This is an optimization exercise on Yosys and OpenROAD, whose aim is small area, not a production implementation.
At most, simulation tests tie the RTL to the original design; equivalence was not proved.
The series may have gaps, and a smaller design here may also do less where the tests do not look.
The RTL of run 3 was laid out without a check of its function.
Power is estimated from default activity; no workload was simulated.

**constraint.sdc**
```tcl
create_clock -name core_clock -period 4.0 [get_ports {clk}]
set_input_delay 0.8000 -clock core_clock [delete_from_list [all_inputs] [get_ports {clk}]]
set_output_delay 0.8000 -clock core_clock [all_outputs]
set_load 0.01 [all_outputs]
```
**standard.sh**
```bash
#!/bin/bash
# synth_recipe.tcl (not shown) runs the flow's synth.tcl, then flattens the netlist and writes it again
# the make line also repeats each setting of config.mk as NAME=value (left out here)
make -C /OpenROAD-flow-scripts/flow DESIGN_CONFIG=/design/flow/config.mk WORK_HOME=/design/flow/orfs CLKGATE_MAP_FILE= SYNTH_SCRIPT=/design/flow/synth_recipe.tcl "${@:-finish}"
```
**flow/run.sh**
```bash
#!/bin/bash
# Own layout flow: the standard ORFS flow (standard.sh) with these changes:
#  - synthesis (flow/synth_cells.tcl): the standard flow's synthesis script, except that the ALU's gate
#    modules are mapped one-to-one onto sky130hd cells (flow/cells_map.v) before Yosys's synth,
#    ABC maps the rest with flow/abc.script, and no full/half-adder cells are extracted;
#  - port buffers are the smallest buffer, buf_1;
#  - clock tree from clkbuf_8 cells, without dummy loads;
#  - power (and so area) recovery after global routing.
# Each tool's full output is in the ORFS logs under orfs/logs/; make's output is in standard_flow.log.
set -euo pipefail
here=$(pwd)
export OWN_ABC_SCRIPT=$here/flow/abc.script
export OWN_CELL_MAP=$here/flow/cells_map.v
bash standard.sh \
  SYNTH_SCRIPT=$here/flow/synth_cells.tcl \
  ADDER_MAP_FILE= \
  "BUFFER_PORTS_ARGS=-buffer_cell sky130_fd_sc_hd__buf_1" \
  "CTS_ARGS=-sink_clustering_enable -repair_clock_nets -buf_list sky130_fd_sc_hd__clkbuf_8 -root_buf sky130_fd_sc_hd__clkbuf_8 -dont_use_dummy_load" \
  RECOVER_POWER=100 \
  finish > standard_flow.log 2>&1
```
**flow/cells_map.v**
```verilog
// Generated by gen/gen2.py map: maps the ALU's gate modules (alu_*) onto sky130hd cells.
module alu_xor2 (input A, B, output Y);
  sky130_fd_sc_hd__xor2_1 _TECHMAP_REPLACE_ (.A(A), .B(B), .X(Y));
endmodule
module alu_xnor2 (input A, B, output Y);
  sky130_fd_sc_hd__xnor2_1 _TECHMAP_REPLACE_ (.A(A), .B(B), .Y(Y));
endmodule
module alu_nand2 (input A, B, output Y);
  sky130_fd_sc_hd__nand2_1 _TECHMAP_REPLACE_ (.A(A), .B(B), .Y(Y));
endmodule
module alu_nor2 (input A, B, output Y);
  sky130_fd_sc_hd__nor2_1 _TECHMAP_REPLACE_ (.A(A), .B(B), .Y(Y));
endmodule
module alu_inv (input A, output Y);
  sky130_fd_sc_hd__inv_1 _TECHMAP_REPLACE_ (.A(A), .Y(Y));
endmodule
module alu_aoi21 (input A1, A2, B1, output Y);
  sky130_fd_sc_hd__a21oi_1 _TECHMAP_REPLACE_ (.A1(A1), .A2(A2), .B1(B1), .Y(Y));
endmodule
module alu_oai21 (input A1, A2, B1, output Y);
  sky130_fd_sc_hd__o21ai_1 _TECHMAP_REPLACE_ (.A1(A1), .A2(A2), .B1(B1), .Y(Y));
endmodule
module alu_oai22 (input A1, A2, B1, B2, output Y);
  sky130_fd_sc_hd__o22ai_1 _TECHMAP_REPLACE_ (.A1(A1), .A2(A2), .B1(B1), .B2(B2), .Y(Y));
endmodule
module alu_aoi22 (input A1, A2, B1, B2, output Y);
  sky130_fd_sc_hd__a22oi_1 _TECHMAP_REPLACE_ (.A1(A1), .A2(A2), .B1(B1), .B2(B2), .Y(Y));
endmodule
module alu_aoi221 (input A1, A2, B1, B2, C1, output Y);
  sky130_fd_sc_hd__a221oi_1 _TECHMAP_REPLACE_ (.A1(A1), .A2(A2), .B1(B1), .B2(B2), .C1(C1), .Y(Y));
endmodule
module alu_aoi222 (input A1, A2, B1, B2, C1, C2, output Y);
  sky130_fd_sc_hd__a222oi_1 _TECHMAP_REPLACE_ (.A1(A1), .A2(A2), .B1(B1), .B2(B2), .C1(C1), .C2(C2), .Y(Y));
endmodule
module alu_nand2b (input A_N, B, output Y);
  sky130_fd_sc_hd__nand2b_1 _TECHMAP_REPLACE_ (.A_N(A_N), .B(B), .Y(Y));
endmodule
module alu_oai221 (input A1, A2, B1, B2, C1, output Y);
  sky130_fd_sc_hd__o221ai_1 _TECHMAP_REPLACE_ (.A1(A1), .A2(A2), .B1(B1), .B2(B2), .C1(C1), .Y(Y));
endmodule
module alu_mux2 (input A0, A1, S, output X);
  sky130_fd_sc_hd__mux2_1 _TECHMAP_REPLACE_ (.A0(A0), .A1(A1), .S(S), .X(X));
endmodule
```
**flow/synth_cells.tcl**
```tcl
# The standard flow's synthesis script (synth_recipe.tcl) with two changes for this design:
#  - before Yosys's first synth pass, the ALU's gate modules (alu_xor2, alu_oai21, ...) are
#    mapped one-to-one onto the sky130hd cells of the same function (OWN_CELL_MAP), so the
#    hand-built adder and output multiplexer keep their structure;
#  - ABC maps the remaining logic (the operation decode) with the script in OWN_ABC_SCRIPT.
set ::own_cells_mapped 0
proc synth {args} {
  if { !$::own_cells_mapped } {
    set ::own_cells_mapped 1
    yosys techmap -map $::env(OWN_CELL_MAP) alu
  }
  yosys synth -nofsm -noshare {*}$args
}
proc abc {args} {
  set i [lsearch -exact $args -script]
  if { $i >= 0 && [info exists ::env(OWN_ABC_SCRIPT)] } {
    lset args [expr {$i + 1}] $::env(OWN_ABC_SCRIPT)
  }
  puts "abc wrapper: abc $args"
  yosys abc {*}$args
}
source $::env(SCRIPTS_DIR)/synth.tcl
# left out here: clear keep_hierarchy, flatten, clean up, hide names made inside functions, write 1_2_yosys.v
```
**flow/abc.script**
```
strash
dch -f
map -B 0.9
topo
stime -c
```
**design.v**
```verilog
module alu_pipe (
  input  logic        clk,
  input  logic [4:0]  sel,
  input  logic [31:0] data1,
  input  logic [31:0] data2,
  output logic [31:0] result
);
  logic [4:0]  sel_q;
  logic [31:0] data1_q, data2_q, alu_y;
  always_ff @(posedge clk) begin
    sel_q   <= sel;
    data1_q <= data1;
    data2_q <= data2;
    result  <= alu_y;
  end
  alu u_alu (.sel(sel_q), .data1(data1_q), .data2(data2_q), .result(alu_y));
endmodule

module alu (
  input  logic [4:0]  sel,
  input  logic [31:0] data1,
  input  logic [31:0] data2,
  output logic [31:0] result
);
  logic [31:0] a, b;
  assign a = data1;
  assign b = data2;
  logic lo, arith, inv, cin, cinn, e_pn, e_gn, s_shl, s_shr, s_sra, s_gt, s_lt;
  assign lo    = ~sel[4] & ~sel[3];
  assign arith = lo & ~sel[2] & ~sel[1];                  
  assign e_gn  = ~(lo & ~sel[2] & sel[1]);                
  assign e_pn  = ~(lo & ((~sel[2] & sel[1] & sel[0]) | (sel[2] & ~sel[1] & ~sel[0])));   
  assign s_shl = lo & sel[2] & ~sel[1] & sel[0];          
  assign s_shr = lo & sel[2] & sel[1];                    
  assign s_sra = lo & sel[2] & sel[1] & sel[0];           
  assign s_gt  = ~sel[4] & sel[3] & ~sel[2] & ~sel[1] & ~sel[0];   
  assign s_lt  = ~sel[4] & sel[3] & ~sel[2] & ~sel[1] & sel[0];    
  assign inv   = ~sel[4] & ~sel[2] & ~sel[1] & (sel[3] | sel[0]);   
  assign cin   = ~sel[4] & ~sel[2] & ~sel[1] & sel[0];              
  assign cinn  = ~cin;
  logic n1, n2, n3, n4, n5, n6, n7, n8, n9, n10, n11, n12;
  logic n13, n14, n15, n16, n17, n18, n19, n20, n21, n22, n23, n24;
  logic n25, n26, n27, n28, n29, n30, n31, n32, n33, n34, n35, n36;
  logic n37, n38, n39, n40, n41, n42, n43, n44, n45, n46, n47, n48;
  logic n49, n50, n51, n52, n53, n54, n55, n56, n57, n58, n59, n60;
  logic n61, n62, n63, n64, n65, n66, n67, n68, n69, n70, n71, n72;
  logic n73, n74, n75, n76, n77, n78, n79, n80, n81, n82, n83, n84;
  logic n85, n86, n87, n88, n89, n90, n91, n92, n93, n94, n95, n96;
  logic n97, n98, n99, n100, n101, n102, n103, n104, n105, n106, n107, n108;
  logic n109, n110, n111, n112, n113, n114, n115, n116, n117, n118, n119, n120;
  logic n121, n122, n123, n124, n125, n126, n127, n128, n129, n130, n131, n132;
  logic n133, n134, n135, n136, n137, n138, n139, n140, n141, n142, n143, n144;
  logic n145, n146, n147, n148, n149, n150, n151, n152, n153, n154, n155, n156;
  logic n157, n158, n159, n160, n161, n162, n163, n164, n165, n166, n167, n168;
  logic n169, n170, n171, n172, n173, n174, n175, n176, n177, n178, n179, n180;
  logic n181, n182, n183, n184, n185, n186, n187, n188, n189, n190, n191, n192;
  logic n193, n194, n195, n196, n197, n198, n199, n200, n201, n202, n203, n204;
  logic n205, n206, n207, n208, n209, n210, n211, n212, n213, n214, n215, n216;
  logic n217, n218, n219, n220, n221, n222, n223, n225, n227, n229, n231, n233;
  logic n235, n237, n239, n241, n243, n245, n247, n249, n251, n253, n255, n257;
  logic n259, n261, n263, n265, n267, n269, n271, n273, n275, n277, n279, n281;
  logic n283, n285;
  alu_xor2 g1 (.A(a[0]), .B(b[0]), .Y(n1));
  alu_xnor2 g2 (.A(n1), .B(inv), .Y(n2));
  alu_nand2 g3 (.A(a[0]), .B(n2), .Y(n3));
  alu_xor2 g4 (.A(a[1]), .B(b[1]), .Y(n4));
  alu_xnor2 g5 (.A(n4), .B(inv), .Y(n5));
  alu_nand2 g6 (.A(a[1]), .B(n5), .Y(n6));
  alu_xor2 g7 (.A(a[2]), .B(b[2]), .Y(n7));
  alu_xnor2 g8 (.A(n7), .B(inv), .Y(n8));
  alu_nand2 g9 (.A(a[2]), .B(n8), .Y(n9));
  alu_xor2 g10 (.A(a[3]), .B(b[3]), .Y(n10));
  alu_xnor2 g11 (.A(n10), .B(inv), .Y(n11));
  alu_nand2 g12 (.A(a[3]), .B(n11), .Y(n12));
  alu_xor2 g13 (.A(a[4]), .B(b[4]), .Y(n13));
  alu_xnor2 g14 (.A(n13), .B(inv), .Y(n14));
  alu_nand2 g15 (.A(a[4]), .B(n14), .Y(n15));
  alu_xor2 g16 (.A(a[5]), .B(b[5]), .Y(n16));
  alu_xnor2 g17 (.A(n16), .B(inv), .Y(n17));
  alu_nand2 g18 (.A(a[5]), .B(n17), .Y(n18));
  alu_xor2 g19 (.A(a[6]), .B(b[6]), .Y(n19));
  alu_xnor2 g20 (.A(n19), .B(inv), .Y(n20));
  alu_nand2 g21 (.A(a[6]), .B(n20), .Y(n21));
  alu_xor2 g22 (.A(a[7]), .B(b[7]), .Y(n22));
  alu_xnor2 g23 (.A(n22), .B(inv), .Y(n23));
  alu_nand2 g24 (.A(a[7]), .B(n23), .Y(n24));
  alu_xor2 g25 (.A(a[8]), .B(b[8]), .Y(n25));
  alu_xnor2 g26 (.A(n25), .B(inv), .Y(n26));
  alu_nand2 g27 (.A(a[8]), .B(n26), .Y(n27));
  alu_xor2 g28 (.A(a[9]), .B(b[9]), .Y(n28));
  alu_xnor2 g29 (.A(n28), .B(inv), .Y(n29));
  alu_nand2 g30 (.A(a[9]), .B(n29), .Y(n30));
  alu_xor2 g31 (.A(a[10]), .B(b[10]), .Y(n31));
  alu_xnor2 g32 (.A(n31), .B(inv), .Y(n32));
  alu_nand2 g33 (.A(a[10]), .B(n32), .Y(n33));
  alu_xor2 g34 (.A(a[11]), .B(b[11]), .Y(n34));
  alu_xnor2 g35 (.A(n34), .B(inv), .Y(n35));
  alu_nand2 g36 (.A(a[11]), .B(n35), .Y(n36));
  alu_xor2 g37 (.A(a[12]), .B(b[12]), .Y(n37));
  alu_xnor2 g38 (.A(n37), .B(inv), .Y(n38));
  alu_nand2 g39 (.A(a[12]), .B(n38), .Y(n39));
  alu_xor2 g40 (.A(a[13]), .B(b[13]), .Y(n40));
  alu_xnor2 g41 (.A(n40), .B(inv), .Y(n41));
  alu_nand2 g42 (.A(a[13]), .B(n41), .Y(n42));
  alu_xor2 g43 (.A(a[14]), .B(b[14]), .Y(n43));
  alu_xnor2 g44 (.A(n43), .B(inv), .Y(n44));
  alu_nand2 g45 (.A(a[14]), .B(n44), .Y(n45));
  alu_xor2 g46 (.A(a[15]), .B(b[15]), .Y(n46));
  alu_xnor2 g47 (.A(n46), .B(inv), .Y(n47));
  alu_nand2 g48 (.A(a[15]), .B(n47), .Y(n48));
  alu_xor2 g49 (.A(a[16]), .B(b[16]), .Y(n49));
  alu_xnor2 g50 (.A(n49), .B(inv), .Y(n50));
  alu_nand2 g51 (.A(a[16]), .B(n50), .Y(n51));
  alu_xor2 g52 (.A(a[17]), .B(b[17]), .Y(n52));
  alu_xnor2 g53 (.A(n52), .B(inv), .Y(n53));
  alu_nand2 g54 (.A(a[17]), .B(n53), .Y(n54));
  alu_xor2 g55 (.A(a[18]), .B(b[18]), .Y(n55));
  alu_xnor2 g56 (.A(n55), .B(inv), .Y(n56));
  alu_nand2 g57 (.A(a[18]), .B(n56), .Y(n57));
  alu_xor2 g58 (.A(a[19]), .B(b[19]), .Y(n58));
  alu_xnor2 g59 (.A(n58), .B(inv), .Y(n59));
  alu_nand2 g60 (.A(a[19]), .B(n59), .Y(n60));
  alu_xor2 g61 (.A(a[20]), .B(b[20]), .Y(n61));
  alu_xnor2 g62 (.A(n61), .B(inv), .Y(n62));
  alu_nand2 g63 (.A(a[20]), .B(n62), .Y(n63));
  alu_xor2 g64 (.A(a[21]), .B(b[21]), .Y(n64));
  alu_xnor2 g65 (.A(n64), .B(inv), .Y(n65));
  alu_nand2 g66 (.A(a[21]), .B(n65), .Y(n66));
  alu_xor2 g67 (.A(a[22]), .B(b[22]), .Y(n67));
  alu_xnor2 g68 (.A(n67), .B(inv), .Y(n68));
  alu_nand2 g69 (.A(a[22]), .B(n68), .Y(n69));
  alu_xor2 g70 (.A(a[23]), .B(b[23]), .Y(n70));
  alu_xnor2 g71 (.A(n70), .B(inv), .Y(n71));
  alu_nand2 g72 (.A(a[23]), .B(n71), .Y(n72));
  alu_xor2 g73 (.A(a[24]), .B(b[24]), .Y(n73));
  alu_xnor2 g74 (.A(n73), .B(inv), .Y(n74));
  alu_nand2 g75 (.A(a[24]), .B(n74), .Y(n75));
  alu_xor2 g76 (.A(a[25]), .B(b[25]), .Y(n76));
  alu_xnor2 g77 (.A(n76), .B(inv), .Y(n77));
  alu_nand2 g78 (.A(a[25]), .B(n77), .Y(n78));
  alu_xor2 g79 (.A(a[26]), .B(b[26]), .Y(n79));
  alu_xnor2 g80 (.A(n79), .B(inv), .Y(n80));
  alu_nand2 g81 (.A(a[26]), .B(n80), .Y(n81));
  alu_xor2 g82 (.A(a[27]), .B(b[27]), .Y(n82));
  alu_xnor2 g83 (.A(n82), .B(inv), .Y(n83));
  alu_nand2 g84 (.A(a[27]), .B(n83), .Y(n84));
  alu_xor2 g85 (.A(a[28]), .B(b[28]), .Y(n85));
  alu_xnor2 g86 (.A(n85), .B(inv), .Y(n86));
  alu_nand2 g87 (.A(a[28]), .B(n86), .Y(n87));
  alu_xor2 g88 (.A(a[29]), .B(b[29]), .Y(n88));
  alu_xnor2 g89 (.A(n88), .B(inv), .Y(n89));
  alu_nand2 g90 (.A(a[29]), .B(n89), .Y(n90));
  alu_xor2 g91 (.A(a[30]), .B(b[30]), .Y(n91));
  alu_xnor2 g92 (.A(n91), .B(inv), .Y(n92));
  alu_nand2 g93 (.A(a[30]), .B(n92), .Y(n93));
  alu_xor2 g94 (.A(a[31]), .B(b[31]), .Y(n94));
  alu_xnor2 g95 (.A(n94), .B(inv), .Y(n95));
  alu_nand2 g96 (.A(a[31]), .B(n95), .Y(n96));
  alu_oai21 g97 (.A1(n2), .A2(cinn), .B1(n3), .Y(n97));
  alu_inv g98 (.A(n97), .Y(n98));
  alu_oai21 g99 (.A1(n5), .A2(n98), .B1(n6), .Y(n99));
  alu_oai21 g100 (.A1(n11), .A2(n9), .B1(n12), .Y(n100));
  alu_nor2 g101 (.A(n11), .B(n8), .Y(n101));
  alu_oai21 g102 (.A1(n17), .A2(n15), .B1(n18), .Y(n102));
  alu_nor2 g103 (.A(n17), .B(n14), .Y(n103));
  alu_oai21 g104 (.A1(n23), .A2(n21), .B1(n24), .Y(n104));
  alu_nor2 g105 (.A(n23), .B(n20), .Y(n105));
  alu_oai21 g106 (.A1(n29), .A2(n27), .B1(n30), .Y(n106));
  alu_nor2 g107 (.A(n29), .B(n26), .Y(n107));
  alu_oai21 g108 (.A1(n35), .A2(n33), .B1(n36), .Y(n108));
  alu_nor2 g109 (.A(n35), .B(n32), .Y(n109));
  alu_oai21 g110 (.A1(n41), .A2(n39), .B1(n42), .Y(n110));
  alu_nor2 g111 (.A(n41), .B(n38), .Y(n111));
  alu_oai21 g112 (.A1(n47), .A2(n45), .B1(n48), .Y(n112));
  alu_nor2 g113 (.A(n47), .B(n44), .Y(n113));
  alu_oai21 g114 (.A1(n53), .A2(n51), .B1(n54), .Y(n114));
  alu_nor2 g115 (.A(n53), .B(n50), .Y(n115));
  alu_oai21 g116 (.A1(n59), .A2(n57), .B1(n60), .Y(n116));
  alu_nor2 g117 (.A(n59), .B(n56), .Y(n117));
  alu_oai21 g118 (.A1(n65), .A2(n63), .B1(n66), .Y(n118));
  alu_nor2 g119 (.A(n65), .B(n62), .Y(n119));
  alu_oai21 g120 (.A1(n71), .A2(n69), .B1(n72), .Y(n120));
  alu_nor2 g121 (.A(n71), .B(n68), .Y(n121));
  alu_oai21 g122 (.A1(n77), .A2(n75), .B1(n78), .Y(n122));
  alu_nor2 g123 (.A(n77), .B(n74), .Y(n123));
  alu_oai21 g124 (.A1(n83), .A2(n81), .B1(n84), .Y(n124));
  alu_nor2 g125 (.A(n83), .B(n80), .Y(n125));
  alu_oai21 g126 (.A1(n89), .A2(n87), .B1(n90), .Y(n126));
  alu_nor2 g127 (.A(n89), .B(n86), .Y(n127));
  alu_oai21 g128 (.A1(n95), .A2(n93), .B1(n96), .Y(n128));
  alu_nor2 g129 (.A(n95), .B(n92), .Y(n129));
  alu_aoi21 g130 (.A1(n101), .A2(n99), .B1(n100), .Y(n130));
  alu_aoi21 g131 (.A1(n105), .A2(n102), .B1(n104), .Y(n131));
  alu_nand2 g132 (.A(n105), .B(n103), .Y(n132));
  alu_aoi21 g133 (.A1(n109), .A2(n106), .B1(n108), .Y(n133));
  alu_nand2 g134 (.A(n109), .B(n107), .Y(n134));
  alu_aoi21 g135 (.A1(n113), .A2(n110), .B1(n112), .Y(n135));
  alu_nand2 g136 (.A(n113), .B(n111), .Y(n136));
  alu_aoi21 g137 (.A1(n117), .A2(n114), .B1(n116), .Y(n137));
  alu_nand2 g138 (.A(n117), .B(n115), .Y(n138));
  alu_aoi21 g139 (.A1(n121), .A2(n118), .B1(n120), .Y(n139));
  alu_nand2 g140 (.A(n121), .B(n119), .Y(n140));
  alu_aoi21 g141 (.A1(n125), .A2(n122), .B1(n124), .Y(n141));
  alu_nand2 g142 (.A(n125), .B(n123), .Y(n142));
  alu_aoi21 g143 (.A1(n129), .A2(n126), .B1(n128), .Y(n143));
  alu_nand2 g144 (.A(n129), .B(n127), .Y(n144));
  alu_oai21 g145 (.A1(n132), .A2(n130), .B1(n131), .Y(n145));
  alu_oai21 g146 (.A1(n136), .A2(n133), .B1(n135), .Y(n146));
  alu_nor2 g147 (.A(n136), .B(n134), .Y(n147));
  alu_oai21 g148 (.A1(n140), .A2(n137), .B1(n139), .Y(n148));
  alu_nor2 g149 (.A(n140), .B(n138), .Y(n149));
  alu_oai21 g150 (.A1(n144), .A2(n141), .B1(n143), .Y(n150));
  alu_nor2 g151 (.A(n144), .B(n142), .Y(n151));
  alu_aoi21 g152 (.A1(n147), .A2(n145), .B1(n146), .Y(n152));
  alu_aoi21 g153 (.A1(n151), .A2(n148), .B1(n150), .Y(n153));
  alu_nand2 g154 (.A(n151), .B(n149), .Y(n154));
  alu_oai21 g155 (.A1(n154), .A2(n152), .B1(n153), .Y(n155));
  alu_inv g156 (.A(n152), .Y(n156));
  alu_aoi21 g157 (.A1(n149), .A2(n156), .B1(n148), .Y(n157));
  alu_inv g158 (.A(n145), .Y(n158));
  alu_oai21 g159 (.A1(n134), .A2(n158), .B1(n133), .Y(n159));
  alu_oai21 g160 (.A1(n138), .A2(n152), .B1(n137), .Y(n160));
  alu_oai21 g161 (.A1(n142), .A2(n157), .B1(n141), .Y(n161));
  alu_inv g162 (.A(n130), .Y(n162));
  alu_aoi21 g163 (.A1(n103), .A2(n162), .B1(n102), .Y(n163));
  alu_aoi21 g164 (.A1(n107), .A2(n145), .B1(n106), .Y(n164));
  alu_aoi21 g165 (.A1(n111), .A2(n159), .B1(n110), .Y(n165));
  alu_aoi21 g166 (.A1(n115), .A2(n156), .B1(n114), .Y(n166));
  alu_aoi21 g167 (.A1(n119), .A2(n160), .B1(n118), .Y(n167));
  alu_inv g168 (.A(n157), .Y(n168));
  alu_aoi21 g169 (.A1(n123), .A2(n168), .B1(n122), .Y(n169));
  alu_aoi21 g170 (.A1(n127), .A2(n161), .B1(n126), .Y(n170));
  alu_inv g171 (.A(n99), .Y(n171));
  alu_oai21 g172 (.A1(n8), .A2(n171), .B1(n9), .Y(n172));
  alu_oai21 g173 (.A1(n14), .A2(n130), .B1(n15), .Y(n173));
  alu_oai21 g174 (.A1(n20), .A2(n163), .B1(n21), .Y(n174));
  alu_oai21 g175 (.A1(n26), .A2(n158), .B1(n27), .Y(n175));
  alu_oai21 g176 (.A1(n32), .A2(n164), .B1(n33), .Y(n176));
  alu_inv g177 (.A(n159), .Y(n177));
  alu_oai21 g178 (.A1(n38), .A2(n177), .B1(n39), .Y(n178));
  alu_oai21 g179 (.A1(n44), .A2(n165), .B1(n45), .Y(n179));
  alu_oai21 g180 (.A1(n50), .A2(n152), .B1(n51), .Y(n180));
  alu_oai21 g181 (.A1(n56), .A2(n166), .B1(n57), .Y(n181));
  alu_inv g182 (.A(n160), .Y(n182));
  alu_oai21 g183 (.A1(n62), .A2(n182), .B1(n63), .Y(n183));
  alu_oai21 g184 (.A1(n68), .A2(n167), .B1(n69), .Y(n184));
  alu_oai21 g185 (.A1(n74), .A2(n157), .B1(n75), .Y(n185));
  alu_oai21 g186 (.A1(n80), .A2(n169), .B1(n81), .Y(n186));
  alu_inv g187 (.A(n161), .Y(n187));
  alu_oai21 g188 (.A1(n86), .A2(n187), .B1(n87), .Y(n188));
  alu_oai21 g189 (.A1(n92), .A2(n170), .B1(n93), .Y(n189));
  alu_xnor2 g190 (.A(n2), .B(cin), .Y(n190));
  alu_xnor2 g191 (.A(n5), .B(n97), .Y(n191));
  alu_xnor2 g192 (.A(n8), .B(n99), .Y(n192));
  alu_xnor2 g193 (.A(n11), .B(n172), .Y(n193));
  alu_xor2 g194 (.A(n14), .B(n130), .Y(n194));
  alu_xnor2 g195 (.A(n17), .B(n173), .Y(n195));
  alu_xor2 g196 (.A(n20), .B(n163), .Y(n196));
  alu_xnor2 g197 (.A(n23), .B(n174), .Y(n197));
  alu_xnor2 g198 (.A(n26), .B(n145), .Y(n198));
  alu_xnor2 g199 (.A(n29), .B(n175), .Y(n199));
  alu_xor2 g200 (.A(n32), .B(n164), .Y(n200));
  alu_xnor2 g201 (.A(n35), .B(n176), .Y(n201));
  alu_xnor2 g202 (.A(n38), .B(n159), .Y(n202));
  alu_xnor2 g203 (.A(n41), .B(n178), .Y(n203));
  alu_xor2 g204 (.A(n44), .B(n165), .Y(n204));
  alu_xnor2 g205 (.A(n47), .B(n179), .Y(n205));
  alu_xor2 g206 (.A(n50), .B(n152), .Y(n206));
  alu_xnor2 g207 (.A(n53), .B(n180), .Y(n207));
  alu_xor2 g208 (.A(n56), .B(n166), .Y(n208));
  alu_xnor2 g209 (.A(n59), .B(n181), .Y(n209));
  alu_xnor2 g210 (.A(n62), .B(n160), .Y(n210));
  alu_xnor2 g211 (.A(n65), .B(n183), .Y(n211));
  alu_xor2 g212 (.A(n68), .B(n167), .Y(n212));
  alu_xnor2 g213 (.A(n71), .B(n184), .Y(n213));
  alu_xor2 g214 (.A(n74), .B(n157), .Y(n214));
  alu_xnor2 g215 (.A(n77), .B(n185), .Y(n215));
  alu_xor2 g216 (.A(n80), .B(n169), .Y(n216));
  alu_xnor2 g217 (.A(n83), .B(n186), .Y(n217));
  alu_xnor2 g218 (.A(n86), .B(n161), .Y(n218));
  alu_xnor2 g219 (.A(n89), .B(n188), .Y(n219));
  alu_xor2 g220 (.A(n92), .B(n170), .Y(n220));
  alu_xnor2 g221 (.A(n95), .B(n189), .Y(n221));
  alu_mux2 g222 (.A0(s_lt), .A1(s_gt), .S(n155), .X(n222));
  alu_aoi221 g223 (.A1(arith), .A2(n190), .B1(s_shr), .B2(a[1]), .C1(n222), .Y(n223));
  alu_oai221 g224 (.A1(e_pn), .A2(n2), .B1(e_gn), .B2(n3), .C1(n223), .Y(result[0]));
  alu_aoi222 g225 (.A1(arith), .A2(n191), .B1(s_shl), .B2(a[0]), .C1(s_shr), .C2(a[2]), .Y(n225));
  alu_oai221 g226 (.A1(e_pn), .A2(n5), .B1(e_gn), .B2(n6), .C1(n225), .Y(result[1]));
  alu_aoi222 g227 (.A1(arith), .A2(n192), .B1(s_shl), .B2(a[1]), .C1(s_shr), .C2(a[3]), .Y(n227));
  alu_oai221 g228 (.A1(e_pn), .A2(n8), .B1(e_gn), .B2(n9), .C1(n227), .Y(result[2]));
  alu_aoi222 g229 (.A1(arith), .A2(n193), .B1(s_shl), .B2(a[2]), .C1(s_shr), .C2(a[4]), .Y(n229));
  alu_oai221 g230 (.A1(e_pn), .A2(n11), .B1(e_gn), .B2(n12), .C1(n229), .Y(result[3]));
  alu_aoi222 g231 (.A1(arith), .A2(n194), .B1(s_shl), .B2(a[3]), .C1(s_shr), .C2(a[5]), .Y(n231));
  alu_oai221 g232 (.A1(e_pn), .A2(n14), .B1(e_gn), .B2(n15), .C1(n231), .Y(result[4]));
  alu_aoi222 g233 (.A1(arith), .A2(n195), .B1(s_shl), .B2(a[4]), .C1(s_shr), .C2(a[6]), .Y(n233));
  alu_oai221 g234 (.A1(e_pn), .A2(n17), .B1(e_gn), .B2(n18), .C1(n233), .Y(result[5]));
  alu_aoi222 g235 (.A1(arith), .A2(n196), .B1(s_shl), .B2(a[5]), .C1(s_shr), .C2(a[7]), .Y(n235));
  alu_oai221 g236 (.A1(e_pn), .A2(n20), .B1(e_gn), .B2(n21), .C1(n235), .Y(result[6]));
  alu_aoi222 g237 (.A1(arith), .A2(n197), .B1(s_shl), .B2(a[6]), .C1(s_shr), .C2(a[8]), .Y(n237));
  alu_oai221 g238 (.A1(e_pn), .A2(n23), .B1(e_gn), .B2(n24), .C1(n237), .Y(result[7]));
  alu_aoi222 g239 (.A1(arith), .A2(n198), .B1(s_shl), .B2(a[7]), .C1(s_shr), .C2(a[9]), .Y(n239));
  alu_oai221 g240 (.A1(e_pn), .A2(n26), .B1(e_gn), .B2(n27), .C1(n239), .Y(result[8]));
  alu_aoi222 g241 (.A1(arith), .A2(n199), .B1(s_shl), .B2(a[8]), .C1(s_shr), .C2(a[10]), .Y(n241));
  alu_oai221 g242 (.A1(e_pn), .A2(n29), .B1(e_gn), .B2(n30), .C1(n241), .Y(result[9]));
  alu_aoi222 g243 (.A1(arith), .A2(n200), .B1(s_shl), .B2(a[9]), .C1(s_shr), .C2(a[11]), .Y(n243));
  alu_oai221 g244 (.A1(e_pn), .A2(n32), .B1(e_gn), .B2(n33), .C1(n243), .Y(result[10]));
  alu_aoi222 g245 (.A1(arith), .A2(n201), .B1(s_shl), .B2(a[10]), .C1(s_shr), .C2(a[12]), .Y(n245));
  alu_oai221 g246 (.A1(e_pn), .A2(n35), .B1(e_gn), .B2(n36), .C1(n245), .Y(result[11]));
  alu_aoi222 g247 (.A1(arith), .A2(n202), .B1(s_shl), .B2(a[11]), .C1(s_shr), .C2(a[13]), .Y(n247));
  alu_oai221 g248 (.A1(e_pn), .A2(n38), .B1(e_gn), .B2(n39), .C1(n247), .Y(result[12]));
  alu_aoi222 g249 (.A1(arith), .A2(n203), .B1(s_shl), .B2(a[12]), .C1(s_shr), .C2(a[14]), .Y(n249));
  alu_oai221 g250 (.A1(e_pn), .A2(n41), .B1(e_gn), .B2(n42), .C1(n249), .Y(result[13]));
  alu_aoi222 g251 (.A1(arith), .A2(n204), .B1(s_shl), .B2(a[13]), .C1(s_shr), .C2(a[15]), .Y(n251));
  alu_oai221 g252 (.A1(e_pn), .A2(n44), .B1(e_gn), .B2(n45), .C1(n251), .Y(result[14]));
  alu_aoi222 g253 (.A1(arith), .A2(n205), .B1(s_shl), .B2(a[14]), .C1(s_shr), .C2(a[16]), .Y(n253));
  alu_oai221 g254 (.A1(e_pn), .A2(n47), .B1(e_gn), .B2(n48), .C1(n253), .Y(result[15]));
  alu_aoi222 g255 (.A1(arith), .A2(n206), .B1(s_shl), .B2(a[15]), .C1(s_shr), .C2(a[17]), .Y(n255));
  alu_oai221 g256 (.A1(e_pn), .A2(n50), .B1(e_gn), .B2(n51), .C1(n255), .Y(result[16]));
  alu_aoi222 g257 (.A1(arith), .A2(n207), .B1(s_shl), .B2(a[16]), .C1(s_shr), .C2(a[18]), .Y(n257));
  alu_oai221 g258 (.A1(e_pn), .A2(n53), .B1(e_gn), .B2(n54), .C1(n257), .Y(result[17]));
  alu_aoi222 g259 (.A1(arith), .A2(n208), .B1(s_shl), .B2(a[17]), .C1(s_shr), .C2(a[19]), .Y(n259));
  alu_oai221 g260 (.A1(e_pn), .A2(n56), .B1(e_gn), .B2(n57), .C1(n259), .Y(result[18]));
  alu_aoi222 g261 (.A1(arith), .A2(n209), .B1(s_shl), .B2(a[18]), .C1(s_shr), .C2(a[20]), .Y(n261));
  alu_oai221 g262 (.A1(e_pn), .A2(n59), .B1(e_gn), .B2(n60), .C1(n261), .Y(result[19]));
  alu_aoi222 g263 (.A1(arith), .A2(n210), .B1(s_shl), .B2(a[19]), .C1(s_shr), .C2(a[21]), .Y(n263));
  alu_oai221 g264 (.A1(e_pn), .A2(n62), .B1(e_gn), .B2(n63), .C1(n263), .Y(result[20]));
  alu_aoi222 g265 (.A1(arith), .A2(n211), .B1(s_shl), .B2(a[20]), .C1(s_shr), .C2(a[22]), .Y(n265));
  alu_oai221 g266 (.A1(e_pn), .A2(n65), .B1(e_gn), .B2(n66), .C1(n265), .Y(result[21]));
  alu_aoi222 g267 (.A1(arith), .A2(n212), .B1(s_shl), .B2(a[21]), .C1(s_shr), .C2(a[23]), .Y(n267));
  alu_oai221 g268 (.A1(e_pn), .A2(n68), .B1(e_gn), .B2(n69), .C1(n267), .Y(result[22]));
  alu_aoi222 g269 (.A1(arith), .A2(n213), .B1(s_shl), .B2(a[22]), .C1(s_shr), .C2(a[24]), .Y(n269));
  alu_oai221 g270 (.A1(e_pn), .A2(n71), .B1(e_gn), .B2(n72), .C1(n269), .Y(result[23]));
  alu_aoi222 g271 (.A1(arith), .A2(n214), .B1(s_shl), .B2(a[23]), .C1(s_shr), .C2(a[25]), .Y(n271));
  alu_oai221 g272 (.A1(e_pn), .A2(n74), .B1(e_gn), .B2(n75), .C1(n271), .Y(result[24]));
  alu_aoi222 g273 (.A1(arith), .A2(n215), .B1(s_shl), .B2(a[24]), .C1(s_shr), .C2(a[26]), .Y(n273));
  alu_oai221 g274 (.A1(e_pn), .A2(n77), .B1(e_gn), .B2(n78), .C1(n273), .Y(result[25]));
  alu_aoi222 g275 (.A1(arith), .A2(n216), .B1(s_shl), .B2(a[25]), .C1(s_shr), .C2(a[27]), .Y(n275));
  alu_oai221 g276 (.A1(e_pn), .A2(n80), .B1(e_gn), .B2(n81), .C1(n275), .Y(result[26]));
  alu_aoi222 g277 (.A1(arith), .A2(n217), .B1(s_shl), .B2(a[26]), .C1(s_shr), .C2(a[28]), .Y(n277));
  alu_oai221 g278 (.A1(e_pn), .A2(n83), .B1(e_gn), .B2(n84), .C1(n277), .Y(result[27]));
  alu_aoi222 g279 (.A1(arith), .A2(n218), .B1(s_shl), .B2(a[27]), .C1(s_shr), .C2(a[29]), .Y(n279));
  alu_oai221 g280 (.A1(e_pn), .A2(n86), .B1(e_gn), .B2(n87), .C1(n279), .Y(result[28]));
  alu_aoi222 g281 (.A1(arith), .A2(n219), .B1(s_shl), .B2(a[28]), .C1(s_shr), .C2(a[30]), .Y(n281));
  alu_oai221 g282 (.A1(e_pn), .A2(n89), .B1(e_gn), .B2(n90), .C1(n281), .Y(result[29]));
  alu_aoi222 g283 (.A1(arith), .A2(n220), .B1(s_shl), .B2(a[29]), .C1(s_shr), .C2(a[31]), .Y(n283));
  alu_oai221 g284 (.A1(e_pn), .A2(n92), .B1(e_gn), .B2(n93), .C1(n283), .Y(result[30]));
  alu_aoi222 g285 (.A1(arith), .A2(n221), .B1(s_shl), .B2(a[30]), .C1(s_sra), .C2(a[31]), .Y(n285));
  alu_oai221 g286 (.A1(e_pn), .A2(n95), .B1(e_gn), .B2(n96), .C1(n285), .Y(result[31]));
endmodule
module alu_xor2 (input logic A, B, output logic Y);
  assign Y = A ^ B;
endmodule
module alu_xnor2 (input logic A, B, output logic Y);
  assign Y = ~(A ^ B);
endmodule
module alu_nand2 (input logic A, B, output logic Y);
  assign Y = ~(A & B);
endmodule
module alu_nor2 (input logic A, B, output logic Y);
  assign Y = ~(A | B);
endmodule
module alu_inv (input logic A, output logic Y);
  assign Y = ~A;
endmodule
module alu_aoi21 (input logic A1, A2, B1, output logic Y);
  assign Y = ~((A1 & A2) | B1);
endmodule
module alu_oai21 (input logic A1, A2, B1, output logic Y);
  assign Y = ~((A1 | A2) & B1);
endmodule
module alu_aoi221 (input logic A1, A2, B1, B2, C1, output logic Y);
  assign Y = ~((A1 & A2) | (B1 & B2) | C1);
endmodule
module alu_aoi222 (input logic A1, A2, B1, B2, C1, C2, output logic Y);
  assign Y = ~((A1 & A2) | (B1 & B2) | (C1 & C2));
endmodule
module alu_oai221 (input logic A1, A2, B1, B2, C1, output logic Y);
  assign Y = ~((A1 | A2) & (B1 | B2) & C1);
endmodule
module alu_mux2 (input logic A0, A1, S, output logic X);
  assign X = S ? A1 : A0;
endmodule
```
**config.mk**
```make
export PLATFORM = sky130hd
export DESIGN_NAME = alu_pipe
export DESIGN_NICKNAME = alu_pipe
export VERILOG_FILES = /design/flow/design.v
export SDC_FILE = /design/flow/constraint.sdc
export NUM_CORES = 4
export LEC_CHECK = 0
export CAP_MARGIN = 20
export CORE_MARGIN = 2
export CORE_UTILIZATION = 40
export SLEW_MARGIN = 20
```
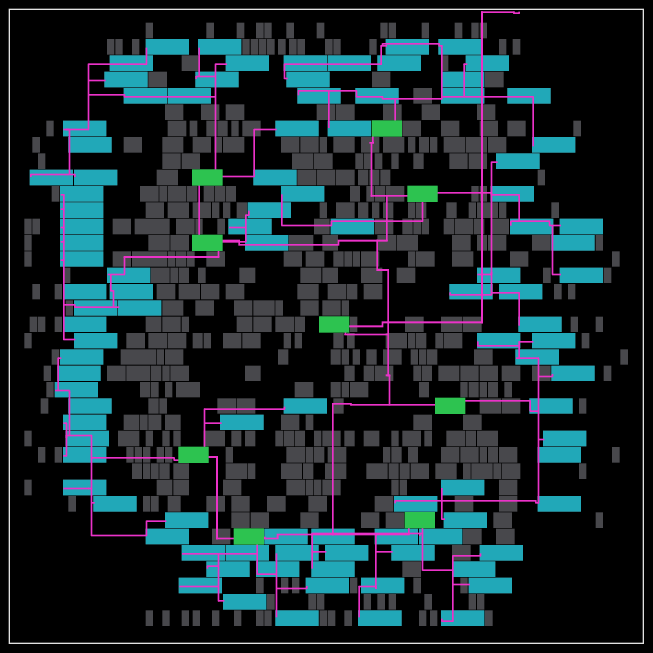
Run 1: clock distribution
Drawn at 6 px/µm.
[clock wires] magenta | length: 1040 µm
[clock-net drivers] green | count: 9
[flip-flops] cyan | count: 101
routed clock nets: 10

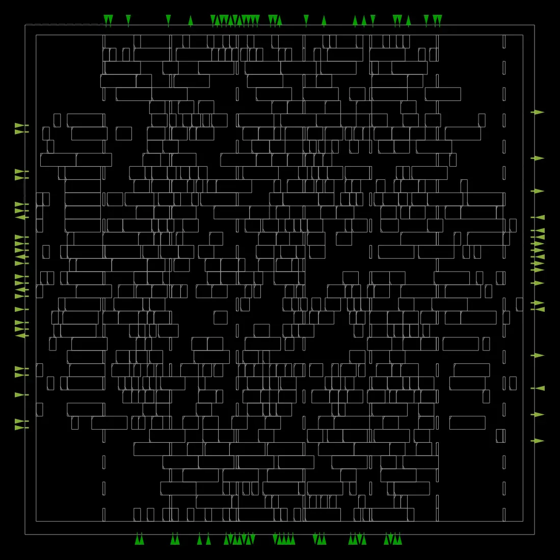
Run 1: cell outlines without signal wires
Finished Layout Cells: 674
row cnt: 37

==> results.json, run 1 <==
{
  "grt_max_degree": 33,
  "ys_seq_elements": 101,
  "async_flop_share_pct": 0,
  "dpl_cell_area_um2": 4760,
  "slew_violations": 0,
  "slowest_delay_ps": 350,
  "clkbuf_count": 9,
  "synth_simple_gate_area_share_pct": 7.27,
  "synth_top_area_cell": "dfxtp_1",
  "synthAdderAreaFrac_pct": 0,
  "cts_tree": "done",
  "rsz0062_at_grt": "false",
  "grt_antenna_before_repair": 0,
  "p_per_area_nw_per_um2": 430,
  "grt.met2_usage_pct": 27.8,
  "cts_buffer_depth": 2,
  "die_w_um": 105,
  "cp_data_arrival_time_ps": 3900,
  "num-nonclk-buffers": 117,
  "setup_viol": 0,
  "syn2layout_area_growth_pct": 20.2,
  "netlist_area_um2": 4120,
  "multi_input_gates": 297,
  "initial_core_util_pct": 40.6,
  "n_tap_cell": 136,
  "gr-total-overflow": 0,
  "clk_share_pct": 2.50,
  "synth_mux_area_share_pct": 0.274,
  "grtUsageMet1_pct": 22.9,
  "clockRootBuffer": "clkbuf_8",
  "design.core.area_um2": 10100,
  "p_leak_uw": 0.00180,
  "hold_violations": 0,
  "die_y_um": 105,
  "synth_edf_count": 0,
  "cp.required_ps": 4220,
  "nNetsFinal": 610,
  "fin_worst_skew_ps": 17.6,
  "multiInputGateArea_um2": 2080,
  "area.sequential_um2": 2020,
  "grt_pass1_vias": 3295,
  "p_total_uw": 2130,
  "drive_gt1_share_pct": 5.76,
  "tightest_slew_ps": 502,
  "hp-class": "primary input to flop",
  "synth_top_family_by_area": "compound AO/OA/AOI/OAI gates",
  "sw_frac_of_total_pct": 29.8,
  "h-tree-depth": 3,
  "hpwl_um": 6780,
  "fin_hold_ws_ps": 524,
  "synth.distinct_cells": 15,
  "ys_warn_count": 1,
  "synth_compound_area_share_pct": 21.6,
  "seqPwrFrac_pct": 52.5,
  "drt_wl_total_um": 9880,
  "worstSetupPathType": "flop to flop",
  "synth-xor-area-share_pct": 20.4,
  "drtIter0Drc": 367,
  "grt_use_met3_pct": 3.65,
  "cts_hold_buf": 0,
  "ys.flop_type": "dfxtp_1",
  "place.gp.congestion": 0.788,
  "design.seq.count": 101,
  "slew_headroom_pct": 66.3,
  "max_clock_freq_mhz": 272,
  "ir_drop_v": 0.000189,
  "synth_top_area_share_pct": 49.1,
  "num-fill-cells": 1004,
  "pwr-share-clk_pct": 23.0,
  "min_period_ps": 3680,
  "numPortBuffers": 101,
  "syn-num-nets": 482,
  "status": "timing/DRC/antenna clean",
  "period_share_pct": 92.1,
  "sh_seq_area_pct": 40.9,
  "via_per_inst": 5.36,
  "crit_top_cell": "o21ai_1",
  "r2r_cells": 18,
  "wl_per_cell_um": 14.7,
  "crit_fanout": 10,
  "grt_most_used_layer": "met2",
  "setup_ws_ps": 317,
  "place_inst": 659,
  "power.switching_uw": 634,
  "num_io_pins": 102,
  "cp_slowest_cell": "a222oi_1",
  "synthTopCellsByArea": "dfxtp_1 (49%), xnor2_1 (11%), xor2_1 (8.9%)",
  "post-route-drc-count": 0,
  "inverters": 14,
  "via_count": 3616,
  "path_delay_family": "compound AO/OA/AOI/OAI gates",
  "clock_sink_count": 101,
  "multi_input_area_share_pct": 42.1,
  "buffer_area_share_pct": 10.0,
  "die-area_um2": 11100,
  "final_util_pct": 48.8,
  "crit_buf_inv": 3,
  "detail-route-antenna-nets": 0,
  "clk_latency_ps": 360,
  "grt_pass1_wl_um": 15400,
  "path_cells": "nor2_1, nand3_1, nand2_4, xnor2_2, nand2_1, o21ai_1, inv_1, o21ai_1, a21oi_2, o21ai_1, clkbuf_1, inv_1, o21ai_1, a21oi_1, o21ai_0, xnor2_1, a222oi_1, o221ai_1",
  "cp-end-kind": "flop",
  "pg_seq_uw": 1120,
  "drt-pass1-iter-count": 13
}
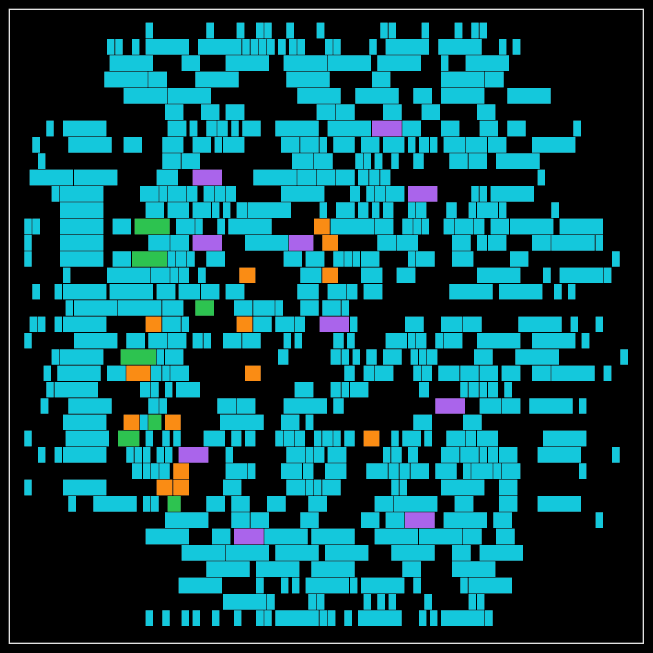
Run 1: sizing map
Drawn at 6 px/µm.
| size | colour | cells | share |
|---|---|---|---|
| x2 | green | 7 | 1.3% |
| x6 and larger | purple | 10 | 1.9% |
| x1 and smaller | cyan | 507 | 94% |
| x3 and x4 | orange | 14 | 2.6% |

-- run 1: repair_timing --
item,CTS,global route
buffers inserted,0,6
gates resized for setup,0,6
setup endpoints to repair,0,7
-- run 1: sequential cells by signal, summed over array words and instances, names as in the netlist --
signal,flops
result,32
sel_q,5
data1_q,32
data2_q,32
-- run 1: final timing paths --
kind | from | to | slack, ps
max | sel_q[2] | result[15] | 320
min reg2reg | data1_q[31] | result[31] | 580
max reg2reg | sel_q[2] | result[15] | 320
min | data2[7] | data2_q[7] | 520
-- run 1: routing by layer --
| layer | wire (µm) | share of wire [%] |
|---|---|---|
| met1 | 4330 | 44 |
| met3 | 794 | 8.0 |
| met5 | 0 | 0 |
| met2 | 4630 | 47 |
| met4 | 126 | 1.3 |
-- run 1: cell usage in the layout, fill, tap and decap left out --
cell,count
inv_1,9
nor3_2,1
xnor2_2,3
a21oi_2,1
clkbuf_1,2
clkbuf_8,9
a221oi_1,1
dfxtp_1,101
nor2_2,2
buf_4,13
nand2_4,1
nand3_1,4
a222oi_1,31
o221ai_1,32
xor2_1,42
nor2_1,23
nand2_1,47
xnor2_1,51
clkinv_1,5
buf_6,1
o21ai_0,11
buf_1,101
a21oi_1,17
mux2_1,1
o21ai_1,29
==> inputs of run 2 (changes only) <==
--- a/config.mk
+++ b/config.mk
@@ -10,2 +10,3 @@
 export CORE_UTILIZATION = 40
+export SETUP_SLACK_MARGIN = -0.3
 export SLEW_MARGIN = 20
==> run 2 against run 1 <==
Against the previous run: still clean on timing, DRC and antenna; fmax down 3.7%; clock power about the same; via count fell by 2.3%; setup slack lost 140 ps; global-route usage hardly changed; critical path type unchanged.
==> results.json, run 2 <==
{
  "synth_top_area_share_pct": 49.1,
  "cts_setup_buffers": 0,
  "nNetsFinal": 602,
  "synth_top_family_by_area": "compound AO/OA/AOI/OAI gates",
  "design.core.area_um2": 10100,
  "clkbuf_count": 9,
  "crit_top_cell": "o21ai_1",
  "final_util_pct": 48.0,
  "ctsResizeCount": 0,
  "synthTopCellsByArea": "dfxtp_1 (49%), xnor2_1 (11%), xor2_1 (8.9%)",
  "syn-num-nets": 482,
  "ys_seq_elements": 101,
  "grt_antenna_before_repair": 0,
  "std_cell_rows": 37,
  "sh_seq_area_pct": 41.5,
  "layout_common_cells": "dfxtp_1 (101), buf_1 (101), xnor2_1 (54)",
  "synth-xor-area-share_pct": 20.4,
  "drive_gt1_share_pct": 3.96,
  "ys.flop_type": "dfxtp_1",
  "num-fill-cells": 1003,
  "inverters": 14,
  "slew_headroom_pct": 44.9,
  "path_delay_family": "compound AO/OA/AOI/OAI gates",
  "ir_drop_v": 0.000162,
  "tightest_slew_ps": 824,
  "netlist_area_um2": 4120,
  "post-route-drc-count": 0,
  "crit_fanout": 4,
  "startpoint": "sel_q[4]",
  "min_period_ps": 3820,
  "place_inst": 657,
  "path_cells": "clkinv_1, nand3_1, nand2_2, xnor2_1, o21ai_1, inv_1, o21ai_1, a21oi_1, o21ai_1, a21oi_1, inv_1, a21oi_1, o21ai_1, a21oi_1, o21ai_1, xnor2_1, a222oi_1, o221ai_1",
  "r2r_start": "sel_q[4]",
  "n_tap_cell": 136,
  "clock_sink_count": 101,
  "p_per_area_nw_per_um2": 436,
  "multi_input_area_share_pct": 42.4,
  "cp.required_ps": 4230,
  "ys_warn_count": 1,
  "clk_share_pct": 2.54,
  "slew_violations": 0,
  "syn2layout_area_growth_pct": 18.4,
  "clockRootBuffer": "clkbuf_8",
  "synth_edf_count": 0,
  "p_total_uw": 2120,
  "cp_slowest_cell": "dfxtp_1",
  "place.gp.congestion": 0.842,
  "initial_core_util_pct": 40.6,
  "design.seq.count": 101,
  "hpwl_um": 6920,
  "crit_buf_inv": 3,
  "grt_pass1_vias": 3222,
  "synth_mux_area_share_pct": 0.274,
  "via_per_inst": 5.30,
  "async_flop_share_pct": 0,
  "drt-pass1-iter-count": 9,
  "dpl_cell_area_um2": 4750,
  "synthAdderAreaFrac_pct": 0,
  "instances_no_fill": 666,
  "synth_compound_area_share_pct": 21.6,
  "worstSetupPathType": "flop to flop",
  "drt_wl_total_um": 9760,
  "area.sequential_um2": 2020,
  "hp-class": "primary input to flop",
  "hold_violations": 0,
  "cts_tree": "done",
  "synth.distinct_cells": 15,
  "period_share_pct": 95.6,
  "min-delay-start": "data2[24]",
  "status": "timing/DRC/antenna clean",
  "h-tree-depth": 3,
  "drtIter0Drc": 305,
  "cp-end-kind": "flop",
  "max_clock_freq_mhz": 261,
  "grt_pass1_wl_um": 15500,
  "buffer_area_share_pct": 9.02,
  "p_leak_uw": 0.00175,
  "die-area_um2": 11100,
  "die_y_um": 105,
  "top_regs": "data1_q (32), data2_q (32), result (32)",
  "fin_hold_ws_ps": 526,
  "setup_viol": 0,
  "num-nonclk-buffers": 109,
  "setup_ws_ps": 175,
  "gr-total-overflow": 0,
  "detail-route-antenna-nets": 0,
  "cts_buffer_depth": 2,
  "cts_hold_buf": 0,
  "grt_max_degree": 33,
  "synth_simple_gate_area_share_pct": 7.27,
  "num_io_pins": 102,
  "die_w_um": 105
}
[run 2: cell count changes in the layout (fill, tap and decap cells not counted), moves of 2 or more]
cell	change
buf_4	-5
xnor2_1	+3
xnor2_2	-3
clkbuf_1	-2
nor2_2	-2
nor2_4	+2
o21ai_0	-2
o21ai_1	+2
[run 2: layer usage]
layer	vias to the layer above	wire length, µm	global-route usage, %
met5	-	0	0
met4	0	148	5.81
met3	12	581	3.40
met2	135	4780	29.2
met1	1618	4250	22.2
li1	1768	-	-
[run 2: where the power goes]
part	leakage [µW]	internal [µW]	switching [µW]	total [µW]
clock network	0.0000647	202	290	492
registers	0.000846	1080	42.8	1120
logic	0.000844	215	300	515
total	0.00175	1490	633	2120
[run 2: kinds of logic after synthesis]
family                    after synthesis
xor gates and xnor gates               96
AOI/OAI and AO/OA                     122
buffers and inverters                  14
and+or+nand+nor                        78
muxes                                   1
DFF                                   101
[run 2: path summary, 6_finish.rpt]
path / end / slack (ps) / cells past startpoint
worst max register to register: result[31] / 180 / 18
worst min register to register: result[0] / 580 / 2
worst min-delay path: data2_q[24] / 530 / 1
worst max-delay path: result[31] / 180 / 18
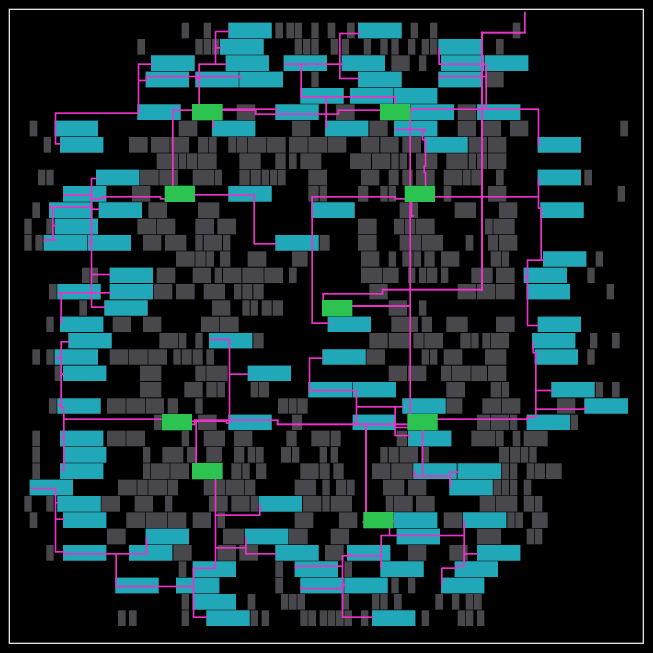
Run 2: clock distribution
Drawn at 6 px/µm.
[clock wires] magenta | length: 1050 µm
[flip-flops] cyan | count: 101
[clock-net drivers] green | count: 9
flops lie: spread over the die
routed clock nets: 10
Skew-Pair Late Insertion Delay: 360 ps
clock skew: 16.8 ps
Power Clock: 492 µW
clock power share: 23.2%

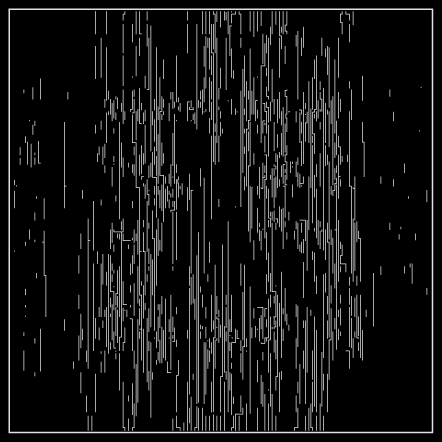
Run 2: the metal 2 layer
Drawn at 4 px/µm.
longest straight run: 47.6 µm
nets with wire on the layer: 504
main direction: vertical

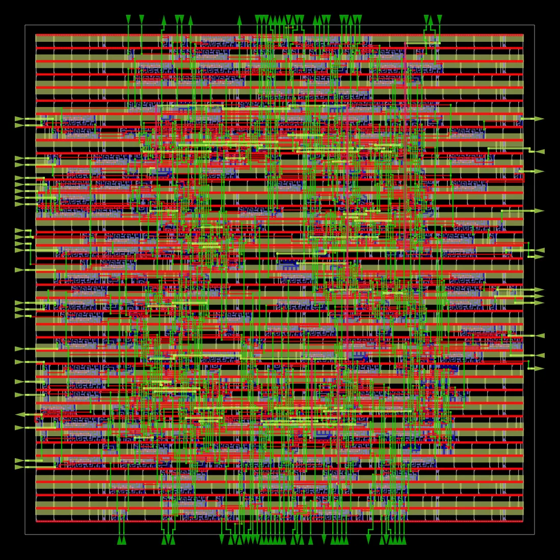
Run 2: the routed nets
Avg WL per Cell: 14.7 µm
Max Used Layer: met4
Met1 Routed Length: 4250 µm
met2 routed WL: 4780 µm
vias: 3533

==> inputs of run 3 (changes only) <==
--- a/design.v
+++ b/design.v
@@ -37,4 +37,4 @@
   assign s_lt  = ~sel[4] & sel[3] & ~sel[2] & ~sel[1] & sel[0];    
-  assign inv   = ~sel[4] & ~sel[2] & ~sel[1] & (sel[3] | sel[0]);   
-  assign cin   = ~sel[4] & ~sel[2] & ~sel[1] & sel[0];              
+  assign inv   = sel[3] | (sel[0] & ~sel[1]);
+  assign cin   = sel[0];
   assign cinn  = ~cin;
--- a/config.mk
+++ b/config.mk
@@ -10,3 +10,2 @@
 export CORE_UTILIZATION = 40
-export SETUP_SLACK_MARGIN = -0.3
 export SLEW_MARGIN = 20
==> run 3 against run 2 <==
Against the previous run: still clean; final cell count did not move; via count rose by 0.31%; combinational power rose by 8.7%; routed wire length fell by 1.0%; flip-flop and latch count did not move; final area rose by 1.1%; clock skew rose by 10 ps; register-to-register slack improved by 190 ps; die area barely moved; count of clock-buffer cells in the layout did not move; critical endpoint unchanged; largest cell class unchanged; highest routed layer unchanged.
==> results.json, run 3 <==
{
  "synth_top_family_by_area": "compound AO/OA/AOI/OAI gates",
  "num_io_pins": 102,
  "cts_setup_buffers": 0,
  "post-route-drc-count": 0,
  "detail-route-antenna-nets": 0,
  "syn-num-nets": 482,
  "slowest_delay_ps": 440,
  "fin_worst_skew_ps": 27.1,
  "synth_top_area_share_pct": 49.2,
  "seqPwrFrac_pct": 51.7,
  "combinationalPower_uw": 560,
  "std_cell_rows": 37,
  "crit_fanout": 10,
  "pg_seq_uw": 1120,
  "async_flop_share_pct": 0,
  "grt_max_degree": 33,
  "gr-total-overflow": 0,
  "r2r_start": "sel_q[1]",
  "worstSetupPathType": "flop to flop",
  "synth_mux_area_share_pct": 0.274,
  "status": "timing/DRC/antenna clean",
  "synthAdderAreaFrac_pct": 0,
  "place.gp.congestion": 0.820,
  "p_total_uw": 2170,
  "initial_core_util_pct": 40.6,
  "grt.met2_usage_pct": 29.5,
  "grt_most_used_layer": "met2",
  "slew_violations": 0,
  "power.switching_uw": 655,
  "hold_violations": 0,
  "netlist_area_um2": 4110,
  "route.met2.wl_um": 4710,
  "hold_depth": 1,
  "pwr-share-comb_pct": 25.8,
  "synth_compound_area_share_pct": 21.6,
  "syn2layout_area_growth_pct": 19.7,
  "setup_ws_ps": 362,
  "period_share_pct": 90.9,
  "layout_common_cells": "dfxtp_1 (101), buf_1 (101), nand2_1 (48)",
  "setup_viol": 0,
  "ir_drop_v": 0.000188,
  "cts_tree": "done",
  "ys_warn_count": 1,
  "clock_power_uw": 488,
  "grt_pass1_vias": 3412,
  "grt_antenna_before_repair": 0,
  "grt_pass1_wl_um": 15600,
  "drt-pass1-iter-count": 7,
  "slew_headroom_pct": 34.4,
  "cp_data_arrival_time_ps": 3850,
  "top_regs": "data1_q (32), data2_q (32), result (32)",
  "synth.distinct_cells": 14,
  "crit_buf_inv": 3,
  "cts_buffer_depth": 2,
  "max_clock_freq_mhz": 275,
  "drive_gt1_share_pct": 5.47,
  "wl_met3_um": 737
}
[run 3: changes by cell type after synthesis, sizes merged]
cell and delta:
nand3 -1, nor2 +1, nor3 -1, nand2 +1
[run 3: stage by stage]
stage / instance area (µm²) / hold WS (ps)
after floorplan: 4120 / 521
after global placement: 4730 / 566
after detailed placement: 4730 / 563
after CTS: 4860 / 496
after global routing: 4920 / 480
final: 4920 / 514
[run 3: layout make-up]
cell class	count	area (µm²)
fillers	989	5220
multi-input cells	297	2120
flip-flops and latches	101	2020
repair buffers	109	432
well taps	136	170
clock buffers	9	124
inverters	14	52.6
[run 3: kinds of logic (layout without fill, tap and decap cells)]
kind of cell,Yosys count,in the layout
simple gates,78,78
buf+inv,14,132
compound gates,122,122
xor+xnor,96,96
mux,1,1
flops,101,101
[run 3: worst max-delay path by stage]
stage              from         end  slack, ps  depth (start not counted)
4_1_cts        sel_q[1]  result[31]        130                         18
3_5_place_dp   sel_q[1]  result[31]        170                         18
2_1_floorplan  sel_q[1]  result[31]        110                         18
5_1_grt        sel_q[1]  result[23]          9                         18
3_3_place_gp   sel_q[1]  result[31]        350                         18
6_report       sel_q[1]  result[31]        360                         18
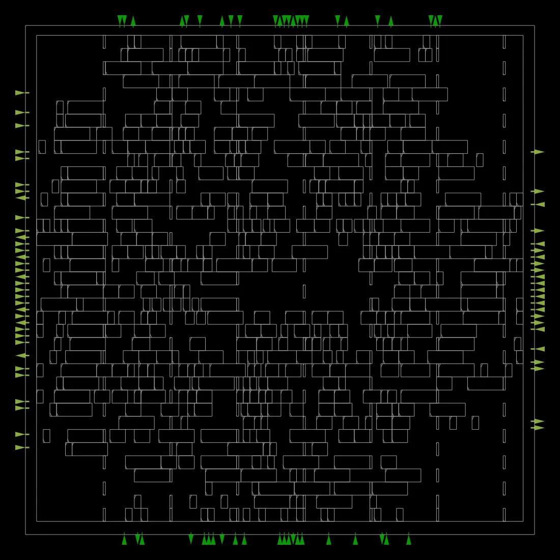
Run 3: cell outlines without signal wires
Finished Core Util: 48.5%
area of the core: 10100 µm²

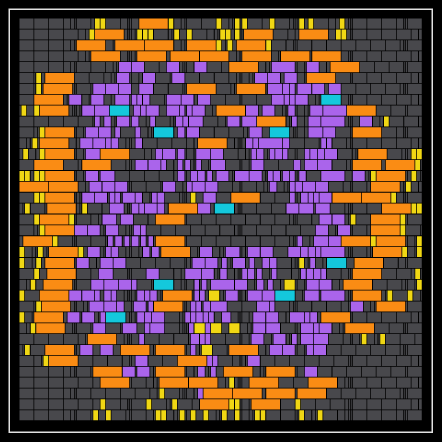
Run 3: placed cells, one colour a class
Drawn at 4 px/µm. Fill, decap, tap and diode cells in grey.
| class | colour | cells | share of their area |
|---|---|---|---|
| remaining buffers and delay cells | yellow | 109 | 9.1% |
| clock-net drivers | cyan | 9 | 2.6% |
| registers | orange | 101 | 43% |
| remaining logic cells | purple | 311 | 46% |

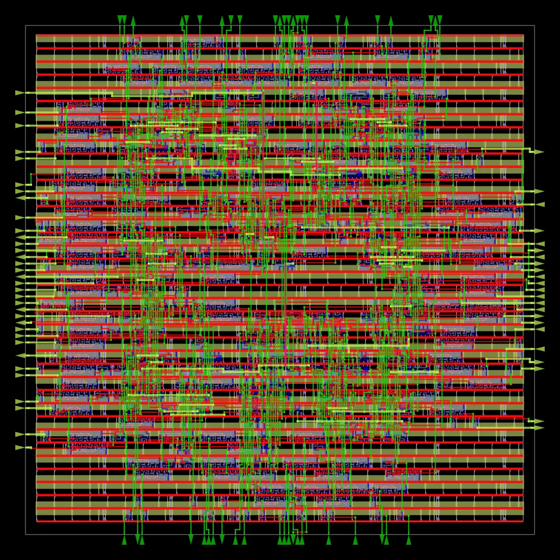
Run 3: the routed nets
GRT Util Overall: 17.6%
DRT Wirelength: 9660 µm
Met1 Routed Length: 4140 µm
vias: 3544

--- run 4: outline of the changes from run 3 ---
design.v: 382 -> 384 lines; modules unchanged: 12
  alu: edited, 331 -> 330 lines
  alu_oa21: new, 3 lines
==> module alu_oa21 as of run 4 <==
module alu_oa21 (input logic A1, A2, B1, output logic X);
  assign X = (A1 | A2) & B1;
endmodule
--- a/flow/cells_map.v
+++ b/flow/cells_map.v
@@ -21,4 +21,7 @@
   sky130_fd_sc_hd__o21ai_1 _TECHMAP_REPLACE_ (.A1(A1), .A2(A2), .B1(B1), .Y(Y));
 endmodule
+module alu_oa21 (input A1, A2, B1, output X);
+  sky130_fd_sc_hd__o21a_1 _TECHMAP_REPLACE_ (.A1(A1), .A2(A2), .B1(B1), .X(X));
+endmodule
 module alu_oai22 (input A1, A2, B1, B2, output Y);
   sky130_fd_sc_hd__o22ai_1 _TECHMAP_REPLACE_ (.A1(A1), .A2(A2), .B1(B1), .B2(B2), .Y(Y));
--- a/config.mk
+++ b/config.mk
@@ -9,3 +9,4 @@
 export CORE_MARGIN = 2
 export CORE_UTILIZATION = 40
+export SETUP_SLACK_MARGIN = -0.3
 export SLEW_MARGIN = 20
==> run 4 against run 3 <==
Against the previous run: sequential share of layout area rose by 0.50 points; count of clock-buffer cells in the layout unchanged; die area is essentially flat; fmax decreased by 5.5%; synthesized cell count fell by 0.24%; clock skew fell by 8.0 ps; final area shrank 1.2%; clock power is essentially flat; non-clock buffer count up 2; setup slack got worse by 210 ps; critical path type unchanged; largest power group unchanged.
==> results.json, run 4 <==
{
  "status": "timing/DRC/antenna clean",
  "drt-pass1-iter-count": 6,
  "die-area_um2": 11100,
  "nNetsFinal": 603,
  "gr-total-overflow": 0,
  "clk_latency_ps": 360,
  "place.gp.congestion": 0.847,
  "via_count": 3547,
  "synth_top_area_share_pct": 49.2,
  "final_util_pct": 48.0,
  "drt-met1-wl_um": 4310,
  "cp.required_ps": 4230,
  "max_clock_freq_mhz": 260,
  "sw_frac_of_total_pct": 30.1,
  "route.met2.wl_um": 4630,
  "synth_top_area_cell": "dfxtp_1",
  "combinationalPower_uw": 553,
  "synthTopCellsByArea": "dfxtp_1 (49%), xnor2_1 (11%), xor2_1 (9.2%)",
  "synth_top_family_by_area": "compound AO/OA/AOI/OAI gates",
  "synth_mux_area_share_pct": 0.274,
  "p_leak_uw": 0.00178,
  "setup_ws_ps": 152,
  "worstSetupPathType": "flop to flop",
  "wl_met3_um": 602,
  "layout_common_cells": "dfxtp_1 (101), buf_1 (101), xnor2_1 (53)",
  "crit_fanout": 8,
  "cp_slowest_cell": "dfxtp_1",
  "grt_max_degree": 33,
  "grt_pass1_wl_um": 16000,
  "top_regs": "data1_q (32), data2_q (32), result (32)",
  "cp_data_arrival_time_ps": 4070,
  "cp-end-kind": "flop",
  "slew_headroom_pct": 37.2,
  "cts_setup_buffers": 0,
  "place_inst": 658,
  "die_w_um": 105,
  "path_delay_family": "compound AO/OA/AOI/OAI gates",
  "drt_wl_total_um": 9760,
  "detail-route-antenna-nets": 0,
  "min_period_ps": 3850,
  "tightest_slew_ps": 936,
  "p_per_area_nw_per_um2": 444,
  "drive_gt1_share_pct": 3.95,
  "fin_hold_ws_ps": 518,
  "hpwl_um": 6730,
  "synth.distinct_cells": 15,
  "slowest_delay_ps": 440,
  "period_share_pct": 96.2,
  "pwr-share-clk_pct": 22.6,
  "drtIter0Drc": 234,
  "slew_violations": 0,
  "die_y_um": 105,
  "holdPathEnd": "data1_q[11]",
  "netlist_area_um2": 4110,
  "clockRootBuffer": "clkbuf_8",
  "num_io_pins": 102,
  "syn-num-nets": 481,
  "post-route-drc-count": 0,
  "r2r_setup_slack_ps": 150,
  "timing.rr.end": "result[23]",
  "final_cell_area_um2": 4860,
  "path_cells": "clkinv_1, nand2_1, nand2_2, xnor2_1, nand2_1, o21a_1, o21ai_1, a21oi_1, o21ai_1, a21oi_1, buf_4, o21ai_0, a21oi_1, o21ai_1, xnor2_1, a222oi_1, o221ai_1",
  "grt_pass1_vias": 3499,
  "ctsResizeCount": 0,
  "power.switching_uw": 651,
  "track_usage_pct": 18.0,
  "h-tree-depth": 3,
  "min-delay-start": "data1[11]",
  "wl_per_cell_um": 14.6,
  "async_flop_share_pct": 0,
  "p_total_uw": 2160,
  "via_per_inst": 5.32,
  "synth_compound_area_share_pct": 21.7,
  "pg_seq_uw": 1120,
  "maxPowerGroup": "registers"
}
run 4: cell count changes after synthesis:
cell / previous run / this run
xor2_1: 42 / 43
xnor2_1: 54 / 53
o21ai_1: 40 / 39
o21a_1: 0 / 1
inv_1: 9 / 8
run 4: logic make-up after synthesis:
family	count (synthesis)
muxes	1
and+or+nand+nor	78
DFF	101
AOI/OAI and AO/OA	122
buffers and inverters	13
xor gates and xnor gates	96
run 4: area by class of cell:
class                   count  area (µm²)
fillers                   962        5280
multi-input cells         297        2050
flip-flops and latches    101        2020
repair buffers            111         450
well taps                 136         170
clock buffers               9         124
inverters                  13        48.8
run 4: layer usage:
| metal | up-vias | global-route usage (%) |
|---|---|---|
| met5 | - | 0 |
| met4 | 0 | 8.67 |
| met1 | 1641 | 22.3 |
| met2 | 122 | 29.6 |
| met3 | 20 | 4.14 |
| li1 | 1764 | - |
run 4: how the worst max path moves through the flow:
stage / start / end / cells after the start
6_report: sel_q[1] / result[23] / 17
5_1_grt: sel_q[1] / result[27] / 18
4_1_cts: sel_q[1] / result[31] / 18
3_5_place_dp: sel_q[1] / result[31] / 18
3_3_place_gp: sel_q[1] / result[31] / 18
2_1_floorplan: sel_q[1] / result[31] / 17
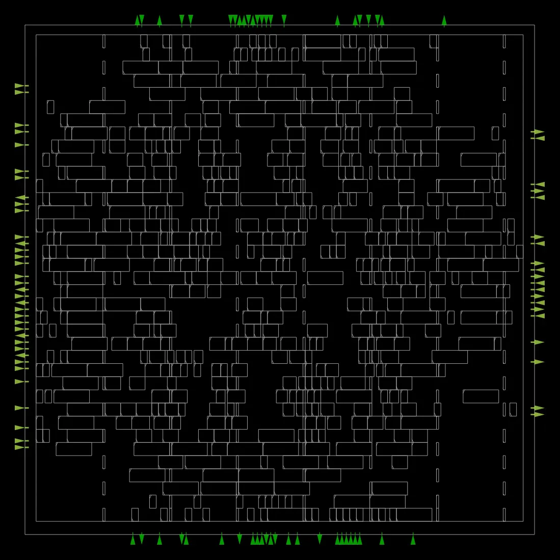
Run 4: cell outlines without signal wires
Finished Layout Cells: 667
Tapcell Cnt: 136
Fillers: 962

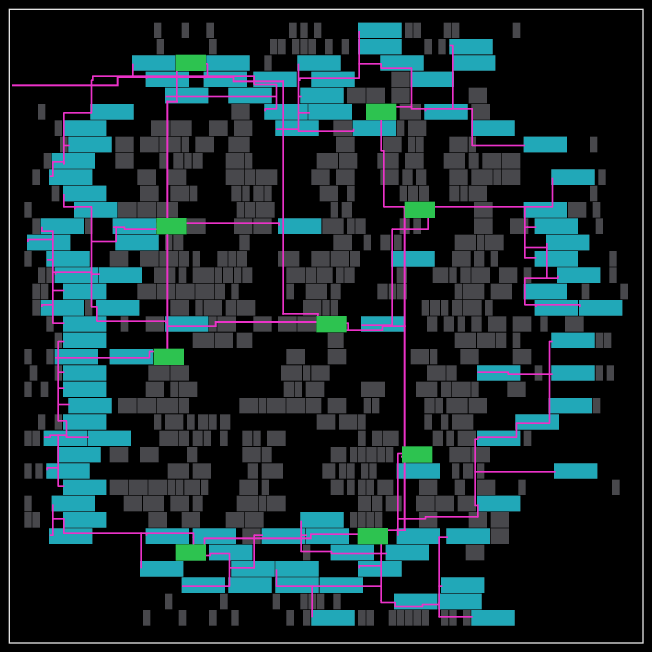
Run 4: clock distribution
Drawn at 6 px/µm.
[clock-net drivers] green | count: 9
[flip-flops] cyan | count: 101
[clock wires] magenta | length: 1040 µm
flops lie: spread over the die
routed clock nets: 10

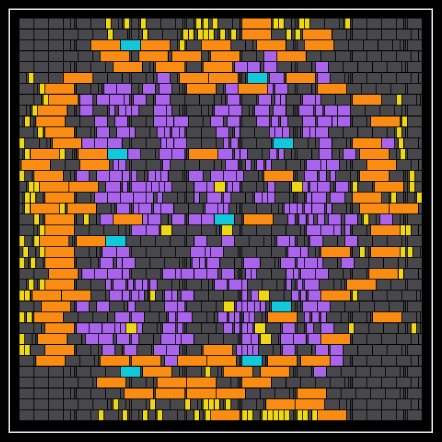
Run 4: placed cells, one colour a class
Drawn at 4 px/µm. Fill, decap, tap and diode cells in grey.
| class | colour | cells | share of their area |
|---|---|---|---|
| registers | orange | 101 | 43% |
| remaining buffers and delay cells | yellow | 111 | 9.6% |
| clock-net drivers | cyan | 9 | 2.6% |
| remaining logic cells | purple | 310 | 45% |


==> gallery <==
The metal 2 layer.
Drawn at 4 px/µm.
image #1
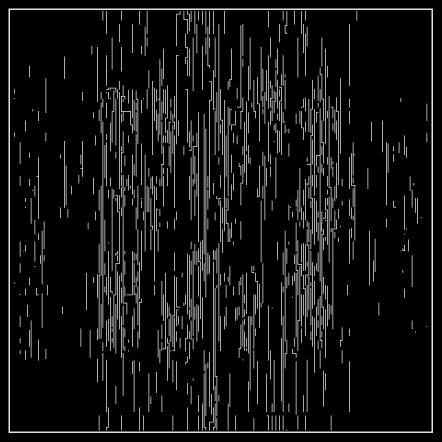
image #2
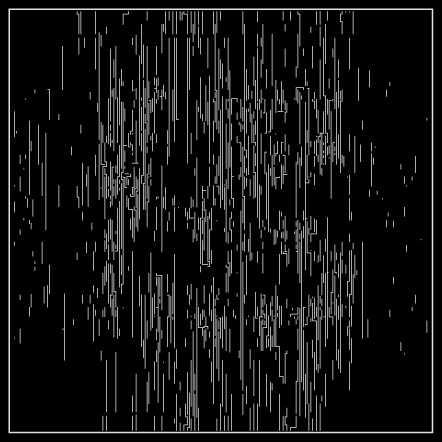
image #1: run 4
image #2: run 1

Key to image #1:
share of all routed wire: 47%
wire length on this layer: 4630 µm

[static timing again, ports no longer ideal]
The flow's constraints put no driver on any port. The routed layouts listed below were extracted and timed again, unchanged, in two steps. Step 1 (the two cells are an assumption about what drives the block):
set clk [get_ports {clk}]
set_driving_cell -lib_cell sky130_fd_sc_hd__clkbuf_16 $clk
set_driving_cell -lib_cell sky130_fd_sc_hd__buf_2 [delete_from_list [all_inputs] $clk]
Step 2 also shifts input and output timing later by t, the mid clock arrival at the registers, as if the neighbouring blocks saw the same clock. Slacks: no drivers / after step 1 / after step 2; pairs: no drivers / after step 1.
| run | shift t [ns] | setup WS [ns] | worst setup path after step 2 | worst register clock-pin slew, ns |
|---|---|---|---|---|
| run 1 | 0.383 | 0.317 / 0.317 / 0.317 | register to register | 0.08 / 0.08 |
| run 2 | 0.382 | 0.175 / 0.175 / 0.175 | register to register | 0.09 / 0.09 |
| run 3 | 0.385 | 0.362 / 0.362 / 0.362 | register to register | 0.10 / 0.10 |
| run 4 | 0.388 | 0.152 / 0.152 / 0.152 | register to register | 0.09 / 0.09 |
After both steps setup and hold are still met in every run listed.
